Source: an optimization exercise on an open RTL-to-GDS flow (aim: small area, a short achievable clock period and few clock cycles). Production flows keep margins and buffers that such runs may drop.
At most, simulation tests tie the RTL to the original design; equivalence was not proved.
Not every run is shown, and edits may drop behaviour that the tests do not exercise.
Function not checked in runs 2, 6 and 7: the RTL went through the layout flow alone.

Figure 1. Routed metal per tile (run 1).
The bar under the picture is 200 µm long. 39 x 39 tiles, from white (low) to dark blue (high), scaled to the fullest tile. Values are wire area over tile area, all layers added.
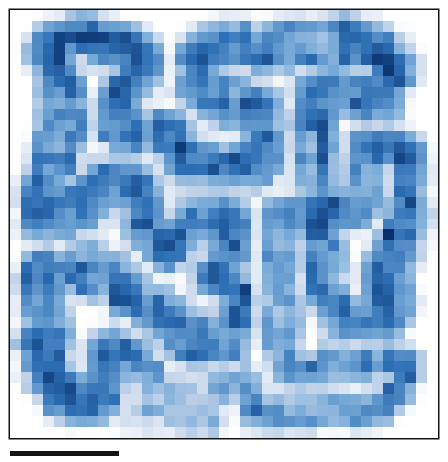
Figure 2. Pin placement (run 1).
Pins as bars across the die edge, other pins in grey.
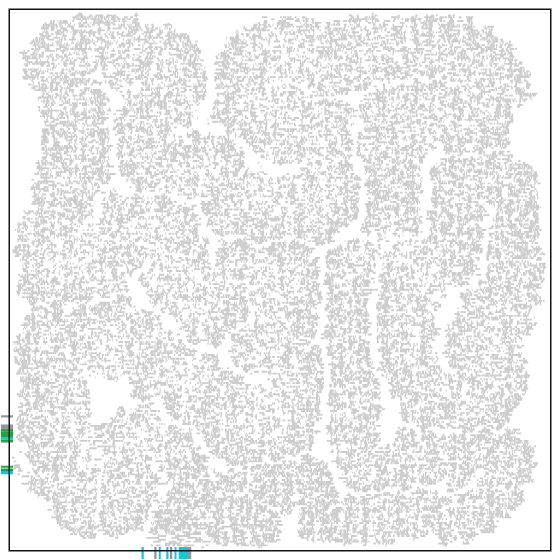
Figure 3. Sequential cells grouped by signal name (run 1).
Other sequential cells in the stronger grey, the rest of the logic in the fainter grey.
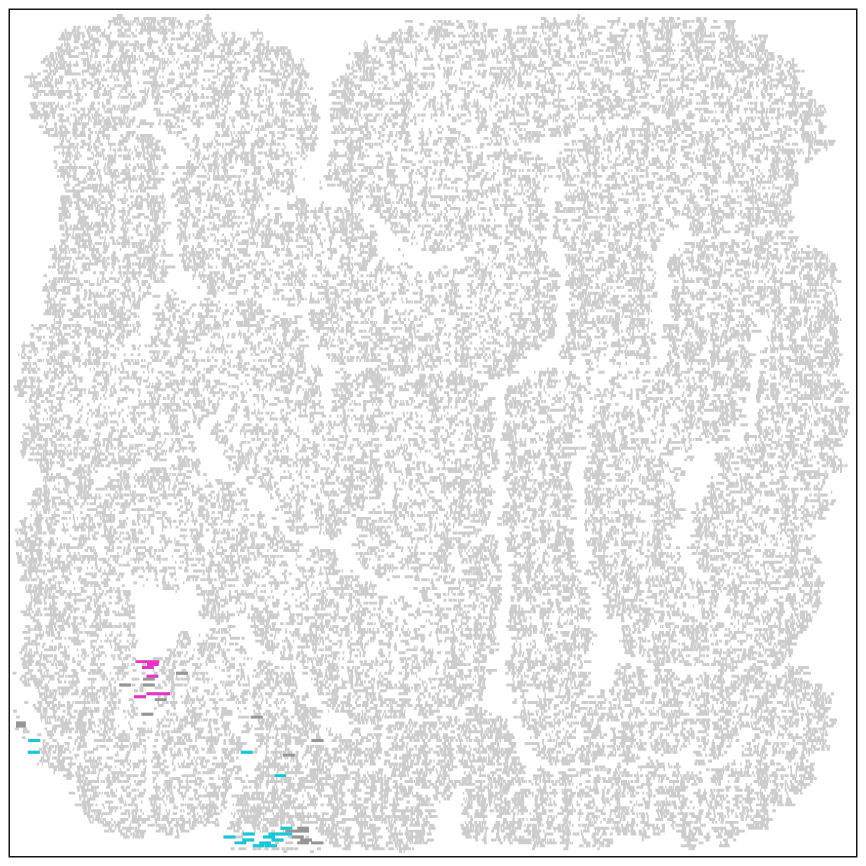
Figure 4. Cell outlines without signal wires (run 1).
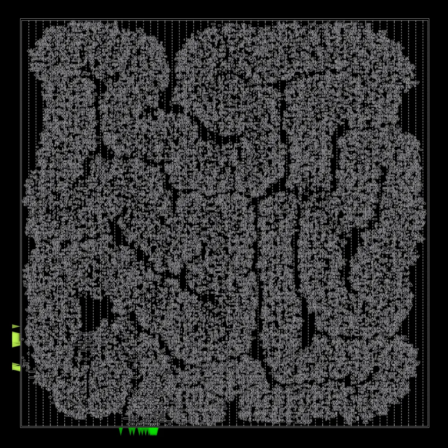
### design/flow/run.sh
#!/bin/bash
# synth_recipe.tcl (not shown) runs the flow's synth.tcl, then flattens the netlist and writes it again
# the make line also repeats each setting of config.mk as NAME=value (left out here)
make -C /OpenROAD-flow-scripts/flow DESIGN_CONFIG=/design/flow/config.mk WORK_HOME=/design/flow/orfs CLKGATE_MAP_FILE= SYNTH_SCRIPT=/design/flow/synth_recipe.tcl finish
### design/flow/config.mk
export PLATFORM = sky130hd
export DESIGN_NAME = lcm_top
export DESIGN_NICKNAME = lcm_top
export VERILOG_FILES = /design/flow/design.v
export SDC_FILE = /design/flow/constraint.sdc
export NUM_CORES = 8
export LEC_CHECK = 0
export CAP_MARGIN = 20
export CORE_MARGIN = 2
export CORE_UTILIZATION = 40
export SLEW_MARGIN = 20
### design/flow/constraint.sdc
create_clock -name core_clock -period 820.0 [get_ports {clk}]
set_input_delay 164.0000 -clock core_clock [delete_from_list [all_inputs] [get_ports {clk}]]
set_output_delay 164.0000 -clock core_clock [all_outputs]
set_load 0.01 [all_outputs]
### design/flow/design.v
module lcm 
#(
    parameter DW = 8 
)(
    input  logic              clk      ,
    input  logic              rst_n    ,
    input  logic[DW-1:0]      data_a   ,       
    input  logic[DW-1:0]      data_b   ,       
    output logic[DW*2-1:0]    lcm_o    , 
    output logic[DW-1:0]      gcd_o      
);
    localparam DATA_MAX = 2**DW ;
    wire [DW-1:0] max_i = data_a > data_b ? data_a : data_b ;
    wire [DW-1:0] min_i = data_a > data_b ? data_b : data_a ;
    logic[DW-1:0] tmp ;
    logic[DW-1:0] res_a, res_b;    
    logic         done ;
    always_comb begin
        res_a = max_i;
        res_b = min_i;
        tmp   = res_a ;
        done  = 1'b0 ;
        for(int i=0; i<DATA_MAX; i++) begin
            if(done) begin
            end
            else if(res_a > res_b) begin
                tmp   = res_a ;
                res_a = tmp - res_b ;
            end
            else if(res_a < res_b) begin
                tmp   = res_a ;
                res_a = res_b ;
                res_b = tmp   ;        
            end
            else begin
                tmp   = res_a ;
                done  = 1'b1 ;
            end
        end
    end
    assign gcd_o = tmp ;
    assign lcm_o = (gcd_o == '0) ? '0 : (data_a/gcd_o) * data_b ;
endmodule
module lcm_top 
#(
    parameter DW = 8 
)(
    input  logic              clk      ,
    input  logic              rst_n    ,
    input  logic              start    ,
    input  logic[DW-1:0]      data_a   ,       
    input  logic[DW-1:0]      data_b   ,       
    output logic              done     ,
    output logic[DW*2-1:0]    lcm_o    ,
    output logic[DW-1:0]      gcd_o     
);
    logic[DW-1:0]   a_r, b_r ;
    logic           busy     ;
    logic[DW*2-1:0] lcm_c    ;
    logic[DW-1:0]   gcd_c    ;
    lcm #(.DW(DW)) U_LCM (
        .clk    (clk   ),
        .rst_n  (rst_n ),
        .data_a (a_r   ),
        .data_b (b_r   ),
        .lcm_o  (lcm_c ),
        .gcd_o  (gcd_c )
    );
    always_ff @(posedge clk, negedge rst_n) begin
        if (!rst_n) begin
            busy <= 1'b0 ;
            done <= 1'b0 ;
        end
        else begin
            busy <= start ;
            done <= busy  ;
        end
    end
    always_ff @(posedge clk) begin
        if (start) begin
            a_r <= data_a ;
            b_r <= data_b ;
        end
        if (busy) begin
            lcm_o <= lcm_c ;
            gcd_o <= gcd_c ;
        end
    end
endmodule
==> metrics.md, run 1 <==
| Metric | Value |
|---|---|
| Status | `no timing/DRC/antenna violations` |
| Worst Setup End Kind | `register` |
| Clock buffer depth | `2` |
| XOR/XNOR Fraction of Synth Area | `5.22%` |
| Max_cap viols | `0` |
| Min cycle time layout | `just under 800 ns` |
| Most frequent cells in the layout | `nor2_1, nand2_1, a21oi_1` |
| Crit. Startpoint | `b_r[1]$_DFFE_PP_` |
| Top delay family on crit path | `simple AND/OR/NAND/NOR gates` |
| CP max FO | `32` |
| Flop and latch count out of synthesis | `42` |
| Gr ovfl total | `0` |
| I/O Buffers | `43` |
| H-tree depth | `2` |
| Crit path depth | `between 700 and 800` |
| Final setup margin | `slightly below 40 ns` |
| Vias in the first global route | `between 200k and 300k` |
| Synth warn | `2` |
| Top-count cell post-synth | `nor2_1` |
| CTS Root Cell | `clkbuf_16` |
| CTS Buf Count | `5` |
| Post-Route Skew | `slightly above 0.02 ns` |
| Number of synthesized flops with an enable pin | `40` |
| Worst path most repeated cell | `nor2_1` |
| Largest net degree at the start of global routing | `37` |
| Die area | `0.620 mm²` |
| Max Slew Vio Count | `0` |
| FMAX | `approximately 1.3 MHz` |
| Clock tree from TritonCTS | `built` |
| Final #Nets | `roughly 38000` |
| Worst-Skew Late Latency | `~0.35 ns` |
| First-pass GRT wire length | `between 1500 and 2000 mm` |
| WP data arrival | `780.97 ns` |
| Fin Setup TNS | `0 ns` |
| CTS Hold Buffers Added | `0` |
| Mux contribution to synthesized area | `less than 1%` |
| Drt drc | `0` |
Testbench counts for the RTL of run 1, summed over its fixed seeds: cycles 6,408.
## Picture notes: Figure 1
fullest tile: 0.76
tiles over half the peak: 52%
nearly empty tiles: 7.5%
mean over tiles: 0.35
Total Routed Length: 1240 mm
vias: 307000
Total GRT Usage: 37.1%
WL/cell: 28.4 µm

## Picture notes: Figure 2
legend:
  green:
    port: data_b
    pins: 8
    direction: input
    edge: left
  cyan:
    port: lcm_o
    pins: 16
    direction: output
    edge: 13 bottom, 3 left
  blue:
    port: done
    pins: 1
    direction: output
    edge: left

## Picture notes: Figure 3
legend:
  cyan:
    netlist_name: lcm_o
    flops: 16
  magenta:
    netlist_name: a_r
    flops: 8
    where: lower left
not coloured: 18
Seq/total area: 0.501%

## Picture notes: Figure 4
fin cells: 43800
seq_cells: 42
FP Rows: 287

## run 1: per-stage QoR
stage               hold slack, ns  util [%]  cells  instance area, µm²
floorplan                    0.810         -  36100              245000
global placement             0.387      40.2  43600              246000
detailed placement           0.379      40.3  43600              246000
CTS                          0.396      40.3  43700              246000
global route                 0.407      40.8  43800              249000
finish                       0.386      40.8  43800              250000
## run 1: flip-flops by register name (all words and copies together) (netlist names)
name and flops:
done 1, lcm_o 16, b_r 8, busy 1, a_r 8, gcd_o 8
## run 1: what timing repair did
action | in CTS | in global routing
resized for setup | 0 | 561
setup buffers | 0 | 105
setup endpoints to repair | 0 | 24
## run 1: layout make-up
class	count	area (µm²)	share of cell area, %
timing repair buffer	919	7100	2.84
clock buffer	5	125	0.0501
inverter	1662	6300	2.53
tap	8092	10100	4.06
antenna	9	22.5	0.00903
clock inverter	2	33.8	0.0135
sequential	42	1250	0.501
multi-input combinational	33000	225000	90.0
## run 1: metal layers
| layer | global-route usage (%) | part of all wire [%] |
|---|---|---|
| met5 | 0 | 0.014 |
| met3 | 6.38 | 11 |
| met2 | 57.6 | 42 |
| met1 | 50.2 | 41 |
| met4 | 16.4 | 5.8 |
==> run 1 -> run 2 <==
==> design/flow/design.v (replaced) <==
module lcm
#(
    parameter DW = 8
)(
    input  logic[DW-1:0]      data_a   ,
    input  logic[DW-1:0]      data_b   ,
    output logic[DW*2-1:0]    lcm_o    ,
    output logic[DW-1:0]      gcd_o
);
    function automatic [7:0] odd_part(input [7:0] v);
        reg [7:0] t;
        begin
            t = v;
            if (t[3:0] == 4'd0) t = {4'd0, t[7:4]};
            if (t[1:0] == 2'd0) t = {2'd0, t[7:2]};
            if (t[0]   == 1'b0) t = {1'd0, t[7:1]};
            odd_part = t;
        end
    endfunction
    function automatic [15:0] stage(input [7:0] x, input [7:0] y, input big);
        reg [7:0] d, t, m;
        reg       s, bw;
        integer   i;
        begin
            bw = 1'b0;
            for (i = 0; i < 8; i = i + 1) begin
                d[i] = x[i] ^ y[i] ^ bw;
                bw   = (~x[i] & y[i]) | (~(x[i] ^ y[i]) & bw);
            end
            s = bw;                        
            m = s ? x : y;
            t = d;
            if (big && t[3:0] == 4'd0) t = {{4{s}}, t[7:4]};
            if (t[1:0] == 2'd0)        t = {{2{s}}, t[7:2]};
            if (t[0]   == 1'b0)        t = {s, t[7:1]};
            stage = {m, t[7:1] ^ {7{s}}, t[0]};
        end
    endfunction
    logic [7:0]  x, y, o, s, ss, bs, r, q;
    logic [2:0]  k;
    logic        bw, qi, oi, rj;
    logic [15:0] st;
    always_comb begin
        x = odd_part(data_a);
        y = odd_part(data_b);
        for (int i = 0; i < 7; i++) begin
            st = stage(x, y, i < 5);
            x  = st[15:8];
            y  = st[7:0];
        end
        o = x | y;
        s  = data_a | data_b;
        ss = s;
        k[2] = (ss[3:0] == 4'd0);
        if (k[2]) ss = {4'd0, ss[7:4]};
        k[1] = (ss[1:0] == 2'd0);
        if (k[1]) ss = {2'd0, ss[7:2]};
        k[0] = (ss[0] == 1'b0);
        gcd_o = o;
        if (k[0]) gcd_o = {gcd_o[6:0], 1'd0};
        if (k[1]) gcd_o = {gcd_o[5:0], 2'd0};
        if (k[2]) gcd_o = {gcd_o[3:0], 4'd0};
        bs = data_b;
        if (k[0]) bs = {1'd0, bs[7:1]};
        if (k[1]) bs = {2'd0, bs[7:2]};
        if (k[2]) bs = {4'd0, bs[7:4]};
        r = data_a;
        for (int i = 0; i < 8; i++) begin
            qi   = r[i];
            q[i] = qi;
            bw   = 1'b0;
            for (int j = i + 1; j < 8; j++) begin
                oi   = o[j-i] & qi;
                rj   = r[j];
                r[j] = rj ^ oi ^ bw;
                bw   = (~rj & oi) | (~(rj ^ oi) & bw);
            end
        end
        lcm_o = mul8(q, bs);
    end
    function automatic [15:0] mul8(input [7:0] a, input [7:0] b);
        reg [15:0] ps, pc, pp, ns, p;
        reg        c;
        integer    i;
        begin
            ps = 16'd0;
            pc = 16'd0;
            for (i = 0; i < 8; i = i + 1) begin
                pp = {8'd0, a & {8{b[i]}}} << i;
                ns = ps ^ pc ^ pp;
                pc = ((ps & pc) | (ps & pp) | (pc & pp)) << 1;
                ps = ns;
            end
            c = 1'b0;
            for (i = 0; i < 16; i = i + 1) begin
                p[i] = ps[i] ^ pc[i] ^ c;
                c    = (ps[i] & pc[i]) | (ps[i] & c) | (pc[i] & c);
            end
            mul8 = p;
        end
    endfunction
endmodule
module lcm_top
#(
    parameter DW = 8
)(
    input  logic              clk      ,
    input  logic              rst_n    ,
    input  logic              start    ,
    input  logic[DW-1:0]      data_a   ,
    input  logic[DW-1:0]      data_b   ,
    output logic              done     ,
    output logic[DW*2-1:0]    lcm_o    ,
    output logic[DW-1:0]      gcd_o
);
    logic           busy  ;
    logic[DW*2-1:0] lcm_c ;
    logic[DW-1:0]   gcd_c ;
    logic[DW*3-1:0] r     ;
    lcm #(.DW(DW)) U_LCM (
        .data_a (r[DW-1:0]     ),
        .data_b (r[DW*2-1:DW]  ),
        .lcm_o  (lcm_c         ),
        .gcd_o  (gcd_c         )
    );
    always_ff @(posedge clk, negedge rst_n) begin
        if (!rst_n) begin
            busy <= 1'b0 ;
            done <= 1'b0 ;
        end
        else begin
            busy <= start ;
            done <= busy  ;
        end
    end
    always_ff @(posedge clk) begin
        if (start) r[DW*2-1:0] <= {data_b, data_a} ;
        else       r[DW*2-1:0] <= {lcm_c[DW-1:0], gcd_c} ;
        r[DW*3-1:DW*2] <= lcm_c[DW*2-1:DW] ;
    end
    assign gcd_o = r[DW-1:0] ;
    assign lcm_o = r[DW*3-1:DW] ;
endmodule
--- a/design/flow/config.mk
+++ b/design/flow/config.mk
@@ -6,4 +6,5 @@
 export NUM_CORES = 8
 export LEC_CHECK = 0
+export ABC_AREA = 1
 export CAP_MARGIN = 20
 export CORE_MARGIN = 2
==> run 2 against run 1 <==
  * Global-route usage decreased by 16 points
  * Still clean
  * Flip-flop and latch count down 16
  * First-iteration DRC count fell by 99%
  * Non-clock buffer count decreased by 875
  * Setup slack gained 620 ns
==> metrics.md, run 2 <==
| Metric | Value |
|---|---|
| Most frequent cells in the layout | `nand2_1, inv_1, nand3_1 (was nor2_1, nand2_1, a21oi_1)` |
| Met3 wire length | `879 µm (was 140 mm)` |
| FP Rows | `53 (was 287)` |
| Signal inverters | `190 (was 1662)` |
| Met2 wire length | `9.90 mm (was 527 mm)` |
| Clock buffer cells | `3 (was 5)` |
| Max Slew Vio Count | `0 (unchanged)` |
| ANT cells | `0 (was 9)` |
| First-pass GRT wire length | `39.0 mm (was 1830 mm)` |
| Wl on met1 | `11.4 mm (was 505 mm)` |
| CTS Root Cell | `clkbuf_16 (unchanged)` |
| Seq/total area | `5.70% (was 0.501%)` |
| Fin Setup TNS | `0 ns (unchanged)` |
| Design area | `0.00931 mm² (was 0.250 mm²)` |
| CTS Buf Count | `3 (was 5)` |
| Max_cap viols | `0 (unchanged)` |
| Gr ovfl total | `0 (unchanged)` |
| Crit. Startpoint | `r[0]$_DFF_P_ (was b_r[1]$_DFFE_PP_)` |
| Largest net degree at the start of global routing | `27 (was 37)` |
| Worst-Skew Late Latency | `0.27 ns (was 0.35 ns)` |
| Final #Nets | `1469 (was 38200)` |
| Worst Setup End Kind | `primary output (was register)` |
| Clock buffer depth | `2 (unchanged)` |
| Top layer in use | `met4 (was met5)` |
| WHS | `0.368 ns (was 0.386 ns)` |
| Post_cts resized | `0 (unchanged)` |
| Die area | `0.0226 mm² (was 0.620 mm²)` |
| Status | `no timing/DRC/antenna violations (unchanged)` |
| Flop and latch count out of synthesis | `26 (was 42)` |
| Cell count after placement | `1580 (was 43600)` |
| Post-Route Skew | `0.00416 ns (was 0.0204 ns)` |
| Post-CTS Setup Bufs | `0 (unchanged)` |
| Top-count cell post-synth | `nand2_1 (was nor2_1)` |
| Non-CTS buffers | `44 (was 919)` |
| ClkCell Share | `1.13% (was 0.0637%)` |
| Largest register FFs | `24 (was 16)` |
| I/O Buffers | `43 (unchanged)` |
| Drt drc | `0 (unchanged)` |
| GR peak layer | `met2 (unchanged)` |
| Reg with most FFs | `r (was lcm_o)` |
| Seq. cell area | `531 µm² (was 0.00125 mm²)` |
| Synth warn | `2 (unchanged)` |
| Seq_cells | `26 (was 42)` |
| Non-clock buffer share | `4.70% (was 2.84%)` |
| Top delay family on crit path | `flip-flops (was simple AND/OR/NAND/NOR gates)` |
| Top flop regs | `r (24), busy (1), done (1)` |
| Final setup margin | `654.39 ns (was 39.13 ns)` |
| FMAX | `6.04 MHz (was 1.28 MHz)` |
| Total GRT Usage | `21.1% (was 37.1%)` |
[run 2: cell types whose count changed after synthesis, sizes merged, moves of 1384 or more]
cell / previous run / this run
o21ai: 2388 / 98
nor2: 5331 / 112
nand2: 4151 / 409
a21o: 1384 / 0
inv: 1650 / 187
ha: 2166 / 28
a21oi: 3297 / 21
[run 2: final timing paths]
check,cells after the start,slack [ns],end
min in group asynchronous,1,163.88,busy$_DFF_PN0_
hold / removal,0,0.37,done$_DFF_PN0_
setup / recovery,1,654.39,gcd_o[0]
hold reg to reg,0,0.37,done$_DFF_PN0_
setup reg to reg,148,780.69,r[22]$_DFF_P_
max in group asynchronous,1,656.01,busy$_DFF_PN0_
[run 2: kinds of logic (layout without fill, tap and decap cells)]
kind of cell / count (synthesis) / after routing / synth area share [%]
and+or+nand+nor: 738 / 738 / 40.3
buffers and inverters: 217 / 238 / 9.96
AOI/OAI and AO/OA: 145 / 145 / 10.5
adders and majority gates: 140 / 140 / 30.3
DFF: 26 / 26 / 6.20
xor gates and xnor gates: 20 / 20 / 2.49
muxes: 2 / 2 / 0.249
Figure 5. M2 wires (run 2).
The bar under the picture is 50 µm long.
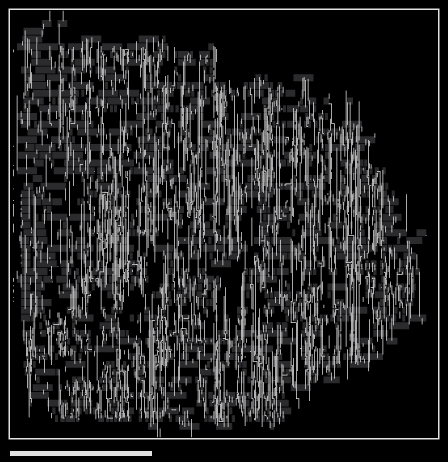
nets with wire on the layer: 1200
longest straight run: 45.9 µm
vias: 8022
met2 GRT Util: 33.4%
Total Routed Length: 22.4 mm

Figure 6. Cell outlines without signal wires (run 2).
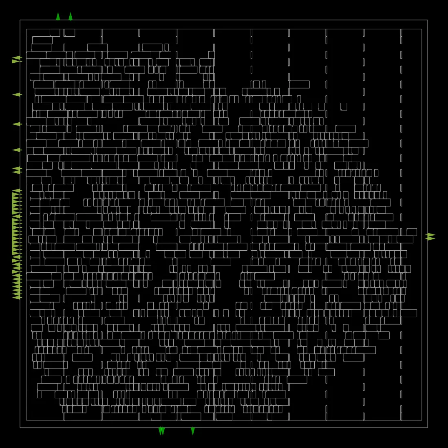
post-layout util: 44.3%
TAP cells: 275
fin cells: 1584

Figure 7. The metal 3 layer (run 2).
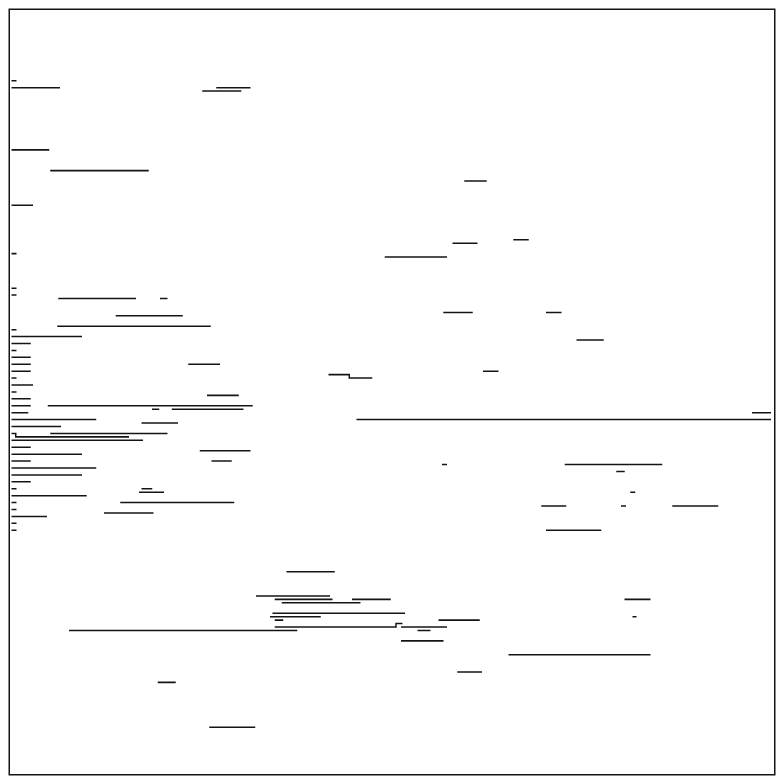
longest straight run: 81.2 µm
main direction: horizontal
share of all routed wire: 3.9%

Figure 8. Pin placement (run 2).
Pins as bars across the die edge, other pins in grey.
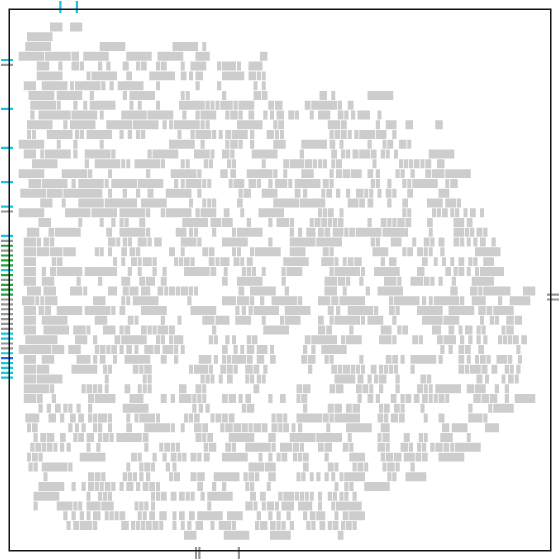

==> run 2 -> run 3 <==
--- a/design/flow/design.v
+++ b/design/flow/design.v
@@ -18,21 +18,29 @@
         end
     endfunction
-    function automatic [15:0] stage(input [7:0] x, input [7:0] y, input big);
-        reg [7:0] d, t, m;
+    function automatic [15:0] stage(input [7:0] x, input [7:0] y,
+                                    input integer w, input integer wxo);
+        reg [7:0] d, u, m, yo;
         reg       s, bw;
         integer   i;
         begin
             bw = 1'b0;
-            for (i = 0; i < 8; i = i + 1) begin
+            d  = 8'd0;
+            for (i = 0; i < w; i = i + 1) begin
                 d[i] = x[i] ^ y[i] ^ bw;
                 bw   = (~x[i] & y[i]) | (~(x[i] ^ y[i]) & bw);
             end
             s = bw;                        
-            m = s ? x : y;
-            t = d;
-            if (big && t[3:0] == 4'd0) t = {{4{s}}, t[7:4]};
-            if (t[1:0] == 2'd0)        t = {{2{s}}, t[7:2]};
-            if (t[0]   == 1'b0)        t = {s, t[7:1]};
-            stage = {m, t[7:1] ^ {7{s}}, t[0]};
+            m = 8'd0;
+            for (i = 0; i < wxo; i = i + 1)
+                m[i] = s ? x[i] : y[i];
+            u = d ^ {8{s}};
+            for (i = w; i < 8; i = i + 1) u[i] = 1'b0;
+            if (w > 4 && d[3:0] == 4'd0) begin u = u >> 4; d = d >> 4; end
+            if (w > 2 && d[1:0] == 2'd0) begin u = u >> 2; d = d >> 2; end
+            if (d[0] == 1'b0)            begin u = u >> 1; end
+            yo = y;
+            for (i = 0; i < w; i = i + 1) yo[i] = u[i];
+            yo[0] = u[0] | s;
+            stage = {m, yo};
         end
     endfunction
@@ -44,10 +52,14 @@
         x = odd_part(data_a);
         y = odd_part(data_b);
-        for (int i = 0; i < 7; i++) begin
-            st = stage(x, y, i < 5);
-            x  = st[15:8];
-            y  = st[7:0];
-        end
-        o = x | y;
+        st = stage(x, y, 8, 8); x = st[15:8]; y = st[7:0];
+        st = stage(x, y, 8, 7); x = st[15:8]; y = st[7:0];
+        st = stage(x, y, 7, 6); x = st[15:8]; y = st[7:0];
+        st = stage(x, y, 6, 5); x = st[15:8]; y = st[7:0];
+        st = stage(x, y, 5, 4); x = st[15:8]; y = st[7:0];
+        st = stage(x, y, 4, 3); x = st[15:8]; y = st[7:0];
+        bw = 1'b0;
+        for (int i = 0; i < 3; i++)
+            bw = (~x[i] & y[i]) | (~(x[i] ^ y[i]) & bw);
+        o = ((x[0] & bw) | ~y[0]) ? x : y;
         s  = data_a | data_b;
         ss = s;
Figure 9. Pin placement (run 3).
Pins as bars across the die edge, other pins in grey.
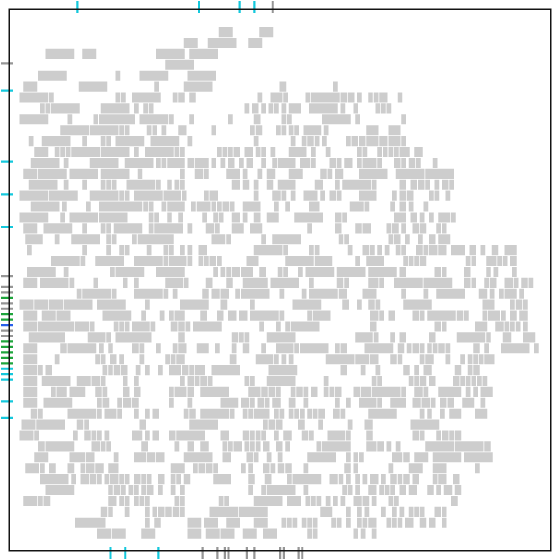
legend:
  blue:
    port: done
    pins: 1
    direction: output
    edge: left
  cyan:
    port: lcm_o
    pins: 16
    direction: output
    edge: 9 left, 4 top, 3 bottom
  green:
    port: data_b
    pins: 8
    direction: input
    edge: left
all pins by edge: 26 left, 13 bottom, 5 top
I/O Buffers: 43
Die H: 135 µm

Figure 10. Cell outlines without signal wires (run 3).
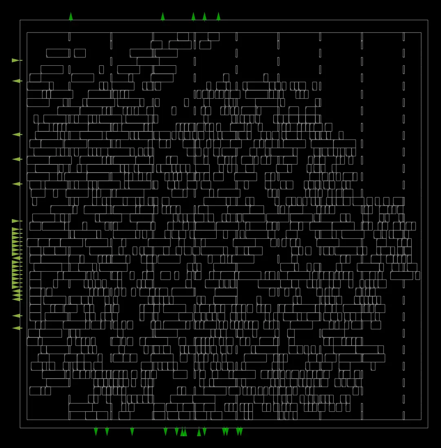
Fillers: 1782
fin cells: 1258
TAP cells: 220

==> run 3 against run 2 <==
  * Sequential share of layout area rose by 1.4 points
  * Clock-buffer cell count did not move
  * Wire length fell by 23%
  * First-iteration DRC count fell by 26%
  * Core utilization rose by 0.68 points
  * Critical path depth did not move
  * Clock skew rose by 0.0052 ns
  * Cell count fell by 21%
  * Flip-flop and latch count did not move
  * Critical endpoint unchanged
  * Highest routed layer unchanged
==> metrics.md, run 3 <==
| Metric | Value |
|---|---|
| Total Routed Length | `17.3 mm (was 22.4 mm)` |
| Most frequent cells in the layout | `nand2_1, inv_1, nor2_1 (was nand2_1, inv_1, nand3_1)` |
| Post-Route Skew | `0.00935 ns (was 0.00416 ns)` |
| Min cycle time layout | `165.63 ns (was 165.61 ns)` |
| Vias in the first global route | `6410 (was 7870)` |
| FP Rows | `47 (was 53)` |
| CTS Buf Count | `3 (unchanged)` |
| Vias | `6349 (was 8022)` |
| Top-count cell post-synth | `nand2_1 (unchanged)` |
| CTS Root Cell | `clkbuf_16 (unchanged)` |
| H-tree depth | `1 (unchanged)` |
| First-pass GRT wire length | `30.5 mm (was 39.0 mm)` |
| Max Slew Vio Count | `0 (unchanged)` |
| Worst-Skew Late Latency | `0.28 ns (was 0.27 ns)` |
| Crit. Startpoint | `r[0]$_DFF_P_ (unchanged)` |
| Clock tree from TritonCTS | `built (unchanged)` |
| Hold Path Depth | `0 (unchanged)` |
| Crit path to | `gcd_o[0] (unchanged)` |
| GR peak layer | `met2 (unchanged)` |
| Cell count after placement | `1254 (was 1580)` |
| Number of synthesized flops with an enable pin | `0 (unchanged)` |
| WHS | `0.370 ns (was 0.368 ns)` |
| WL/cell | `13.7 µm (was 14.1 µm)` |
| CP max FO | `12 (unchanged)` |
| Max_cap viols | `0 (unchanged)` |
| Drt drc | `0 (unchanged)` |
| WP data arrival | `1.63 ns (was 1.61 ns)` |
| Final #Nets | `1176 (was 1469)` |
| Post_cts resized | `0 (unchanged)` |
| Post-layout util | `45.0% (was 44.3%)` |
| Largest register FFs | `24 (unchanged)` |
| Die area | `0.0181 mm² (was 0.0226 mm²)` |
| Fin Setup TNS | `0 ns (unchanged)` |
| Top layer in use | `met4 (unchanged)` |
| Clock buffer depth | `2 (unchanged)` |
| Met3 wire length | `569 µm (was 879 µm)` |
| Post-CTS Setup Bufs | `0 (unchanged)` |
| Wl on met1 | `8.49 mm (was 11.4 mm)` |
| Top delay family on crit path | `flip-flops (unchanged)` |
| ANT cells | `0 (unchanged)` |
| R2r endpoint | `r[22]$_DFF_P_ (unchanged)` |
| Seq. cell area | `531 µm² (unchanged)` |
| Gr ovfl total | `0 (unchanged)` |
| Met1 global-route usage | `29.0% (was 31.9%)` |
| Met2 GRT Util | `34.8% (was 33.4%)` |
| Flop and latch count out of synthesis | `26 (unchanged)` |
| Worst Hold End | `done$_DFF_PN0_ (unchanged)` |
| Total GRT Usage | `20.5% (was 21.1%)` |
| Synth warn | `2 (unchanged)` |
| Reg with most FFs | `r (unchanged)` |
| M3 GR Usage | `1.01% (was 2.06%)` |
| Status | `no timing/DRC/antenna violations (unchanged)` |
| CTS Hold Buffers Added | `0 (unchanged)` |
Testbench counts for the RTL of run 3, summed over its fixed seeds: cycles 6,408.
Figure 11. Routed metal per tile (run 3).
The bar under the picture is 50 µm long. 27 x 27 tiles, from white (low) to dark blue (high), scaled to the fullest tile. Values are wire area over tile area, all layers added.
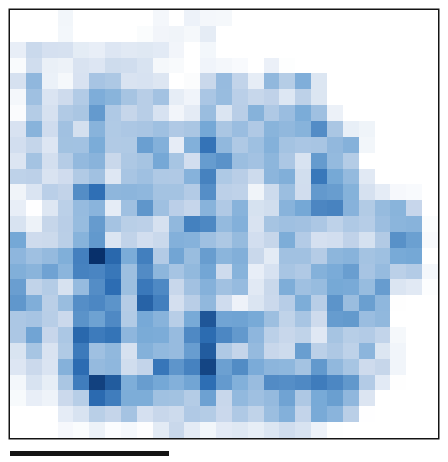
mean over tiles: 0.15
nearly empty tiles: 21%
emptiest ninth of the die: upper right
tiles over half the peak: 15%
fullest tile: 0.53

-- run 3: cell families (layout without fill, tap and decap cells) --
logic type / count (synthesis) / after routing / synth area share [%]
AND/OR/NAND/NOR: 522 / 522 / 33.7
adder cells (fa/ha/maj): 118 / 118 / 32.0
AO/OA/AOI/OAI: 149 / 149 / 12.7
buffers and inverters: 173 / 199 / 10.7
multiplexers: 4 / 4 / 0.604
flip-flops: 26 / 26 / 7.76
XOR/XNOR: 20 / 20 / 2.56
-- run 3: metrics by stage --
| step | instance area, µm² |
|---|---|
| final | 7480 |
| after global routing | 7480 |
| after CTS | 7480 |
| after detailed placement | 7380 |
| after global placement | 7380 |
| after floorplan | 6830 |
-- run 3: cell type report --
class                      instances  area share (%)
clock buffer                       3            1.00
clock inverter                     1           0.401
inverter                         152            7.66
multi-input combinational        813            74.4
sequential                        26            7.09
tap                              220            3.68
timing repair buffer              43            5.75
==> run 3 -> run 4 <==
==> design/flow/flow/run.sh (new file) <==
#!/bin/bash
# Own layout flow: the standard ORFS flow (standard.sh) with two changes
# to how the layout is made:
#  - the ABC script that maps the combinational logic to cells is an
#    area-oriented one (flow/abc_area.script) instead of ORFS's, which
#    sizes cells up for speed the design does not need;
#  - the port buffers are the smallest buffer, sky130_fd_sc_hd__buf_1.
# The registers, their names and cell types, the constraints, floorplan,
# power grid, tap cells, clock tree and routing are the standard flow's.
set -euo pipefail
W=$PWD
rm -rf "$W/scripts_own"
mkdir -p "$W/scripts_own"
cp -r "$FLOW_HOME/scripts/." "$W/scripts_own/"
cp "$W/flow/abc_area.script" "$W/scripts_own/abc_area.script"
export SCRIPTS_DIR="$W/scripts_own"
export BUFFER_PORTS_ARGS="-buffer_cell sky130_fd_sc_hd__buf_1"
bash "$W/standard.sh" finish > "$W/standard_flow.log" 2>&1
==> design/flow/flow/abc_area.script (new file) <==
strash
dc2
dch -f
amap
topo
==> design/flow/standard.sh (new file) <==
#!/bin/bash
# synth_recipe.tcl (not shown) runs the flow's synth.tcl, then flattens the netlist and writes it again
# the make line also repeats each setting of config.mk as NAME=value (left out here)
make -C /OpenROAD-flow-scripts/flow DESIGN_CONFIG=/design/flow/config.mk WORK_HOME=/design/flow/orfs CLKGATE_MAP_FILE= SYNTH_SCRIPT=/design/flow/synth_recipe.tcl "${@:-finish}"
removed: design/flow/run.sh
Figure 12. The metal 3 layer (run 4).
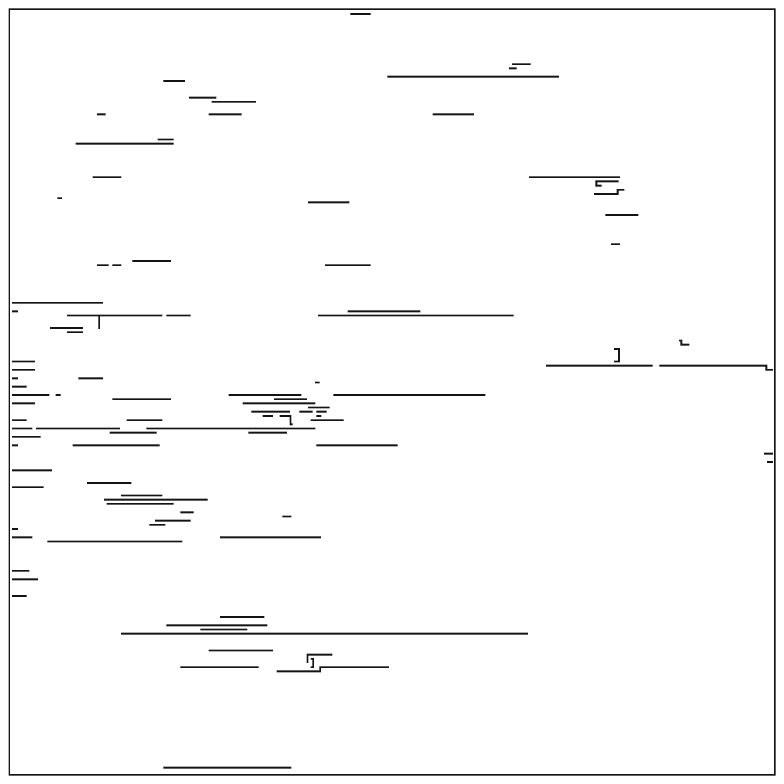
wire length on this layer: 747 µm
share of all routed wire: 4.8%
nets with wire on the layer: 82
longest straight run: 65.8 µm
main direction: horizontal
M3 GR Usage: 1.60%
Total Routed Length: 15.6 mm
vias: 5640

Figure 13. M2 wires (run 4).
The bar under the picture is 20 µm long.
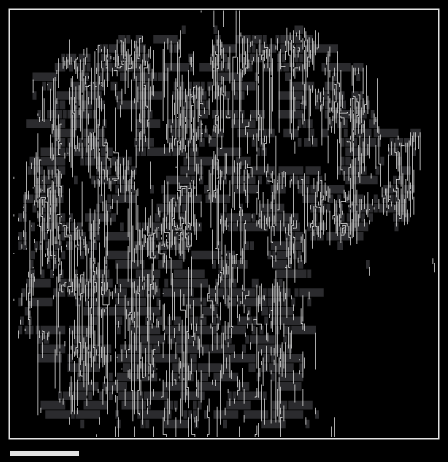
wire length on this layer: 7200 µm
main direction: vertical
nets with wire on the layer: 822
longest straight run: 43.9 µm
share of all routed wire: 46%

Figure 14. Routed metal per tile (run 4).
The bar under the picture is 20 µm long. 25 x 25 tiles, from white (low) to dark blue (high), scaled to the fullest tile. Values are wire area over tile area, all layers added.
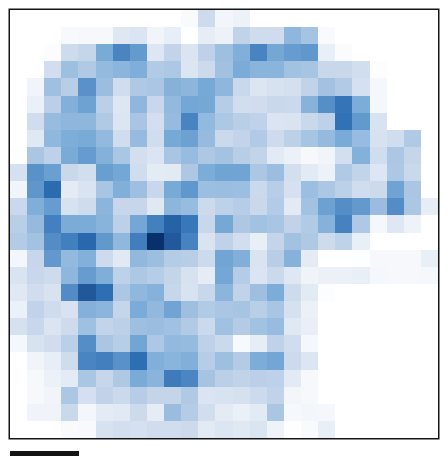
densest ninth of the die: middle left
nearly empty tiles: 22%
tiles over half the peak: 11%
fullest tile: 0.66
mean over tiles: 0.16
emptiest ninth of the die: lower right

==> run 4 against run 3 <==
  * Still clean
  * Final area decreased by 16%
  * Critical path depth grew 3
  * Cell count down 22%
  * Via count shrank 11%
  * Clock-buffer cell count unchanged
  * Setup slack better by 0.36 ns
  * Synthesized cell count shrank 26%
  * Hold slack improved by 0.0067 ns
  * Core utilization is 0.081 points lower
  * Synthesized area is 16% lower
  * Critical endpoint is now r[5]$_DFF_P_
  * Largest cell class unchanged
  * Highest routed layer unchanged
==> metrics.md, run 4 <==
| Metric | Value |
|---|---|
| Die H | `124 µm (was 135 µm)` |
| Number of synthesized flops with an enable pin | `0 (unchanged)` |
| Design area | `0.00628 mm² (was 0.00748 mm²)` |
| R2r endpoint | `r[22]$_DFF_P_ (unchanged)` |
| WP data arrival | `165.41 ns (was 1.63 ns)` |
| Met2 GRT Util | `35.2% (was 34.8%)` |
| Fin cells | `977 (was 1258)` |
| GR peak layer | `met2 (unchanged)` |
| Total GRT Usage | `21.3% (was 20.5%)` |
| Endpoints failing hold | `0 (unchanged)` |
| Die area | `0.0154 mm² (was 0.0181 mm²)` |
| Area of the multi-input gates | `0.00473 mm² (was 0.00557 mm²)` |
| Final #Nets | `935 (was 1176)` |
| WL/cell | `15.9 µm (was 13.7 µm)` |
| CTS Root Cell | `clkbuf_16 (unchanged)` |
| Max Slew Vio Count | `0 (unchanged)` |
| Reg2Reg Depth | `127 (was 138)` |
| First-pass GRT wire length | `26.1 mm (was 30.5 mm)` |
| Most frequent cells in the layout | `clkinv_1, nor2_1, fa_1 (was nand2_1, inv_1, nor2_1)` |
| Hold Path Depth | `0 (unchanged)` |
| Largest net degree at the start of global routing | `26 (was 27)` |
| Fin Setup TNS | `0 ns (unchanged)` |
| Met1 global-route usage | `31.2% (was 29.0%)` |
| Crit path to | `r[5]$_DFF_P_ (was gcd_o[0])` |
| WHS | `0.376 ns (was 0.370 ns)` |
| Clock tree from TritonCTS | `built (unchanged)` |
| FP Rows | `43 (was 47)` |
| Max_cap viols | `0 (unchanged)` |
| ANT cells | `0 (unchanged)` |
| Top layer in use | `met4 (unchanged)` |
| Met3 wire length | `746 µm (was 569 µm)` |
| Post_cts resized | `0 (unchanged)` |
| Post-CTS Setup Bufs | `0 (unchanged)` |
| Met2 wire length | `7.20 mm (was 8.02 mm)` |
| Final setup margin | `654.73 ns (was 654.37 ns)` |
| Vias in the first global route | `5278 (was 6410)` |
| Seq. cell area | `531 µm² (unchanged)` |
| CP max FO | `24 (was 12)` |
| Post-Route Skew | `0.00519 ns (was 0.00935 ns)` |
| I/O Buffers | `43 (unchanged)` |
| Clock buffer depth | `2 (unchanged)` |
| H-tree depth | `1 (unchanged)` |
| Cell count after placement | `973 (was 1254)` |
| Min cycle time layout | `165.27 ns (was 165.63 ns)` |
| Status | `no timing/DRC/antenna violations (unchanged)` |
| CTS Buf Count | `3 (unchanged)` |
| Worst-Skew Late Latency | `0.27 ns (was 0.28 ns)` |
| Flop and latch count out of synthesis | `26 (unchanged)` |
| Drt drc | `0 (unchanged)` |
| CTS Hold Buffers Added | `0 (unchanged)` |
| Synth warn | `2 (unchanged)` |
| Reg with most FFs | `r (unchanged)` |
| Top-count cell post-synth | `clkinv_1 (was nand2_1)` |
| Worst Hold End | `done$_DFF_PN0_ (unchanged)` |
| Post-layout util | `44.9% (was 45.0%)` |
==> run 4: cell types whose count changed in the layout (fill, tap and decap cells not counted), sizes merged, moves of 11 or more <==
cell,previous run,this run
nand2,308,45
or3,0,26
clkinv,1,134
buf,0,46
xnor2,11,0
or2,10,25
nand3,75,14
o21ai,102,47
o22a,0,12
o22ai,1,58
a21oi,15,48
clkdlybuf4s50,43,0
o221ai,3,18
inv,151,0
==> run 4: cell type report <==
cell class | instances | share of cell area, %
Timing Repair Buffer | 46 | 2.93
Tap cell | 180 | 3.59
Inverter | 134 | 8.01
Clock inverter | 1 | 0.478
Clock buffer | 3 | 1.20
Sequential cell | 26 | 8.45
Multi-Input combinational cell | 587 | 75.4
==> run 4: cell families (layout without fill, tap and decap cells) <==
| kind of cell | Yosys count | count (layout) | share of synthesized area, % |
|---|---|---|---|
| AOI/OAI and AO/OA | 228 | 228 | 25.5 |
| and+or+nand+nor | 241 | 241 | 18.6 |
| adders and majority gates | 118 | 118 | 38.0 |
| buffers and inverters | 134 | 184 | 8.72 |
| DFF | 26 | 26 | 9.20 |
==> run 4: worst max-delay path, cell delays in order <==
cell      delay, ns
buf_1          0.74
clkinv_1       0.33
nand2_1        0.20
o221ai_1       0.13
==> run 4 -> run 5 <==
--- a/design/flow/config.mk
+++ b/design/flow/config.mk
@@ -10,3 +10,6 @@
 export CORE_MARGIN = 2
 export CORE_UTILIZATION = 40
+export CTS_BUF_LIST = sky130_fd_sc_hd__clkbuf_8
+export CTS_CLUSTER_DIAMETER = 500
+export CTS_CLUSTER_SIZE = 50
 export SLEW_MARGIN = 20
Figure 15. Routed metal per tile (run 5).
The bar under the picture is 20 µm long. 25 x 25 tiles, from white (low) to dark blue (high), scaled to the fullest tile. Values are wire area over tile area, all layers added.
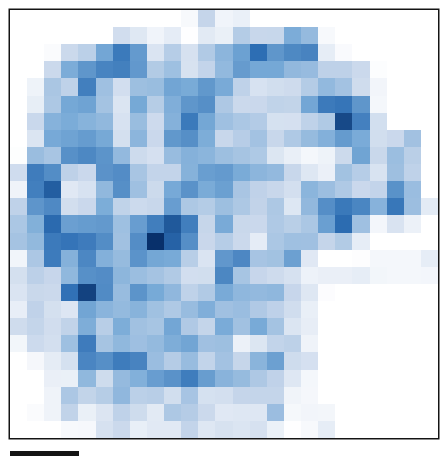
fullest tile: 0.58
nearly empty tiles: 23%
mean over tiles: 0.16
densest ninth of the die: middle left
Total GRT Usage: 21.1%
WL/cell: 15.9 µm

Figure 16. Pin placement (run 5).
Pins as bars across the die edge, other pins in grey.
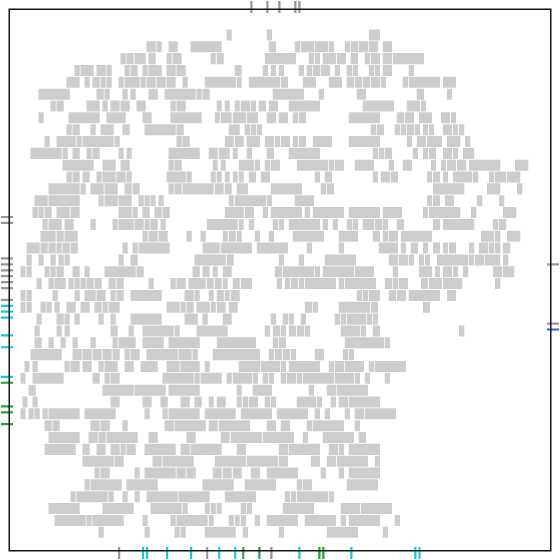
legend:
  cyan:
    port: lcm_o
    pins: 16
    direction: output
    edge: 10 bottom, 6 left
  green:
    port: data_b
    pins: 8
    direction: input
    edge: 4 bottom, 4 left
  blue:
    port: done
    pins: 1
    direction: output
    edge: right

Figure 17. M2 wires (run 5).
The bar under the picture is 20 µm long.
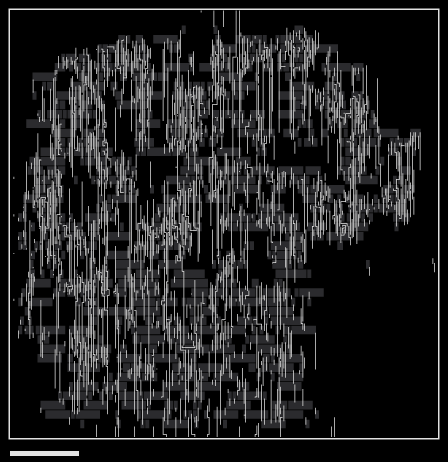
nets with wire on the layer: 817
main direction: vertical
share of all routed wire: 46%
wire length on this layer: 7180 µm
longest straight run: 43.2 µm

==> run 5 against run 4 <==
  * Cell count unchanged
  * Non-clock buffer count unchanged
  * Sequential share of layout area about the same
  * Synthesized area unchanged
  * Global-route usage decreased by 0.14 points
  * Clock skew decreased by 0.0038 ns
  * Critical endpoint is now r[6]$_DFF_P_
  * Largest cell class unchanged
  * Highest routed layer unchanged
==> metrics.md, run 5 <==
| Metric | Value |
|---|---|
| Status | `no timing/DRC/antenna violations (unchanged)` |
| Post-Place Cell Area | `0.00617 mm² (unchanged)` |
| FP Rows | `43 (unchanged)` |
| Final setup margin | `654.78 ns (was 654.73 ns)` |
| First-pass GRT wire length | `26.0 mm (was 26.1 mm)` |
| Top-count cell post-synth | `clkinv_1 (unchanged)` |
| FMAX | `6.05 MHz (about the same)` |
| RSZ-0062 raised after global routing | `no (unchanged)` |
| Drt drc | `0 (unchanged)` |
| Die area | `0.0154 mm² (unchanged)` |
| Reg2reg setup slack | `782.38 ns (was 782.40 ns)` |
| Yosys cell types | `39 (unchanged)` |
| Worst-Skew Late Latency | `0.28 ns (was 0.27 ns)` |
| I/O Buffers | `43 (unchanged)` |
| Post-Route Skew | `0.00144 ns (was 0.00519 ns)` |
| Top delay family on crit path | `buffers and inverters (unchanged)` |
| Post-synthesis sequential area ratio | `9.20% (unchanged)` |
| Max Slew Vio Count | `0 (unchanged)` |
| CTS Root Cell | `clkbuf_8 (was clkbuf_16)` |
| H-tree depth | `1 (unchanged)` |
| Vias per std cell | `5.71 (was 5.77)` |
| Adder-Cell Fraction of Synth Area | `38.0% (unchanged)` |
| Crit-path cells | `buf_1 -> nor2_1 -> o221a_1 -> a21oi_1 -> o21ai_0 (was buf_1 -> clkinv_1 -> nand2_1 -> o221ai_1)` |
| Design area | `0.00625 mm² (was 0.00628 mm²)` |
| Max_cap viols | `0 (unchanged)` |
| Total Routed Length | `15.5 mm (was 15.6 mm)` |
| WP data required | `820.18 ns (was 820.14 ns)` |
| Slew @ Worst Pin | `1.03 ns (was 1.02 ns)` |
| Worst Setup End Kind | `register (unchanged)` |
| Worst Hold Class | `reg2reg (unchanged)` |
| CTS Buf Count | `3 (unchanged)` |
| Reg with most FFs | `r (unchanged)` |
| Post-layout util | `44.7% (was 44.9%)` |
| Mapped Cells | `747 (unchanged)` |
| Largest family of logic cells by synthesized area | `adder cells (unchanged)` |
| WP data arrival | `165.39 ns (was 165.41 ns)` |
| Clock tree from TritonCTS | `built (unchanged)` |
| Post_cts resized | `0 (unchanged)` |
| Max incr delay on CP | `0.70 ns (was 0.74 ns)` |
| Worst Hold End | `done$_DFF_PN0_ (unchanged)` |
| Clock buffer depth | `2 (unchanged)` |
| Final #Nets | `935 (unchanged)` |
| Endpoints failing hold | `0 (unchanged)` |
| Largest register FFs | `24 (unchanged)` |
| Ys flop type | `dfxtp_1 (unchanged)` |
| Gr ovfl total | `0 (unchanged)` |
| WHS | `0.386 ns (was 0.376 ns)` |
| Most frequent cells in the layout | `clkinv_1, nor2_1, fa_1 (unchanged)` |
| Synth warn | `2 (unchanged)` |
| Die H | `124 µm (unchanged)` |
| Post-CTS Setup Bufs | `0 (unchanged)` |
| Hold Path Depth | `0 (unchanged)` |
| Area of the multi-input gates | `0.00473 mm² (unchanged)` |
| Top flop regs | `r (24), busy (1), done (1) (unchanged)` |
| Mux contribution to synthesized area | `0% (unchanged)` |
| Simple-gate share of the synthesized area | `18.6% (unchanged)` |
| Vias in the first global route | `5262 (was 5278)` |
| CTS Hold Buffers Added | `0 (unchanged)` |
| Complex-gate fraction of the synthesized area | `25.5% (unchanged)` |
| Ports | `44 (unchanged)` |
| Seq. cell area | `531 µm² (unchanged)` |
| Fin Setup TNS | `0 ns (unchanged)` |
| R2r endpoint | `r[22]$_DFF_P_ (unchanged)` |
| Vias | `5583 (was 5640)` |
| Post-DP HPWL | `13.2 mm (unchanged)` |
| Buf/Inv on CP | `1 (was 2)` |
| CTS clk-pin slew, worst paths | `0.10 ns (was 0.08 ns)` |
| Yosys top cell area share | `33.0% (unchanged)` |
| Commonest cells post-synth | `clkinv_1, nor2_1, fa_1, o22ai_1, a21oi_1 (unchanged)` |
| Reg2Reg Depth | `127 (unchanged)` |
| Number of synthesized flops with an enable pin | `0 (unchanged)` |
| CP max FO | `24 (unchanged)` |
| Largest net degree at the start of global routing | `26 (unchanged)` |
| Fin cells | `977 (unchanged)` |
| Fillers | `1427 (was 1419)` |
| XOR/XNOR Fraction of Synth Area | `0% (unchanged)` |
| Crit-path slowest cell | `buf_1 (unchanged)` |
| Crit path depth | `5 (was 4)` |
| Cell count after placement | `973 (unchanged)` |
| ANT cells | `0 (unchanged)` |
| Flop and latch count out of synthesis | `26 (unchanged)` |
| Min cycle time layout | `165.22 ns (was 165.27 ns)` |
==> run 5: how the worst max path moves through the flow <==
stage	start	endpoint	slack, ns
final	start	r[6]$_DFF_P_	654.78
after detailed placement	start	r[6]$_DFF_P_	654.49
after global routing	start	r[7]$_DFF_P_	654.64
after CTS	start	r[5]$_DFF_P_	654.80
after floorplan	start	r[6]$_DFF_P_	655.44
after global placement	start	r[7]$_DFF_P_	654.56
==> run 5: final cells by class <==
class,count,share of cell area [%]
repair buffers,46,2.94
flip-flops and latches,26,8.49
clock inverters,1,0.481
well taps,180,3.61
inverters,134,8.05
clock buffers,3,0.661
multi-input cells,587,75.8
==> run 5: metal layers <==
layer,routed length (µm),GRT usage [%]
met1,7580,31.6
met2,7180,34.7
met3,619,1.10
met4,157,2.67
met5,0,0
==> run 5 -> run 6 <==
--- a/design/flow/design.v
+++ b/design/flow/design.v
@@ -45,5 +45,56 @@
         end
     endfunction
-    logic [7:0]  x, y, o, s, ss, bs, r, q;
+    function automatic [2:0] gtab(input [3:0] xh, input [3:0] yh);
+        begin
+            gtab[0] = (yh[0] & ~yh[1] & ~yh[2] & ~yh[3] & ~xh[0] & ~xh[1] & xh[2] & ~xh[3])
+                     | (yh[0] & ~xh[0] & xh[1] & xh[3])
+                     | (~yh[0] & yh[1] & yh[3] & xh[0])
+                     | (yh[0] & yh[1] & yh[2] & ~xh[0] & ~xh[1] & xh[2])
+                     | (yh[1] & yh[3] & xh[2])
+                     | (yh[0] & ~yh[1] & ~yh[2] & ~yh[3] & xh[0] & ~xh[1] & ~xh[2] & ~xh[3])
+                     | (yh[0] & ~yh[1] & ~yh[2] & xh[0] & xh[1] & xh[2])
+                     | (yh[0] & yh[1] & ~yh[2] & ~yh[3] & xh[0] & xh[1] & ~xh[2])
+                     | (~yh[0] & ~yh[1] & yh[2] & ~yh[3] & xh[0] & ~xh[1] & ~xh[2] & ~xh[3])
+                     | (~yh[0] & ~yh[1] & yh[2] & xh[0] & xh[1] & xh[2])
+                     | (yh[0] & yh[2] & yh[3] & xh[0])
+                     | (yh[0] & yh[1] & yh[2] & xh[0] & xh[1] & xh[2])
+                     | (yh[0] & ~yh[1] & yh[2] & xh[0] & ~xh[1] & xh[2])
+                     | (yh[0] & yh[1] & yh[2] & xh[0] & ~xh[1] & ~xh[2]);
+            gtab[1] = (~yh[0] & yh[1] & ~yh[2] & ~yh[3] & ~xh[0] & xh[1] & ~xh[2] & ~xh[3])
+                     | (yh[0] & yh[1] & xh[1] & xh[3])
+                     | (~yh[0] & yh[1] & yh[2] & ~xh[0] & xh[1] & xh[2])
+                     | (yh[0] & yh[1] & yh[2] & ~xh[0] & xh[1] & ~xh[2])
+                     | (yh[2] & yh[3] & xh[1])
+                     | (~yh[0] & yh[1] & ~yh[2] & xh[0] & xh[1] & xh[2])
+                     | (~yh[0] & yh[1] & yh[3] & xh[0] & xh[1])
+                     | (yh[0] & yh[1] & ~yh[2] & ~yh[3] & xh[0] & xh[1] & ~xh[2])
+                     | (yh[0] & yh[1] & yh[2] & xh[0] & xh[1] & xh[2]);
+            gtab[2] = (~yh[0] & ~yh[1] & yh[2] & ~xh[0] & ~xh[1] & xh[2])
+                     | (yh[0] & ~yh[1] & yh[2] & xh[0] & ~xh[1] & xh[2])
+                     | (~yh[0] & yh[1] & yh[2] & ~xh[0] & xh[1] & xh[2])
+                     | (yh[0] & yh[1] & yh[2] & xh[0] & xh[1] & xh[2]);
+        end
+    endfunction
+    function automatic [15:0] mul8(input [7:0] a, input [7:0] b);
+        reg [15:0] acc;
+        reg [7:0]  pp;
+        reg        c, t;
+        integer    i, j;
+        begin
+            acc = {8'd0, a & {8{b[0]}}};
+            for (i = 1; i < 8; i = i + 1) begin
+                pp = a & {8{b[i]}};
+                c  = 1'b0;
+                for (j = 0; j < 8; j = j + 1) begin
+                    t        = acc[i+j] ^ pp[j] ^ c;
+                    c        = (acc[i+j] & pp[j]) | (acc[i+j] & c) | (pp[j] & c);
+                    acc[i+j] = t;
+                end
+                acc[i+8] = c;
+            end
+            mul8 = acc;
+        end
+    endfunction
+    logic [7:0]  x, y, o, s, bs, r, q;
     logic [2:0]  k;
     logic        bw, qi, oi, rj;
@@ -56,17 +107,13 @@
         st = stage(x, y, 7, 6); x = st[15:8]; y = st[7:0];
         st = stage(x, y, 6, 5); x = st[15:8]; y = st[7:0];
-        st = stage(x, y, 5, 4); x = st[15:8]; y = st[7:0];
-        st = stage(x, y, 4, 3); x = st[15:8]; y = st[7:0];
-        bw = 1'b0;
-        for (int i = 0; i < 3; i++)
-            bw = (~x[i] & y[i]) | (~(x[i] ^ y[i]) & bw);
-        o = ((x[0] & bw) | ~y[0]) ? x : y;
-        s  = data_a | data_b;
-        ss = s;
-        k[2] = (ss[3:0] == 4'd0);
-        if (k[2]) ss = {4'd0, ss[7:4]};
-        k[1] = (ss[1:0] == 2'd0);
-        if (k[1]) ss = {2'd0, ss[7:2]};
-        k[0] = (ss[0] == 1'b0);
+        if (~x[0])      o = y;
+        else if (~y[0]) o = x;
+        else            o = {4'd0, gtab(x[4:1], y[4:1]), 1'b1};
+        s    = data_a | data_b;
+        k[2] = (s[3:0] == 4'd0);
+        if (k[2]) s = {4'd0, s[7:4]};
+        k[1] = (s[1:0] == 2'd0);
+        if (k[1]) s = {2'd0, s[7:2]};
+        k[0] = (s[0] == 1'b0);
         gcd_o = o;
         if (k[0]) gcd_o = {gcd_o[6:0], 1'd0};
@@ -89,27 +136,6 @@
             end
         end
-        lcm_o = mul8(q, bs);
+        lcm_o = mul8(bs, q);
     end
-    function automatic [15:0] mul8(input [7:0] a, input [7:0] b);
-        reg [15:0] ps, pc, pp, ns, p;
-        reg        c;
-        integer    i;
-        begin
-            ps = 16'd0;
-            pc = 16'd0;
-            for (i = 0; i < 8; i = i + 1) begin
-                pp = {8'd0, a & {8{b[i]}}} << i;
-                ns = ps ^ pc ^ pp;
-                pc = ((ps & pc) | (ps & pp) | (pc & pp)) << 1;
-                ps = ns;
-            end
-            c = 1'b0;
-            for (i = 0; i < 16; i = i + 1) begin
-                p[i] = ps[i] ^ pc[i] ^ c;
-                c    = (ps[i] & pc[i]) | (ps[i] & c) | (pc[i] & c);
-            end
-            mul8 = p;
-        end
-    endfunction
 endmodule
 module lcm_top
--- a/design/flow/config.mk
+++ b/design/flow/config.mk
@@ -10,6 +10,3 @@
 export CORE_MARGIN = 2
 export CORE_UTILIZATION = 40
-export CTS_BUF_LIST = sky130_fd_sc_hd__clkbuf_8
-export CTS_CLUSTER_DIAMETER = 500
-export CTS_CLUSTER_SIZE = 50
 export SLEW_MARGIN = 20
Figure 18. M2 wires (run 6).
The bar under the picture is 20 µm long.
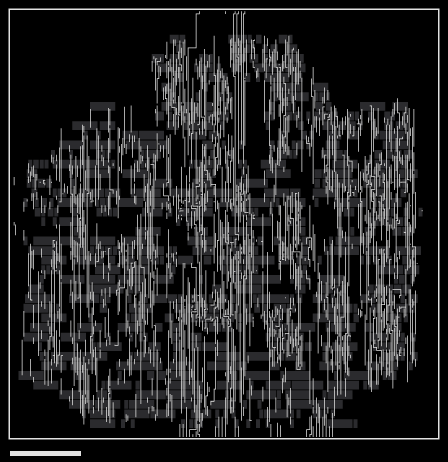
main direction: vertical
wire length on this layer: 7660 µm
share of all routed wire: 50%
nets with wire on the layer: 799
Total Routed Length: 15.4 mm
met2 GRT Util: 39.2%
vias: 5410

Figure 19. The metal 3 layer (run 6).
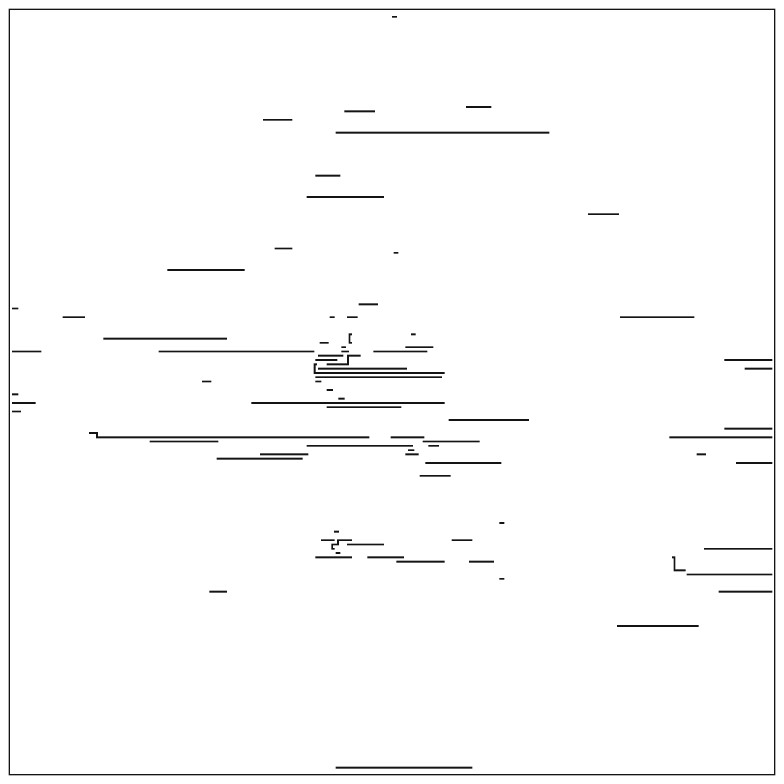
longest straight run: 43.0 µm
main direction: horizontal
share of all routed wire: 3.8%
nets with wire on the layer: 66
wire length on this layer: 576 µm

==> run 6 against run 5 <==
  * Wire length decreased by 0.99%
  * Flip-flop and latch count unchanged
  * Synthesized cell count decreased by 2.9%
  * Clock skew about the same
  * Cell count decreased by 2.6%
  * Die area decreased by 4.7%
  * Via count decreased by 3.1%
  * Largest cell class unchanged
==> metrics.md, run 6 <==
| Metric | Value |
|---|---|
| Vias in the first global route | `5315 (was 5262)` |
| Status | `no timing/DRC/antenna violations (unchanged)` |
| Simple-gate share of the synthesized area | `20.3% (was 18.6%)` |
| Final #Nets | `903 (was 935)` |
| Endpoints failing hold | `0 (unchanged)` |
| Max incr delay on CP | `0.50 ns (was 0.70 ns)` |
| Largest register FFs | `24 (unchanged)` |
| Post-Place Cell Area | `0.00590 mm² (was 0.00617 mm²)` |
| Crit path depth | `1 (was 5)` |
| Post-Route Skew | `0.00170 ns (was 0.00144 ns)` |
| Synth warn | `2 (unchanged)` |
| Max_cap viols | `0 (unchanged)` |
| Vias per std cell | `5.68 (was 5.71)` |
| Final setup margin | `655.06 ns (was 654.78 ns)` |
| Complex-gate fraction of the synthesized area | `25.8% (was 25.5%)` |
| Area of the multi-input gates | `0.00453 mm² (was 0.00473 mm²)` |
| Largest net degree at the start of global routing | `24 (was 26)` |
| Slew @ Worst Pin | `0.941 ns (was 1.03 ns)` |
| XOR/XNOR Fraction of Synth Area | `0% (unchanged)` |
| Wl on met1 | `6.93 mm (was 7.58 mm)` |
| Reg with most FFs | `r (unchanged)` |
| WL/cell | `16.2 µm (was 15.9 µm)` |
| Flop and latch count out of synthesis | `26 (unchanged)` |
| Worst-Skew Late Latency | `0.26 ns (was 0.28 ns)` |
| Fillers | `1374 (was 1427)` |
| Yosys cell types | `41 (was 39)` |
| Worst Setup End Kind | `primary output (was register)` |
| Met3 wire length | `576 µm (was 619 µm)` |
| WHS | `0.350 ns (was 0.386 ns)` |
| Clock tree from TritonCTS | `built (unchanged)` |
| Seq. cell area | `531 µm² (unchanged)` |
| Most frequent cells in the layout | `nor2_1, clkinv_1, fa_1 (was clkinv_1, nor2_1, fa_1)` |
| RSZ-0062 raised after global routing | `no (unchanged)` |
| Hold Path Depth | `0 (unchanged)` |
| Ys flop type | `dfxtp_1 (unchanged)` |
| Crit-path cells | `buf_1 (was buf_1 -> nor2_1 -> o221a_1 -> a21oi_1 -> o21ai_0)` |
| Gr ovfl total | `0 (unchanged)` |
| Top-count cell post-synth | `nor2_1 (was clkinv_1)` |
| Post-synthesis sequential area ratio | `9.67% (was 9.20%)` |
| First-pass GRT wire length | `25.9 mm (was 26.0 mm)` |
| Reg2reg setup slack | `791.02 ns (was 782.38 ns)` |
| Min cycle time layout | `164.95 ns (was 165.22 ns)` |
| Met1 global-route usage | `29.9% (was 31.6%)` |
Figure 20. Cell outlines without signal wires (run 6).
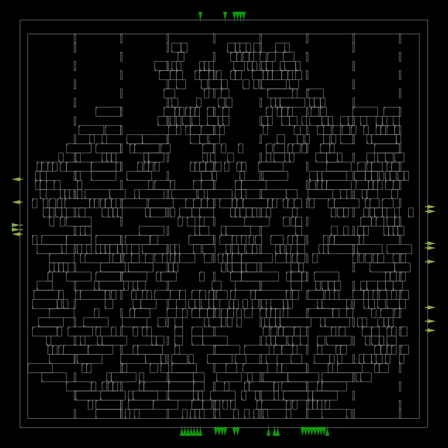
fin cells: 952
seq_cells: 26
FP Rows: 42

-- run 6: area by class of cell --
class | count | share of cell area, %
Clock buffer | 3 | 1.25
Clock inverter | 1 | 0.500
Inverter | 113 | 7.07
Multi-Input combinational cell | 586 | 75.5
Sequential cell | 26 | 8.84
Tap cell | 176 | 3.67
Timing Repair Buffer | 47 | 3.19
-- run 6: how the worst max path moves through the flow --
stage | start | end | slack [ns]
final | r[7]$_DFF_P_ | gcd_o[7] | 655.06
after global routing | r[7]$_DFF_P_ | gcd_o[7] | 655.03
after floorplan | start | r[0]$_DFF_P_ | 655.49
after global placement | start | r[14]$_DFF_P_ | 655.00
after detailed placement | start | r[14]$_DFF_P_ | 654.97
after CTS | r[7]$_DFF_P_ | gcd_o[7] | 655.06
-- run 6: cell families after synthesis --
group	Yosys count
adders and majority gates	107
and+or+nand+nor	266
AOI/OAI and AO/OA	213
buffers and inverters	113
DFF	26
==> run 6 -> run 7 <==
--- a/design/flow/design.v
+++ b/design/flow/design.v
@@ -163,16 +163,13 @@
     );
     always_ff @(posedge clk, negedge rst_n) begin
-        if (!rst_n) begin
-            busy <= 1'b0 ;
-            done <= 1'b0 ;
-        end
-        else begin
-            busy <= start ;
-            done <= busy  ;
-        end
+        if (!rst_n) done <= 1'b0 ;
+        else        done <= busy ;
     end
     always_ff @(posedge clk) begin
-        if (start) r[DW*2-1:0] <= {data_b, data_a} ;
-        else       r[DW*2-1:0] <= {lcm_c[DW-1:0], gcd_c} ;
+        busy <= start ;
+    end
+    always_ff @(posedge clk) begin
+        if (busy) r[DW*2-1:0] <= {lcm_c[DW-1:0], gcd_c} ;
+        else      r[DW*2-1:0] <= {data_b, data_a} ;
         r[DW*3-1:DW*2] <= lcm_c[DW*2-1:DW] ;
     end
==> design/flow/flow/run.sh (replaced) <==
#!/bin/bash
# Own layout flow: the standard ORFS flow (standard.sh), with these
# changes to how the layout is made:
#  - the ABC script that maps the combinational logic to cells is an
#    area-oriented one (flow/abc_area.script) instead of ORFS's, which
#    sizes cells up for speed the design does not need;
#  - after synthesis, flow/faflip.py picks for each full adder whether to
#    use it complemented (a full adder is self-dual), so that fewer
#    inverters sit between adders, and the logic around the adders is
#    mapped again (flow/remap.ys); adders and flip-flops keep their
#    instances, names and cell types. The new netlist is checked against
#    gcd/lcm on all 65536 operand pairs (flow/check_tb.sv) and is used
#    only if it passes;
#  - the port buffers are the smallest buffer, sky130_fd_sc_hd__buf_1;
#  - the clock tree is built from clkbuf_8 without dummy loads.
# Each tool's output goes to a log file in this folder.
set -euo pipefail
W=$PWD
LIB=$FLOW_HOME/platforms/sky130hd/lib/sky130_fd_sc_hd__tt_025C_1v80.lib
RES=$W/orfs/results/sky130hd/lcm_top/base
rm -rf "$W/scripts_own"
mkdir -p "$W/scripts_own"
cp -r "$FLOW_HOME/scripts/." "$W/scripts_own/"
cp "$W/flow/abc_area.script" "$W/scripts_own/abc_area.script"
export SCRIPTS_DIR="$W/scripts_own"
export BUFFER_PORTS_ARGS="-buffer_cell sky130_fd_sc_hd__buf_1"
export CTS_ARGS="-sink_clustering_enable -repair_clock_nets -buf_list sky130_fd_sc_hd__clkbuf_8 -dont_use_dummy_load"

bash "$W/standard.sh" synth > "$W/log_synth.log" 2>&1

# full adder polarity and a second mapping of the logic around the adders
cp "$RES/1_2_yosys.v" "$W/netlist_standard_synth.v"
DU=$(sed -n '/DONT_USE_CELLS/,/^$/p' "$FLOW_HOME/platforms/sky130hd/config.mk" | grep -o 'sky130_fd_sc_hd__[a-z0-9_]*' | sed 's/^/-dont_use /' | tr '\n' ' ')
if python3 "$W/flow/faflip.py" "$W/netlist_standard_synth.v" "$W/netlist_flip.v" > "$W/log_faflip.log" 2>&1; then
  sed -e "s|@LIB@|$LIB|g; s|@IN@|$W/netlist_flip.v|; s|@OUT@|$W/netlist_remap.v|; s|@TOP@|$FLOW_TOP|; s|@SCRIPT@|$W/flow/abc_area.script|; s|@DONTUSE@|$DU|" \
    "$W/flow/remap.ys" > "$W/remap_run.ys"
  if yosys -s "$W/remap_run.ys" > "$W/log_remap.log" 2>&1; then
    # exhaustive check of the new netlist (cells read as their liberty functions)
    mkdir -p "$W/check"
    yosys -p "read_liberty -ignore_miss_func $LIB; read_verilog $W/netlist_remap.v; hierarchy -top $FLOW_TOP; flatten; opt_clean; write_verilog -noattr $W/check/net.v" > "$W/log_check_yosys.log" 2>&1 \
    && (cd "$W/check" && verilator --binary --timing -Wno-fatal -Wno-lint -Wno-style --top-module exh_top -o sim "$W/flow/check_tb.sv" net.v > "$W/log_check_build.log" 2>&1) \
    && "$W/check/obj_dir/sim" > "$W/log_check_sim.log" 2>&1 || true
    if grep -q "EXHTOP errors=0" "$W/log_check_sim.log" 2>/dev/null; then
      cp "$W/netlist_remap.v" "$RES/1_2_yosys.v"
      rm -f "$RES/1_synth.odb" "$RES/1_synth.sdc"
      echo "using the remapped netlist" > "$W/log_choice.log"
    else
      echo "remapped netlist failed its check; using the standard one" > "$W/log_choice.log"
    fi
  fi
fi

bash "$W/standard.sh" finish > "$W/log_layout.log" 2>&1
==> design/flow/flow/check_tb.sv (new file) <==
module exh_top;
  logic clk=0, rst_n=0, start=0; logic [7:0] a,b; logic done; logic [15:0] l; logic [7:0] g;
  integer errs=0;
  lcm_top U(.clk(clk),.rst_n(rst_n),.start(start),.data_a(a),.data_b(b),.done(done),.lcm_o(l),.gcd_o(g));
  always #5 clk=~clk;
  function automatic logic [7:0] rg(input logic [7:0] a, input logic [7:0] b);
    logic [7:0] x,y,t; x=a;y=b; while(y!=0) begin t=x%y;x=y;y=t; end return x; endfunction
  initial begin
    repeat(2) @(negedge clk); rst_n=1; @(negedge clk);
    for (int i=0;i<65536;i++) begin
      a=i[7:0]; b=i[15:8]; start=1; @(negedge clk); start=0; a=$random; b=$random; @(negedge clk);
      if (!done || g!==rg(i[7:0],i[15:8]) || l!==((rg(i[7:0],i[15:8])==0)?16'd0:(16'(i[7:0]/rg(i[7:0],i[15:8]))*16'(i[15:8])))) begin errs++; if (errs<10) $display("ERR a=%0d b=%0d g=%0d l=%0d d=%b",i[7:0],i[15:8],g,l,done); end
    end
    $display("EXHTOP errors=%0d",errs); $finish;
  end
endmodule
==> design/flow/flow/faflip.py (new file) <==
#!/usr/bin/env python3
"""Full-adder polarity choice on a mapped sky130 netlist, ahead of a new
logic mapping.

A full adder is self-dual: FA(~a, ~b, ~c) = (~sum, ~cout). Synthesis
leaves inverters on some nets between adder cells (and between adders and
flip-flops). For every fa cell this picks whether to use it in the
complemented sense so that as few of those nets as possible need an
inverter; logic gates are taken as able to absorb an inversion for free
(the logic is mapped again afterwards). A cell used complemented gets an
inverter on each of its pins here, which leaves the function unchanged;
the new mapping then cancels inverter pairs and folds inverters into the
gates around.

usage: faflip2.py IN.v OUT.v
"""
import re, sys, random

INV_RE = re.compile(r'^sky130_fd_sc_hd__(clk)?inv_\d+$')
BUF_RE = re.compile(r'^sky130_fd_sc_hd__(clk)?buf_\d+$')
FA_RE = re.compile(r'^sky130_fd_sc_hd__fa_\d+$')
FIXED_RE = re.compile(r'^sky130_fd_sc_hd__(ha_\d+|df\w+|sdf\w+|edf\w+|dl\w+)$')
OUT_PINS = {'X', 'Y', 'Q', 'Q_N', 'SUM', 'COUT', 'HI', 'LO'}


def main(src, dst):
    text = open(src).read()
    m = re.search(r'\bmodule\s+(\S+)\s*\((.*?)\);(.*?)\bendmodule', text, re.S)
    body = m.group(3)
    cells = []
    for cm in re.finditer(r'^\s*(sky130_fd_sc_hd__\w+)\s+(\S+)\s*\((.*?)\);', body, re.M | re.S):
        pins = [(p, n.strip()) for p, n in re.findall(r'\.(\w+)\(([^()]*)\)', cm.group(3))]
        cells.append((cm.group(1), cm.group(2), pins, cm.start(), cm.end()))
    driver, loads = {}, {}
    for ci, (typ, nm, pins, s, e) in enumerate(cells):
        for p, n in pins:
            if p in OUT_PINS:
                driver[n] = (ci, p)
            else:
                loads.setdefault(n, []).append((ci, p))
    ports = set()
    for dm in re.finditer(r'^\s*(input|output)\s+(\[(\d+):(\d+)\]\s*)?(\S+?)\s*;', body, re.M):
        nm = dm.group(5)
        ports.add(nm)
        if dm.group(2):
            for i in range(min(int(dm.group(3)), int(dm.group(4))), max(int(dm.group(3)), int(dm.group(4))) + 1):
                ports.add('%s[%d]' % (nm, i))
                ports.add('%s [%d]' % (nm, i))
    assigned = set()
    for am in re.finditer(r'^\s*assign\s+(.*?);', body, re.M | re.S):
        assigned.add(am.group(1))

    fa = [ci for ci, c in enumerate(cells) if FA_RE.match(c[0])]
    kind = {}
    for ci, c in enumerate(cells):
        if FA_RE.match(c[0]):
            kind[ci] = 'fa'
        elif FIXED_RE.match(c[0]):
            kind[ci] = 'fixed'
        elif INV_RE.match(c[0]):
            kind[ci] = 'inv'
        elif BUF_RE.match(c[0]):
            kind[ci] = 'buf'
        else:
            kind[ci] = 'logic'

    # walk from every fa/fixed output through inverters/buffers to fa/fixed
    # inputs (and ports): each such connection is a polarity constraint.
    # constraints: (src_cell or None, dst_cell or None, parity)
    cons = []
    def walk(net, par, src):
        for lc, lp in loads.get(net, []):
            k = kind[lc]
            if k in ('inv', 'buf'):
                on = dict(cells[lc][2])[ 'Y' if k == 'inv' else 'X']
                walk(on, par ^ (k == 'inv'), src)
            elif k in ('fa', 'fixed'):
                cons.append((src, lc, par))
        if net in ports or any(net in a for a in assigned):
            cons.append((src, None, par))
    for ci in range(len(cells)):
        if kind[ci] in ('fa', 'fixed'):
            for p, n in cells[ci][2]:
                if p in OUT_PINS:
                    walk(n, 0, ci)
    # input ports straight into adders
    for n in list(loads):
        if n in ports and n not in driver:
            walk(n, 0, None)

    flip = {ci: 0 for ci in fa}
    def f(c):
        return flip.get(c, 0) if c is not None else 0
    by_cell = {}
    for i, (s, d, par) in enumerate(cons):
        for c in (s, d):
            if c in flip:
                by_cell.setdefault(c, []).append(i)
    def ccost(i):
        s, d, par = cons[i]
        return f(s) ^ f(d) ^ par
    start = sum(ccost(i) for i in range(len(cons)))
    best, best_flip = start, dict(flip)
    rnd = random.Random(7)
    order = list(flip)
    for restart in range(40):
        if restart:
            for c in order:
                flip[c] = best_flip[c] if rnd.random() > 0.25 else 1 - best_flip[c]
        improved = True
        while improved:
            improved = False
            rnd.shuffle(order)
            for c in order:
                cs = by_cell.get(c, [])
                before = sum(ccost(i) for i in cs)
                flip[c] ^= 1
                if sum(ccost(i) for i in cs) < before:
                    improved = True
                else:
                    flip[c] ^= 1
        t = sum(ccost(i) for i in range(len(cons)))
        if t < best:
            best, best_flip = t, dict(flip)
    flip = best_flip

    pre = 'flp'
    while re.search(r'\b_?%s\d' % pre, text):
        pre += 'x'
    out, pos, k, extra, wires = [], 0, 0, [], []
    for ci, (typ, nm, pins, s, e) in enumerate(cells):
        out.append(body[pos:s])
        pos = e
        if not flip.get(ci):
            out.append(body[s:e])
            continue
        pl = []
        for p, n in pins:
            w = '_%s%d_' % (pre, k)
            k += 1
            wires.append(w)
            pl.append('.%s(%s )' % (p, w))
            if p in OUT_PINS:     # cell drives ~n on w; n = ~w
                extra.append('  sky130_fd_sc_hd__inv_1 %s_i (.A(%s ), .Y(%s ));' % (w, w, n))
            else:                 # cell wants ~n on its pin
                extra.append('  sky130_fd_sc_hd__inv_1 %s_i (.A(%s ), .Y(%s ));' % (w, n, w))
        out.append('%s %s (%s);' % (typ, nm, ', '.join(pl)))
    out.append(body[pos:])
    newbody = ''.join('\n  wire %s;' % w for w in wires) + ''.join(out).rstrip() + '\n' + '\n'.join(extra) + '\n'
    open(dst, 'w').write(text[:m.start(3)] + newbody + text[m.end(3):])
    print('faflip2: %d full adders, %d flipped; adder-side inverters %d -> %d'
          % (len(fa), sum(flip.values()), start, best))


if __name__ == '__main__':
    main(sys.argv[1], sys.argv[2])
==> design/flow/flow/remap.ys (new file) <==
# Map the combinational logic of a synthesised netlist again, keeping its
# full/half adders and flip-flops (instances, names and cell types) as
# they are.
read_liberty -ignore_miss_func @LIB@
blackbox sky130_fd_sc_hd__fa_1 sky130_fd_sc_hd__fa_2 sky130_fd_sc_hd__fa_4 sky130_fd_sc_hd__ha_1 sky130_fd_sc_hd__ha_2 sky130_fd_sc_hd__ha_4 sky130_fd_sc_hd__dfxtp_1 sky130_fd_sc_hd__dfxtp_2 sky130_fd_sc_hd__dfxtp_4 sky130_fd_sc_hd__dfrtp_1 sky130_fd_sc_hd__dfrtp_2 sky130_fd_sc_hd__dfrtp_4 sky130_fd_sc_hd__conb_1
read_verilog @IN@
hierarchy -top @TOP@
flatten
opt_clean
opt -fast
abc -script @SCRIPT@ -liberty @LIB@ @DONTUSE@
opt_clean -purge
stat -liberty @LIB@
write_verilog -noattr -noexpr @OUT@
Figure 21. Pin placement (run 7).
Pins as bars across the die edge, other pins in grey.
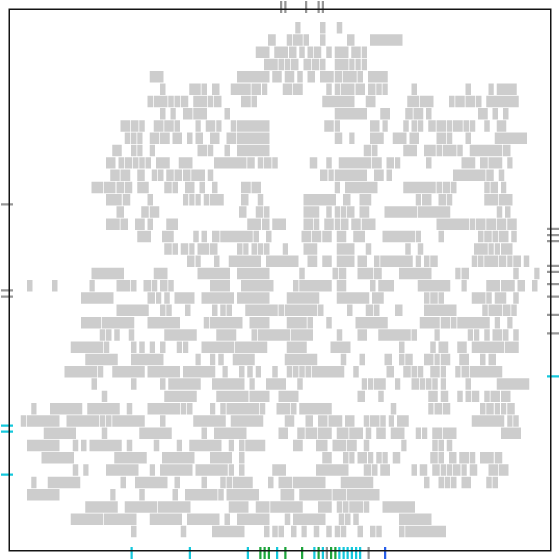
legend:
  cyan:
    port: lcm_o
    pins: 16
    direction: output
    edge: 12 bottom, 3 left, 1 right
  green:
    port: data_b
    pins: 8
    direction: input
    edge: bottom
  blue:
    port: done
    pins: 1
    direction: output
    edge: bottom
all pins by edge: 23 bottom, 10 right, 6 left, 5 top

Figure 22. M2 wires (run 7).
The bar under the picture is 20 µm long.
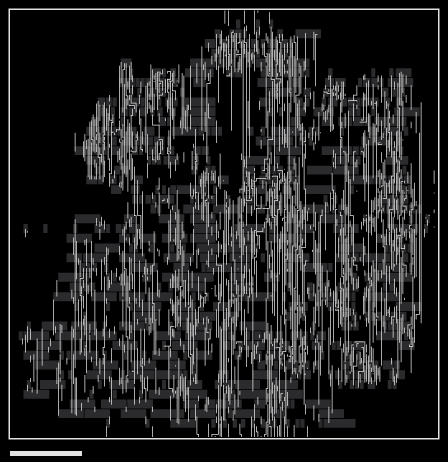
share of all routed wire: 49%
nets with wire on the layer: 759

==> run 7 against run 6 <==
  * Clock skew rose by 0.0044 ns
  * Highest routed layer unchanged
  * Cell count fell by 3.6%
  * Critical path depth did not move
  * Global-route usage fell by 0.34 points
==> metrics.md, run 7 <==
| Metric | Value |
|---|---|
| Area of the multi-input gates | `0.00444 mm² (was 0.00453 mm²)` |
| Vias per std cell | `5.78 (was 5.68)` |
| Met2 wire length | `7.36 mm (was 7.66 mm)` |
| CP max FO | `6 (unchanged)` |
| Worst Setup End Kind | `primary output (unchanged)` |
| Drt drc | `0 (unchanged)` |
| Buf/Inv on CP | `1 (unchanged)` |
| Vias in the first global route | `5198 (was 5315)` |
| Post-Route Skew | `0.00610 ns (was 0.00170 ns)` |
| CTS clk-pin slew, worst paths | `0.10 ns (was 0.07 ns)` |
| M3 GR Usage | `1.90% (was 0.940%)` |
| Die H | `120 µm (was 121 µm)` |
| Status | `no timing/DRC/antenna violations (unchanged)` |
| Slew @ Worst Pin | `0.932 ns (was 0.941 ns)` |
| Most frequent cells in the layout | `nor2_1, clkinv_1, fa_1 (unchanged)` |
| H-tree depth | `1 (unchanged)` |
| Max_cap viols | `0 (unchanged)` |
| CTS Buf Count | `3 (unchanged)` |
| Worst Hold Class | `reg2reg (unchanged)` |
| Top flop regs | `r (24), busy (1), done (1) (unchanged)` |
| RSZ-0062 raised after global routing | `no (unchanged)` |
| FP Rows | `42 (unchanged)` |
| Fin Setup TNS | `0 ns (unchanged)` |
| Met2 GRT Util | `36.7% (was 39.2%)` |
| Min cycle time layout | `164.98 ns (was 164.95 ns)` |
| Fillers | `1423 (was 1374)` |
| Final #Nets | `870 (was 903)` |
| Largest register FFs | `24 (unchanged)` |
| Clock tree from TritonCTS | `built (unchanged)` |
| CTS Root Cell | `clkbuf_8 (was clkbuf_16)` |
| WP data arrival | `0.98 ns (was 0.94 ns)` |
| GR peak layer | `met2 (unchanged)` |
| Post-CTS Setup Bufs | `0 (unchanged)` |
| Post_cts resized | `0 (unchanged)` |
| Largest net degree at the start of global routing | `19 (was 24)` |
| Seq. cell area | `526 µm² (was 531 µm²)` |
| Reg with most FFs | `r (unchanged)` |
| Top layer in use | `met4 (unchanged)` |
| Wl on met1 | `6.73 mm (was 6.93 mm)` |
| I/O Buffers | `43 (unchanged)` |
| Met3 wire length | `630 µm (was 576 µm)` |
Figure 23. The metal 3 layer (run 7).
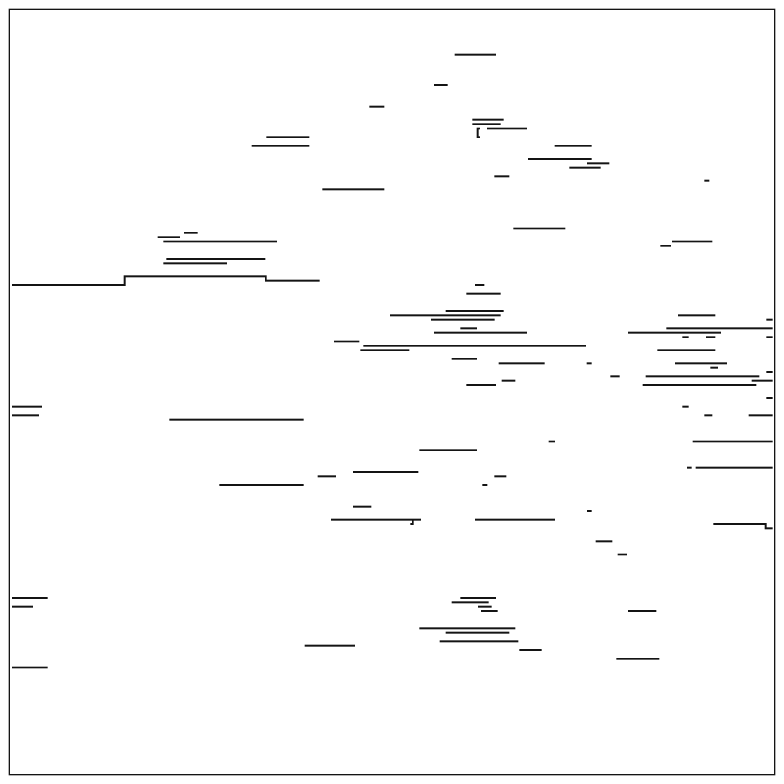
wire length on this layer: 631 µm
nets with wire on the layer: 78
longest straight run: 34.5 µm
share of all routed wire: 4.2%
main direction: horizontal

==> run 7: stage by stage <==
stage                     cells  hold WS, ns  setup slack, ns  instance area [µm²]  util (%)
after detailed placement    915        0.639           655.35                 5750      43.8
final                       918        0.645           655.02                 5790      44.1
after floorplan             692        0.467           655.59                 5340         -
after global routing        918        0.658           654.98                 5790      44.1
after CTS                   918        0.653           655.03                 5790      44.1
after global placement      915        0.639           655.38                 5750      43.8
==> run 7: layout make-up <==
cell class	count	share of cell area, %
sequential	26	9.08
multi-input combinational	568	76.8
inverter	98	6.35
timing repair buffer	47	3.31
clock buffer	3	0.713
tap	176	3.80
==> run 7: worst paths after layout <==
path	start	end	slack, ns	cells past startpoint
worst max register to register	r[1]$_DFF_P_	r[22]$_DFF_P_	790.46	92
worst max-delay path	r[10]$_DFF_P_	lcm_o[2]	655.02	1
min in group asynchronous	rst_n	done$_DFF_PN0_	163.45	1
max in group asynchronous	rst_n	done$_DFF_PN0_	656.45	1
worst min-delay path	busy$_DFF_P_	done$_DFF_PN0_	0.65	0
worst min register to register	busy$_DFF_P_	done$_DFF_PN0_	0.65	0
==> run 7 -> run 8 <==
--- a/design/flow/design.v
+++ b/design/flow/design.v
@@ -170,6 +170,6 @@
     end
     always_ff @(posedge clk) begin
-        if (busy) r[DW*2-1:0] <= {lcm_c[DW-1:0], gcd_c} ;
-        else      r[DW*2-1:0] <= {data_b, data_a} ;
+        if (start) r[DW*2-1:0] <= {data_b, data_a} ;
+        else       r[DW*2-1:0] <= {lcm_c[DW-1:0], gcd_c} ;
         r[DW*3-1:DW*2] <= lcm_c[DW*2-1:DW] ;
     end
Figure 24. M2 wires (run 8).
The bar under the picture is 20 µm long.
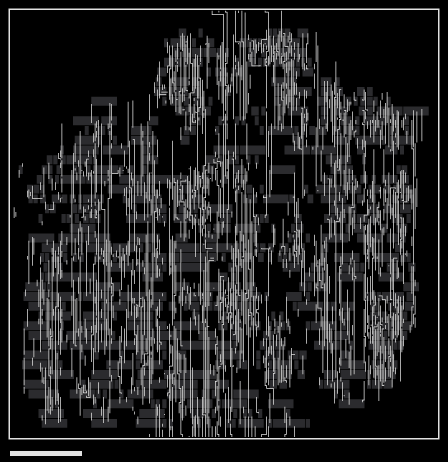
nets with wire on the layer: 765
share of all routed wire: 49%
wire length on this layer: 7290 µm
main direction: vertical
longest straight run: 48.3 µm

Figure 25. Cell outlines without signal wires (run 8).
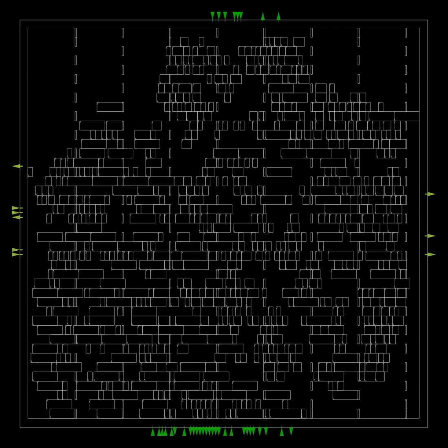
fin cells: 916
post-layout util: 44.1%

Figure 26. Pin placement (run 8).
Pins as bars across the die edge, other pins in grey.
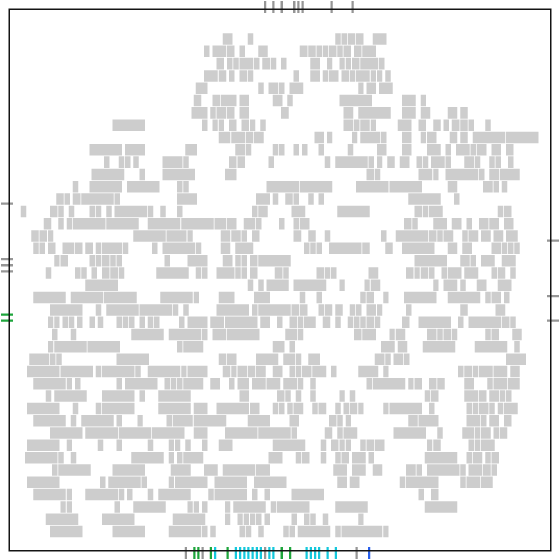
legend:
  blue:
    port: done
    pins: 1
    direction: output
    edge: bottom
  cyan:
    port: lcm_o
    pins: 16
    direction: output
    edge: bottom
  green:
    port: data_b
    pins: 8
    direction: input
    edge: 6 bottom, 2 left
all pins by edge: 27 bottom, 8 top, 6 left, 3 right

==> run 8 against run 7 <==
  * Cell count is 0.22% lower
  * Via count shrank 1.2%
  * Register-to-register slack lost 0.60 ns
  * Fmax down 0.36%
  * Synthesized cell count shrank 0.29%
  * Clock skew rose by 0.0096 ns
  * Sequential share of layout area about the same
  * Setup slack worse by 0.59 ns
  * Non-clock buffer count unchanged
  * Flip-flop and latch count unchanged
  * Die area down 0.38%
==> metrics.md, run 8 <==
| Metric | Value |
|---|---|
| Status | `no timing/DRC/antenna violations (unchanged)` |
| Reg with most FFs | `r (unchanged)` |
| GR peak layer | `met2 (unchanged)` |
| Setup-failing EPs final | `0 (unchanged)` |
| Total GRT Usage | `21.1% (was 21.5%)` |
| Met1 global-route usage | `28.3% (was 29.4%)` |
| Top flop regs | `r (24), busy (1), done (1) (unchanged)` |
| WP data arrival | `165.71 ns (was 0.98 ns)` |
| Final #Nets | `868 (was 870)` |
| Met2 GRT Util | `37.1% (was 36.7%)` |
| Worst-Skew Late Latency | `0.28 ns (was 0.29 ns)` |
| First-pass GRT wire length | `24.6 mm (was 25.0 mm)` |
| Share of layout cells above drive strength 1 | `0.946% (was 0.943%)` |
| Max Slew Vio Count | `0 (unchanged)` |
| GPL Wtd Cong | `0.944 (was 0.963)` |
| CTS Hold Buffers Added | `0 (unchanged)` |
| Gr ovfl total | `0 (unchanged)` |
| I/O Buffers | `43 (unchanged)` |
| FP Rows | `42 (unchanged)` |
| Die area | `0.0142 mm² (was 0.0143 mm²)` |
| WP data required | `820.13 ns (was 656.00 ns)` |
| CTS clk-pin slew, worst paths | `0.09 ns (was 0.10 ns)` |
| Slew @ Worst Pin | `0.908 ns (was 0.932 ns)` |
| Worst Hold Class | `reg2reg (unchanged)` |
| Vias | `5243 (was 5304)` |
| Pre-CTS setup slack | `654.19 ns (was 655.35 ns)` |
| Top layer in use | `met4 (unchanged)` |
| WHS | `0.338 ns (was 0.645 ns)` |
| Post-Place Cell Area | `0.00573 mm² (was 0.00575 mm²)` |
| Ports | `44 (unchanged)` |
| Max_cap viols | `0 (unchanged)` |
| M3 GR Usage | `1.25% (was 1.90%)` |
| Reg2reg setup slack | `789.86 ns (was 790.46 ns)` |
| Worst Setup End Kind | `register (was primary output)` |
| Post-DP HPWL | `12.5 mm (about the same)` |
| Clock tree from TritonCTS | `built (unchanged)` |
| Die H | `119 µm (was 120 µm)` |
| Design area | `0.00577 mm² (was 0.00579 mm²)` |
| Largest register FFs | `24 (unchanged)` |
| Clock buffer depth | `2 (unchanged)` |
| Mapped Cells | `690 (was 692)` |
| Endpoints failing hold | `0 (unchanged)` |
| WL/cell | `16.2 µm (was 16.4 µm)` |
| RSZ-0062 raised after global routing | `no (unchanged)` |
| H-tree depth | `1 (unchanged)` |
| Wl on met1 | `6.56 mm (was 6.73 mm)` |
| Post_cts resized | `0 (unchanged)` |
| ANT cells | `0 (unchanged)` |
| Final setup margin | `654.42 ns (was 655.02 ns)` |
| Drt drc | `0 (unchanged)` |
| Min cycle time layout | `165.58 ns (was 164.98 ns)` |
| Met2 wire length | `7.29 mm (was 7.36 mm)` |
| CP max FO | `20 (was 6)` |
| FMAX | `6.04 MHz (was 6.06 MHz)` |
| Initial DRC Count | `506 (was 341)` |
| Post-CTS Setup Bufs | `0 (unchanged)` |
| CTS Root Cell | `clkbuf_8 (unchanged)` |
| Post-Route Skew | `0.0157 ns (was 0.00610 ns)` |
| Vias per std cell | `5.72 (was 5.78)` |
| Vias in the first global route | `5094 (was 5198)` |
| Most frequent cells in the layout | `nor2_1, clkinv_1, fa_1 (unchanged)` |
| CTS Buf Count | `3 (unchanged)` |
| Total Routed Length | `14.9 mm (was 15.0 mm)` |
| Cell count after placement | `913 (was 915)` |
| Largest net degree at the start of global routing | `21 (was 19)` |
| Met3 wire length | `621 µm (was 630 µm)` |
| Fin Setup TNS | `0 ns (unchanged)` |
| Fillers | `1380 (was 1423)` |
| Synth warn | `2 (unchanged)` |
Testbench counts for the RTL of run 8, summed over its fixed seeds: cycles 6,408.
-- run 8: path summary, 6_finish.rpt --
check,from,endpoint,cells after the start
max,start,r[7]$_DFF_P_,4
min,busy$_DFF_P_,done$_DFF_PN0_,0
max reg2reg,r[1]$_DFF_P_,r[22]$_DFF_P_,93
min reg2reg,busy$_DFF_P_,done$_DFF_PN0_,0
max in group asynchronous,rst_n,done$_DFF_PN0_,1
min in group asynchronous,rst_n,done$_DFF_PN0_,1
-- run 8: final cells by class --
class	count	area (µm²)	area share (%)
inverters	95	357	6.18
well taps	176	220	3.82
multi-input cells	569	4430	76.9
clock buffers	3	41.3	0.716
flip-flops and latches	26	526	9.11
repair buffers	47	191	3.32
-- run 8: critical path, stage by stage --
cell and delay (ns):
buf_1 0.66, clkinv_1 0.56, nand2_1 0.31, o311ai_0 0.17
==> run 8 -> run 9 <==
--- a/design/flow/design.v
+++ b/design/flow/design.v
@@ -124,5 +124,5 @@
         if (k[1]) bs = {2'd0, bs[7:2]};
         if (k[2]) bs = {4'd0, bs[7:4]};
-        r = data_a;
+        r = bs;
         for (int i = 0; i < 8; i++) begin
             qi   = r[i];
@@ -136,5 +136,5 @@
             end
         end
-        lcm_o = mul8(bs, q);
+        lcm_o = mul8(data_a, q);
     end
 endmodule
@@ -170,6 +170,6 @@
     end
     always_ff @(posedge clk) begin
-        if (start) r[DW*2-1:0] <= {data_b, data_a} ;
-        else       r[DW*2-1:0] <= {lcm_c[DW-1:0], gcd_c} ;
+        if (busy) r[DW*2-1:0] <= {lcm_c[DW-1:0], gcd_c} ;
+        else      r[DW*2-1:0] <= {data_b, data_a} ;
         r[DW*3-1:DW*2] <= lcm_c[DW*2-1:DW] ;
     end
--- a/design/flow/flow/run.sh
+++ b/design/flow/flow/run.sh
@@ -25,5 +25,5 @@
 export SCRIPTS_DIR="$W/scripts_own"
 export BUFFER_PORTS_ARGS="-buffer_cell sky130_fd_sc_hd__buf_1"
-export CTS_ARGS="-sink_clustering_enable -repair_clock_nets -buf_list sky130_fd_sc_hd__clkbuf_8 -dont_use_dummy_load"
+export CTS_ARGS="-sink_clustering_enable -sink_clustering_size 30 -sink_clustering_max_diameter 400 -repair_clock_nets -buf_list sky130_fd_sc_hd__clkbuf_8 -dont_use_dummy_load"
 
 bash "$W/standard.sh" synth > "$W/log_synth.log" 2>&1
Figure 27. Routed metal per tile (run 9).
The bar under the picture is 20 µm long. 24 x 24 tiles, from white (low) to dark blue (high), scaled to the fullest tile. Values are wire area over tile area, all layers added.
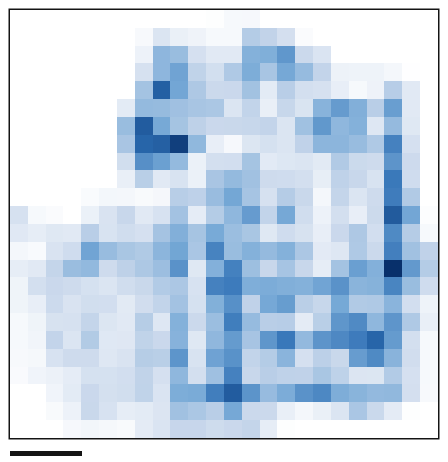
emptiest ninth of the die: upper left
mean over tiles: 0.17
nearly empty tiles: 22%
fullest tile: 0.73
Total GRT Usage: 21.4%
vias: 5332
WL/cell: 16.5 µm
Total Routed Length: 15.0 mm

Figure 28. Pin placement (run 9).
Pins as bars across the die edge, other pins in grey.
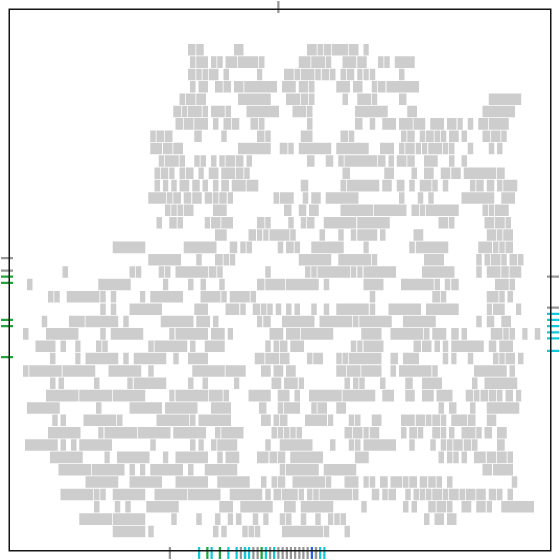
legend:
  blue:
    port: done
    pins: 1
    direction: output
    edge: bottom
  green:
    port: data_b
    pins: 8
    direction: input
    edge: 5 left, 3 bottom
  cyan:
    port: lcm_o
    pins: 16
    direction: output
    edge: 10 bottom, 6 right
all pins by edge: 28 bottom, 8 right, 7 left, 1 top

Figure 29. The metal 3 layer (run 9).
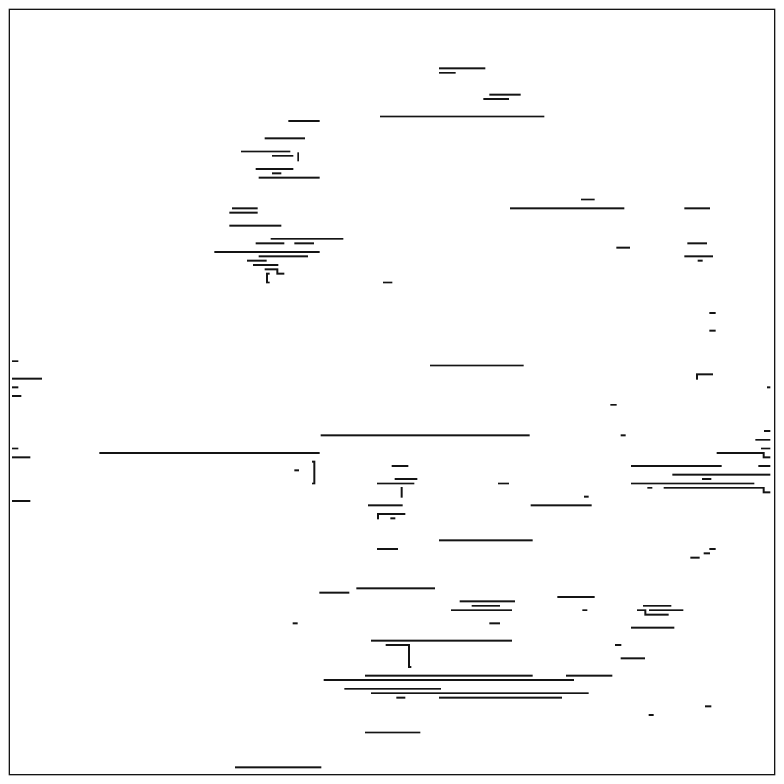
nets with wire on the layer: 83
main direction: horizontal
wire length on this layer: 680 µm
M3 GR Usage: 1.10%

==> run 9 against run 8 <==
  * Setup slack improved by 0.59 ns
  * Still clean
  * Critical path depth down 3
  * Critical path type is now reg2out
  * Wire length is 1.3% higher
  * Synthesized area is 0.64% lower
==> metrics.md, run 9 <==
| Metric | Value |
|---|---|
| Status | `no timing/DRC/antenna violations (unchanged)` |
| Share of layout cells above drive strength 1 | `1.35% (was 0.946%)` |
| Max_cap viols | `0 (unchanged)` |
| Max incr delay on CP | `0.50 ns (was 0.66 ns)` |
| CORE AREA | `0.0128 mm² (was 0.0131 mm²)` |
| Crit. Startpoint | `r[8]$_DFF_P_ (was start)` |
| Top flop regs | `r (24), busy (1), done (1) (unchanged)` |
| 1st-pass router iterations | `5 (was 6)` |
| Fin Setup TNS | `0 ns (unchanged)` |
| Most frequent cells in the layout | `nor2_1, clkinv_1, fa_1 (unchanged)` |
| Reg2Reg Depth | `102 (was 93)` |
| Worst Setup End Kind | `primary output (was register)` |
| Vias per std cell | `5.84 (was 5.72)` |
| Post_cts resized | `0 (unchanged)` |
| CTS Sinks | `26 (unchanged)` |
| Largest net degree at the start of global routing | `19 (was 21)` |
| Post-Route Skew | `0.0115 ns (was 0.0157 ns)` |
| Endpoints failing hold | `0 (unchanged)` |
| Crit-path slowest cell | `dfxtp_1 (was buf_1)` |
| Clock tree from TritonCTS | `built (unchanged)` |
| Post-route ant nets | `0 (unchanged)` |
| Reg with most FFs | `r (unchanged)` |
| Starting Density | `41.4% (was 40.6%)` |
| GPL Wtd Cong | `0.963 (was 0.944)` |
| CTS Hold Buffers Added | `0 (unchanged)` |
| Fillers | `1305 (was 1380)` |
| FMAX | `6.06 MHz (was 6.04 MHz)` |
| Top delay family on crit path | `flip-flops (was buffers and inverters)` |
| Post-DP HPWL | `12.8 mm (was 12.5 mm)` |
| Hold Startpoint | `busy$_DFF_P_ (unchanged)` |
| Crit path depth | `1 (was 4)` |
| Gr ovfl total | `0 (unchanged)` |
| First-pass GRT wire length | `24.9 mm (was 24.6 mm)` |
| Vias in the first global route | `5070 (was 5094)` |
| WP data required | `656.00 ns (was 820.13 ns)` |
| Most common cell after layout, fill and taps aside | `nor2_1 (unchanged)` |
| WP data arrival | `0.99 ns (was 165.71 ns)` |
| Final #Nets | `869 (was 868)` |
| Buf/Inv on CP | `1 (was 2)` |
| Slew @ Worst Pin | `1.01 ns (was 0.908 ns)` |
| Syn Area/Cell | `7.66 µm² (was 7.70 µm²)` |
| CTS Buf Count | `3 (unchanged)` |
| Mapped Cells | `690 (unchanged)` |
| Pre-CTS setup slack | `655.34 ns (was 654.19 ns)` |
| RSZ-0062 raised after global routing | `no (unchanged)` |
| I/O Buffers | `43 (unchanged)` |
| Initial DRC Count | `409 (was 506)` |
| CP max FO | `7 (was 20)` |
| Drt drc | `0 (unchanged)` |
| Die X | `119 µm (about the same)` |
| Initial antenna violation count | `0 (unchanged)` |
| Worst flop-to-flop path startpoint | `r[0]$_DFF_P_ (was r[1]$_DFF_P_)` |
| ANT cells | `0 (unchanged)` |
| Crit-path cells | `buf_1 (was buf_1 -> clkinv_1 -> nand2_1 -> o311ai_0)` |
| Worst-Skew Late Latency | `0.27 ns (was 0.28 ns)` |
| Min cycle time layout | `164.99 ns (was 165.58 ns)` |
| Max Slew Vio Count | `0 (unchanged)` |
| Die H | `119 µm (about the same)` |
| Worst Hold Class | `reg2reg (unchanged)` |
| WHS | `0.600 ns (was 0.338 ns)` |
| Mapped cell area | `0.00528 mm² (was 0.00532 mm²)` |
| Die area | `0.0141 mm² (was 0.0142 mm²)` |
| Rel. slew slack | `32.5% (was 39.4%)` |
| Setup-failing EPs final | `0 (unchanged)` |
| Synth warn | `2 (unchanged)` |
| Largest register FFs | `24 (unchanged)` |
| CP Launch Type | `register (was input port)` |
| FP Rows | `41 (was 42)` |
| Reg2reg setup slack | `790.21 ns (was 789.86 ns)` |
| Post-CTS Setup Bufs | `0 (unchanged)` |
| H-tree depth | `1 (unchanged)` |
| R2r endpoint | `r[22]$_DFF_P_ (unchanged)` |
| Crit path to | `lcm_o[0] (was r[7]$_DFF_P_)` |
| Synthesis-to-finish area growth | `8.83% (was 8.52%)` |
| Clock buffer depth | `2 (unchanged)` |
| CTS clk-pin slew, worst paths | `0.10 ns (was 0.09 ns)` |
| CTS Root Cell | `clkbuf_8 (unchanged)` |
| Ports | `44 (unchanged)` |
| Setup CP Type | `reg2out (was in2reg)` |
| Final setup margin | `655.01 ns (was 654.42 ns)` |
Testbench counts for the RTL of run 9, summed over its fixed seeds: cycles 6,408.
[run 9: routing by layer]
metal | part of all wire [%] | up-vias | GRT usage (%)
met4 | 2.6 | 0 | 5.36
met3 | 4.5 | 27 | 1.10
met1 | 44 | 2581 | 29.3
met2 | 49 | 179 | 37.1
met5 | 0 | - | 0
li1 | - | 2545 | -
[run 9: layout make-up]
class                   count  area, µm²  share of cell area (%)
clock buffers               3       41.3                   0.718
inverters                  94        353                    6.14
multi-input cells         570       4420                    76.8
flip-flops and latches     26        526                    9.14
well taps                 172        215                    3.74
repair buffers             48        199                    3.46
[run 9: worst min-delay path by stage]
stage	slack, ns	cells after the start	end
after floorplan	0.48	0	done$_DFF_PN0_
after global placement	0.59	0	done$_DFF_PN0_
after detailed placement	0.61	0	done$_DFF_PN0_
after CTS	0.61	0	done$_DFF_PN0_
after global routing	0.65	0	done$_DFF_PN0_
final	0.60	0	done$_DFF_PN0_
[run 9: through the flow]
step	instances	cell area (µm²)	utilization (%)
floorplan	690	5280	-
global placement	910	5710	44.7
detailed placement	910	5710	44.7
CTS	913	5750	45.0
global route	913	5750	45.0
finish	913	5750	45.0
==> run 9 -> run 10 <==
--- a/design/flow/config.mk
+++ b/design/flow/config.mk
@@ -7,6 +7,7 @@
 export LEC_CHECK = 0
 export ABC_AREA = 1
-export CAP_MARGIN = 20
+export CAP_MARGIN = 0
 export CORE_MARGIN = 2
 export CORE_UTILIZATION = 40
-export SLEW_MARGIN = 20
+export GPL_TIMING_DRIVEN = 0
+export SLEW_MARGIN = 0
==> run 10 against run 9 <==
  * Still clean
  * Synthesized area stayed put
  * Die area unchanged
  * Critical path depth is the same
  * Wire length decreased by 3.5%
  * Flip-flop and latch count unchanged
  * First-iteration DRC count grew 3.7%
  * Sequential share of layout area is essentially flat
  * Final area is 0.11% lower
  * Synthesized cell count did not move
  * Critical path type unchanged
  * Highest routed layer unchanged
==> metrics.md, run 10 <==
| Metric | Value |
|---|---|
| Status | `no timing/DRC/antenna violations (unchanged)` |
| Share of layout cells above drive strength 1 | `1.22% (was 1.35%)` |
| Worst-Skew Late Latency | `0.27 ns (about the same)` |
| Final #Nets | `866 (was 869)` |
| CP Launch Type | `register (unchanged)` |
| Post-route ant nets | `0 (unchanged)` |
| Top delay family on crit path | `flip-flops (unchanged)` |
| Top flop regs | `r (24), busy (1), done (1) (unchanged)` |
| Pre-CTS setup slack | `655.29 ns (was 655.34 ns)` |
| Fin cells | `910 (was 913)` |
| Cell count after placement | `907 (was 910)` |
| Post-Place Cell Area | `0.00570 mm² (was 0.00571 mm²)` |
| RSZ-0062 raised after global routing | `no (unchanged)` |
| Hold Startpoint | `busy$_DFF_P_ (unchanged)` |
| Reg2Reg Depth | `100 (was 102)` |
| R2r endpoint | `r[22]$_DFF_P_ (unchanged)` |
| CTS Sinks | `26 (unchanged)` |
| Hold Path Depth | `0 (unchanged)` |
| Largest net degree at the start of global routing | `19 (unchanged)` |
| Starting Density | `41.4% (unchanged)` |
| H-tree depth | `1 (unchanged)` |
| CTS Buf Count | `3 (unchanged)` |
| GR peak layer | `met2 (unchanged)` |
| ANT cells | `0 (unchanged)` |
| Post-Route Skew | `0.0105 ns (was 0.0115 ns)` |
| Initial antenna violation count | `0 (unchanged)` |
| Post-CTS Setup Bufs | `0 (unchanged)` |
| Setup-failing EPs final | `0 (unchanged)` |
| Slew @ Worst Pin | `1.09 ns (was 1.01 ns)` |
| Worst Setup End Kind | `primary output (unchanged)` |
| Total Routed Length | `14.5 mm (was 15.0 mm)` |
| Buf/Inv on CP | `1 (unchanged)` |
| Worst Hold End | `done$_DFF_PN0_ (unchanged)` |
| Die area | `0.0141 mm² (unchanged)` |
| Max Slew Vio Count | `0 (unchanged)` |
| WP data arrival | `1.01 ns (was 0.99 ns)` |
| Fin Setup TNS | `0 ns (unchanged)` |
| Rel. slew slack | `27.2% (was 32.5%)` |
| Synthesis-to-finish area growth | `8.72% (was 8.83%)` |
| WL/cell | `16.0 µm (was 16.5 µm)` |
| M3 GR Usage | `0.335% (was 1.10%)` |
| Crit path depth | `1 (unchanged)` |
| Setup CP Type | `reg2out (unchanged)` |
| I/O Buffers | `43 (unchanged)` |
| Largest register FFs | `24 (unchanged)` |
| Ports | `44 (unchanged)` |
| Met2 GRT Util | `35.9% (was 37.1%)` |
| Worst Hold Class | `reg2reg (unchanged)` |
| Total GRT Usage | `20.6% (was 21.4%)` |
| WP data required | `656.00 ns (about the same)` |
| Drt drc | `0 (unchanged)` |
| Max_cap viols | `0 (unchanged)` |
| Initial DRC Count | `424 (was 409)` |
| CORE AREA | `0.0128 mm² (unchanged)` |
| Mapped Cells | `690 (unchanged)` |
| Most common cell after layout, fill and taps aside | `nor2_1 (unchanged)` |
| Final setup margin | `654.99 ns (was 655.01 ns)` |
| Reg2reg setup slack | `790.05 ns (was 790.21 ns)` |
| Met1 global-route usage | `28.7% (was 29.3%)` |
| Vias in the first global route | `5140 (was 5070)` |
| Gr ovfl total | `0 (unchanged)` |
| 1st-pass router iterations | `5 (unchanged)` |
| CTS Root Cell | `clkbuf_8 (unchanged)` |
| Max incr delay on CP | `0.51 ns (was 0.50 ns)` |
| CTS Hold Buffers Added | `0 (unchanged)` |
| Vias | `5262 (was 5332)` |
| Post-DP HPWL | `12.3 mm (was 12.8 mm)` |
| Most frequent cells in the layout | `nor2_1, clkinv_1, fa_1 (unchanged)` |
| Min cycle time layout | `165.01 ns (was 164.99 ns)` |
| First-pass GRT wire length | `24.3 mm (was 24.9 mm)` |
| WHS | `0.595 ns (was 0.600 ns)` |
| GPL Wtd Cong | `0.971 (was 0.963)` |
| Vias per std cell | `5.78 (was 5.84)` |
| Design area | `0.00574 mm² (was 0.00575 mm²)` |
| Reg with most FFs | `r (unchanged)` |
[run 10: worst max-delay path by stage]
stage                 startpoint      endpoint  slack, ns
global placement    r[8]$_DFF_P_      lcm_o[0]     655.35
finish              r[8]$_DFF_P_      lcm_o[0]     654.99
floorplan              data_a[7]  r[7]$_DFF_P_     655.57
global route        r[8]$_DFF_P_      lcm_o[0]     654.95
CTS                 r[8]$_DFF_P_      lcm_o[0]     655.00
detailed placement  r[8]$_DFF_P_      lcm_o[0]     655.29
[run 10: metal layers]
layer  part of all wire, %  vias up
met5                     0        -
met4                   2.0        0
met3                   4.6       28
met2                    49      181
met1                    45     2511
li1                      -     2542
[run 10: cell type report]
| class | count | area (µm²) | share of cell area (%) |
|---|---|---|---|
| Clock buffer | 3 | 41.3 | 0.719 |
| Inverter | 94 | 353 | 6.14 |
| Multi-Input combinational cell | 570 | 4430 | 77.1 |
| Sequential cell | 26 | 526 | 9.15 |
| Tap cell | 172 | 215 | 3.75 |
| Timing Repair Buffer | 45 | 180 | 3.14 |
Figure 30. M2 wires (run 10).
The bar under the picture is 20 µm long.
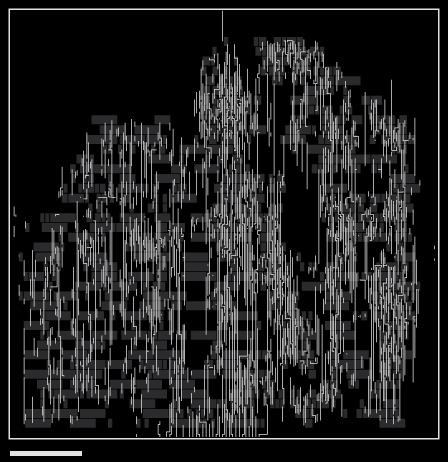
main direction: vertical
wire length on this layer: 7070 µm
longest straight run: 53.0 µm

Figure 31. Cell outlines without signal wires (run 10).
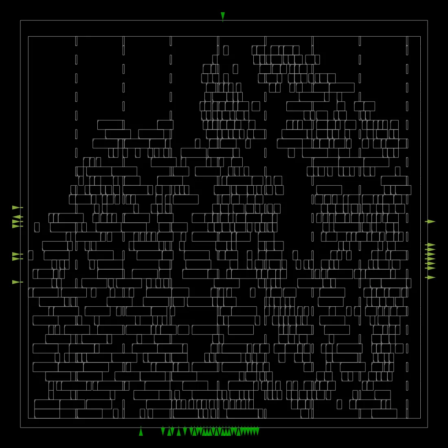
FP Rows: 41
TAP cells: 172
post-layout util: 45.0%

Figure 32. Pin placement (run 10).
Pins as bars across the die edge, other pins in grey.
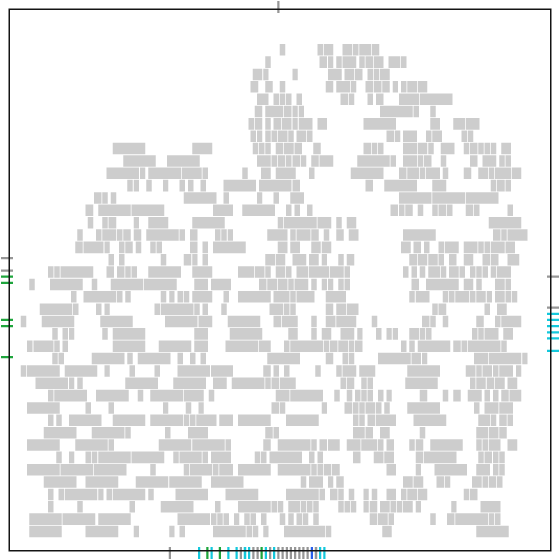
legend:
  green:
    port: data_b
    pins: 8
    direction: input
    edge: 5 left, 3 bottom
  cyan:
    port: lcm_o
    pins: 16
    direction: output
    edge: 10 bottom, 6 right
  blue:
    port: done
    pins: 1
    direction: output
    edge: bottom
Die X: 119 µm
Die H: 119 µm


==> screenshots <==
Cell outlines without signal wires.
(a)
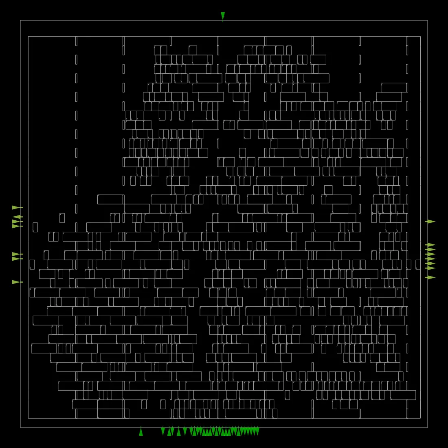
(b)
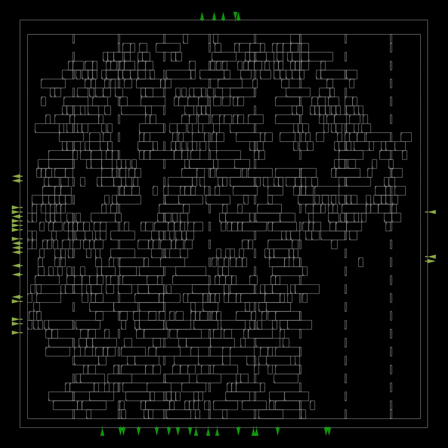
- (a) = run 9
- (b) = run 5


==> layout pictures side by side <==
Routed metal per tile.
picture 1
The bar under the picture is 20 µm long. 24 x 24 tiles, from white (low) to dark blue (high), scaled to the fullest tile. Values are wire area over tile area, all layers added.
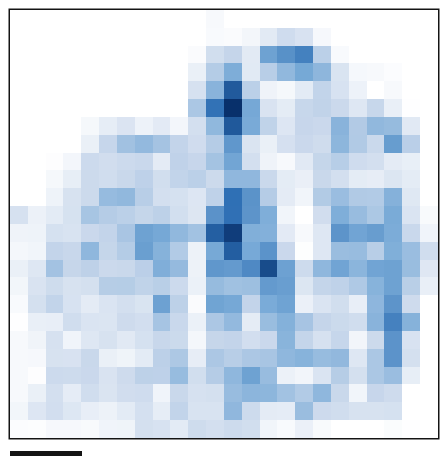
picture 2
The bar under the picture is 20 µm long. 24 x 24 tiles, from white (low) to dark blue (high), scaled to the fullest tile. Values are wire area over tile area, all layers added.
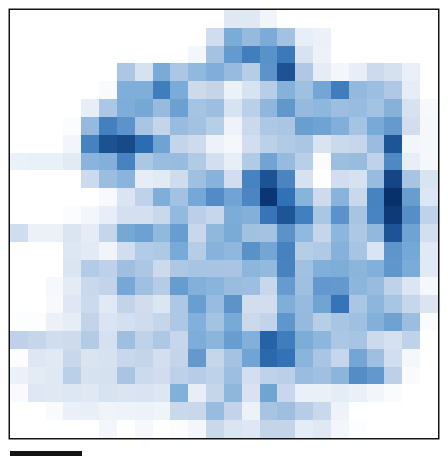
picture 3
The bar under the picture is 20 µm long. 24 x 24 tiles, from white (low) to dark blue (high), scaled to the fullest tile. Values are wire area over tile area, all layers added.
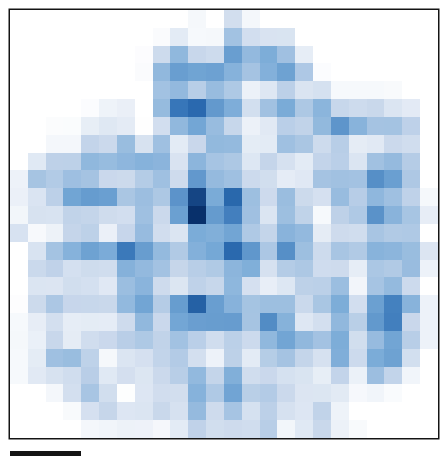
picture 4
The bar under the picture is 50 µm long. 30 x 30 tiles, from white (low) to dark blue (high), scaled to the fullest tile. Values are wire area over tile area, all layers added.
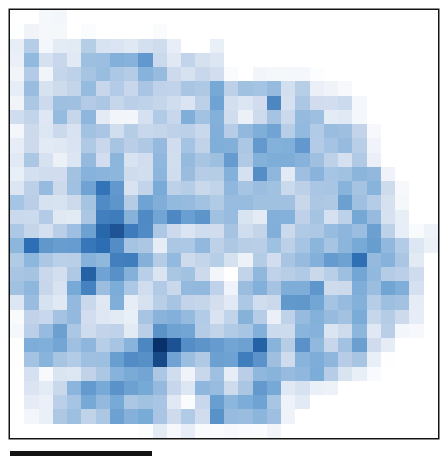
Picture 1 is run 10.
Picture 3 is run 6.
Picture 4 is run 2.
Picture 2 is run 7.

Key to picture 1:
emptiest ninth of the die: upper left
densest ninth of the die: centre
fullest tile: 0.79
mean over tiles: 0.16

[port drivers added, routing unchanged]
In the flow no input, the clock included, has a driving cell. The finished layouts below were timed again as built, in two steps.
Step 1, drivers: a clkbuf_16 drives clk and a buf_2 each remaining input, both assumed.
Step 2 also shifts input and output timing later by t, the mid clock arrival at the registers, as if the neighbouring blocks saw the same clock.
a / b / c = ideal ports / drivers / drivers and shift; a / b = the first two.
run	t, ns	setup WS [ns]	clock arrival spread, ns
run 1	0.403	39.127 / 39.127 / 39.127	0.021 / 0.021
run 2	0.300	654.394 / 654.362 / 654.289	0.004 / 0.004
run 3	0.307	654.373 / 654.340 / 654.197	0.010 / 0.009
run 4	0.299	654.730 / 654.735 / 654.436	0.005 / 0.005
run 5	0.306	654.784 / 654.785 / 654.478	0.001 / 0.001
run 6	0.290	655.055 / 655.023 / 654.961	0.002 / 0.001
run 7	0.316	655.016 / 654.983 / 655.299	0.006 / 0.006
run 8	0.298	654.423 / 654.417 / 654.120	0.016 / 0.016
run 9	0.294	655.008 / 654.983 / 655.277	0.012 / 0.012
run 10	0.285	654.991 / 654.971 / 655.256	0.010 / 0.010
After both steps setup and hold are still met in every run listed. The setup slack of run 5, which loses most, moves by +0.001 ns with the drivers and by -0.306 ns with both steps.
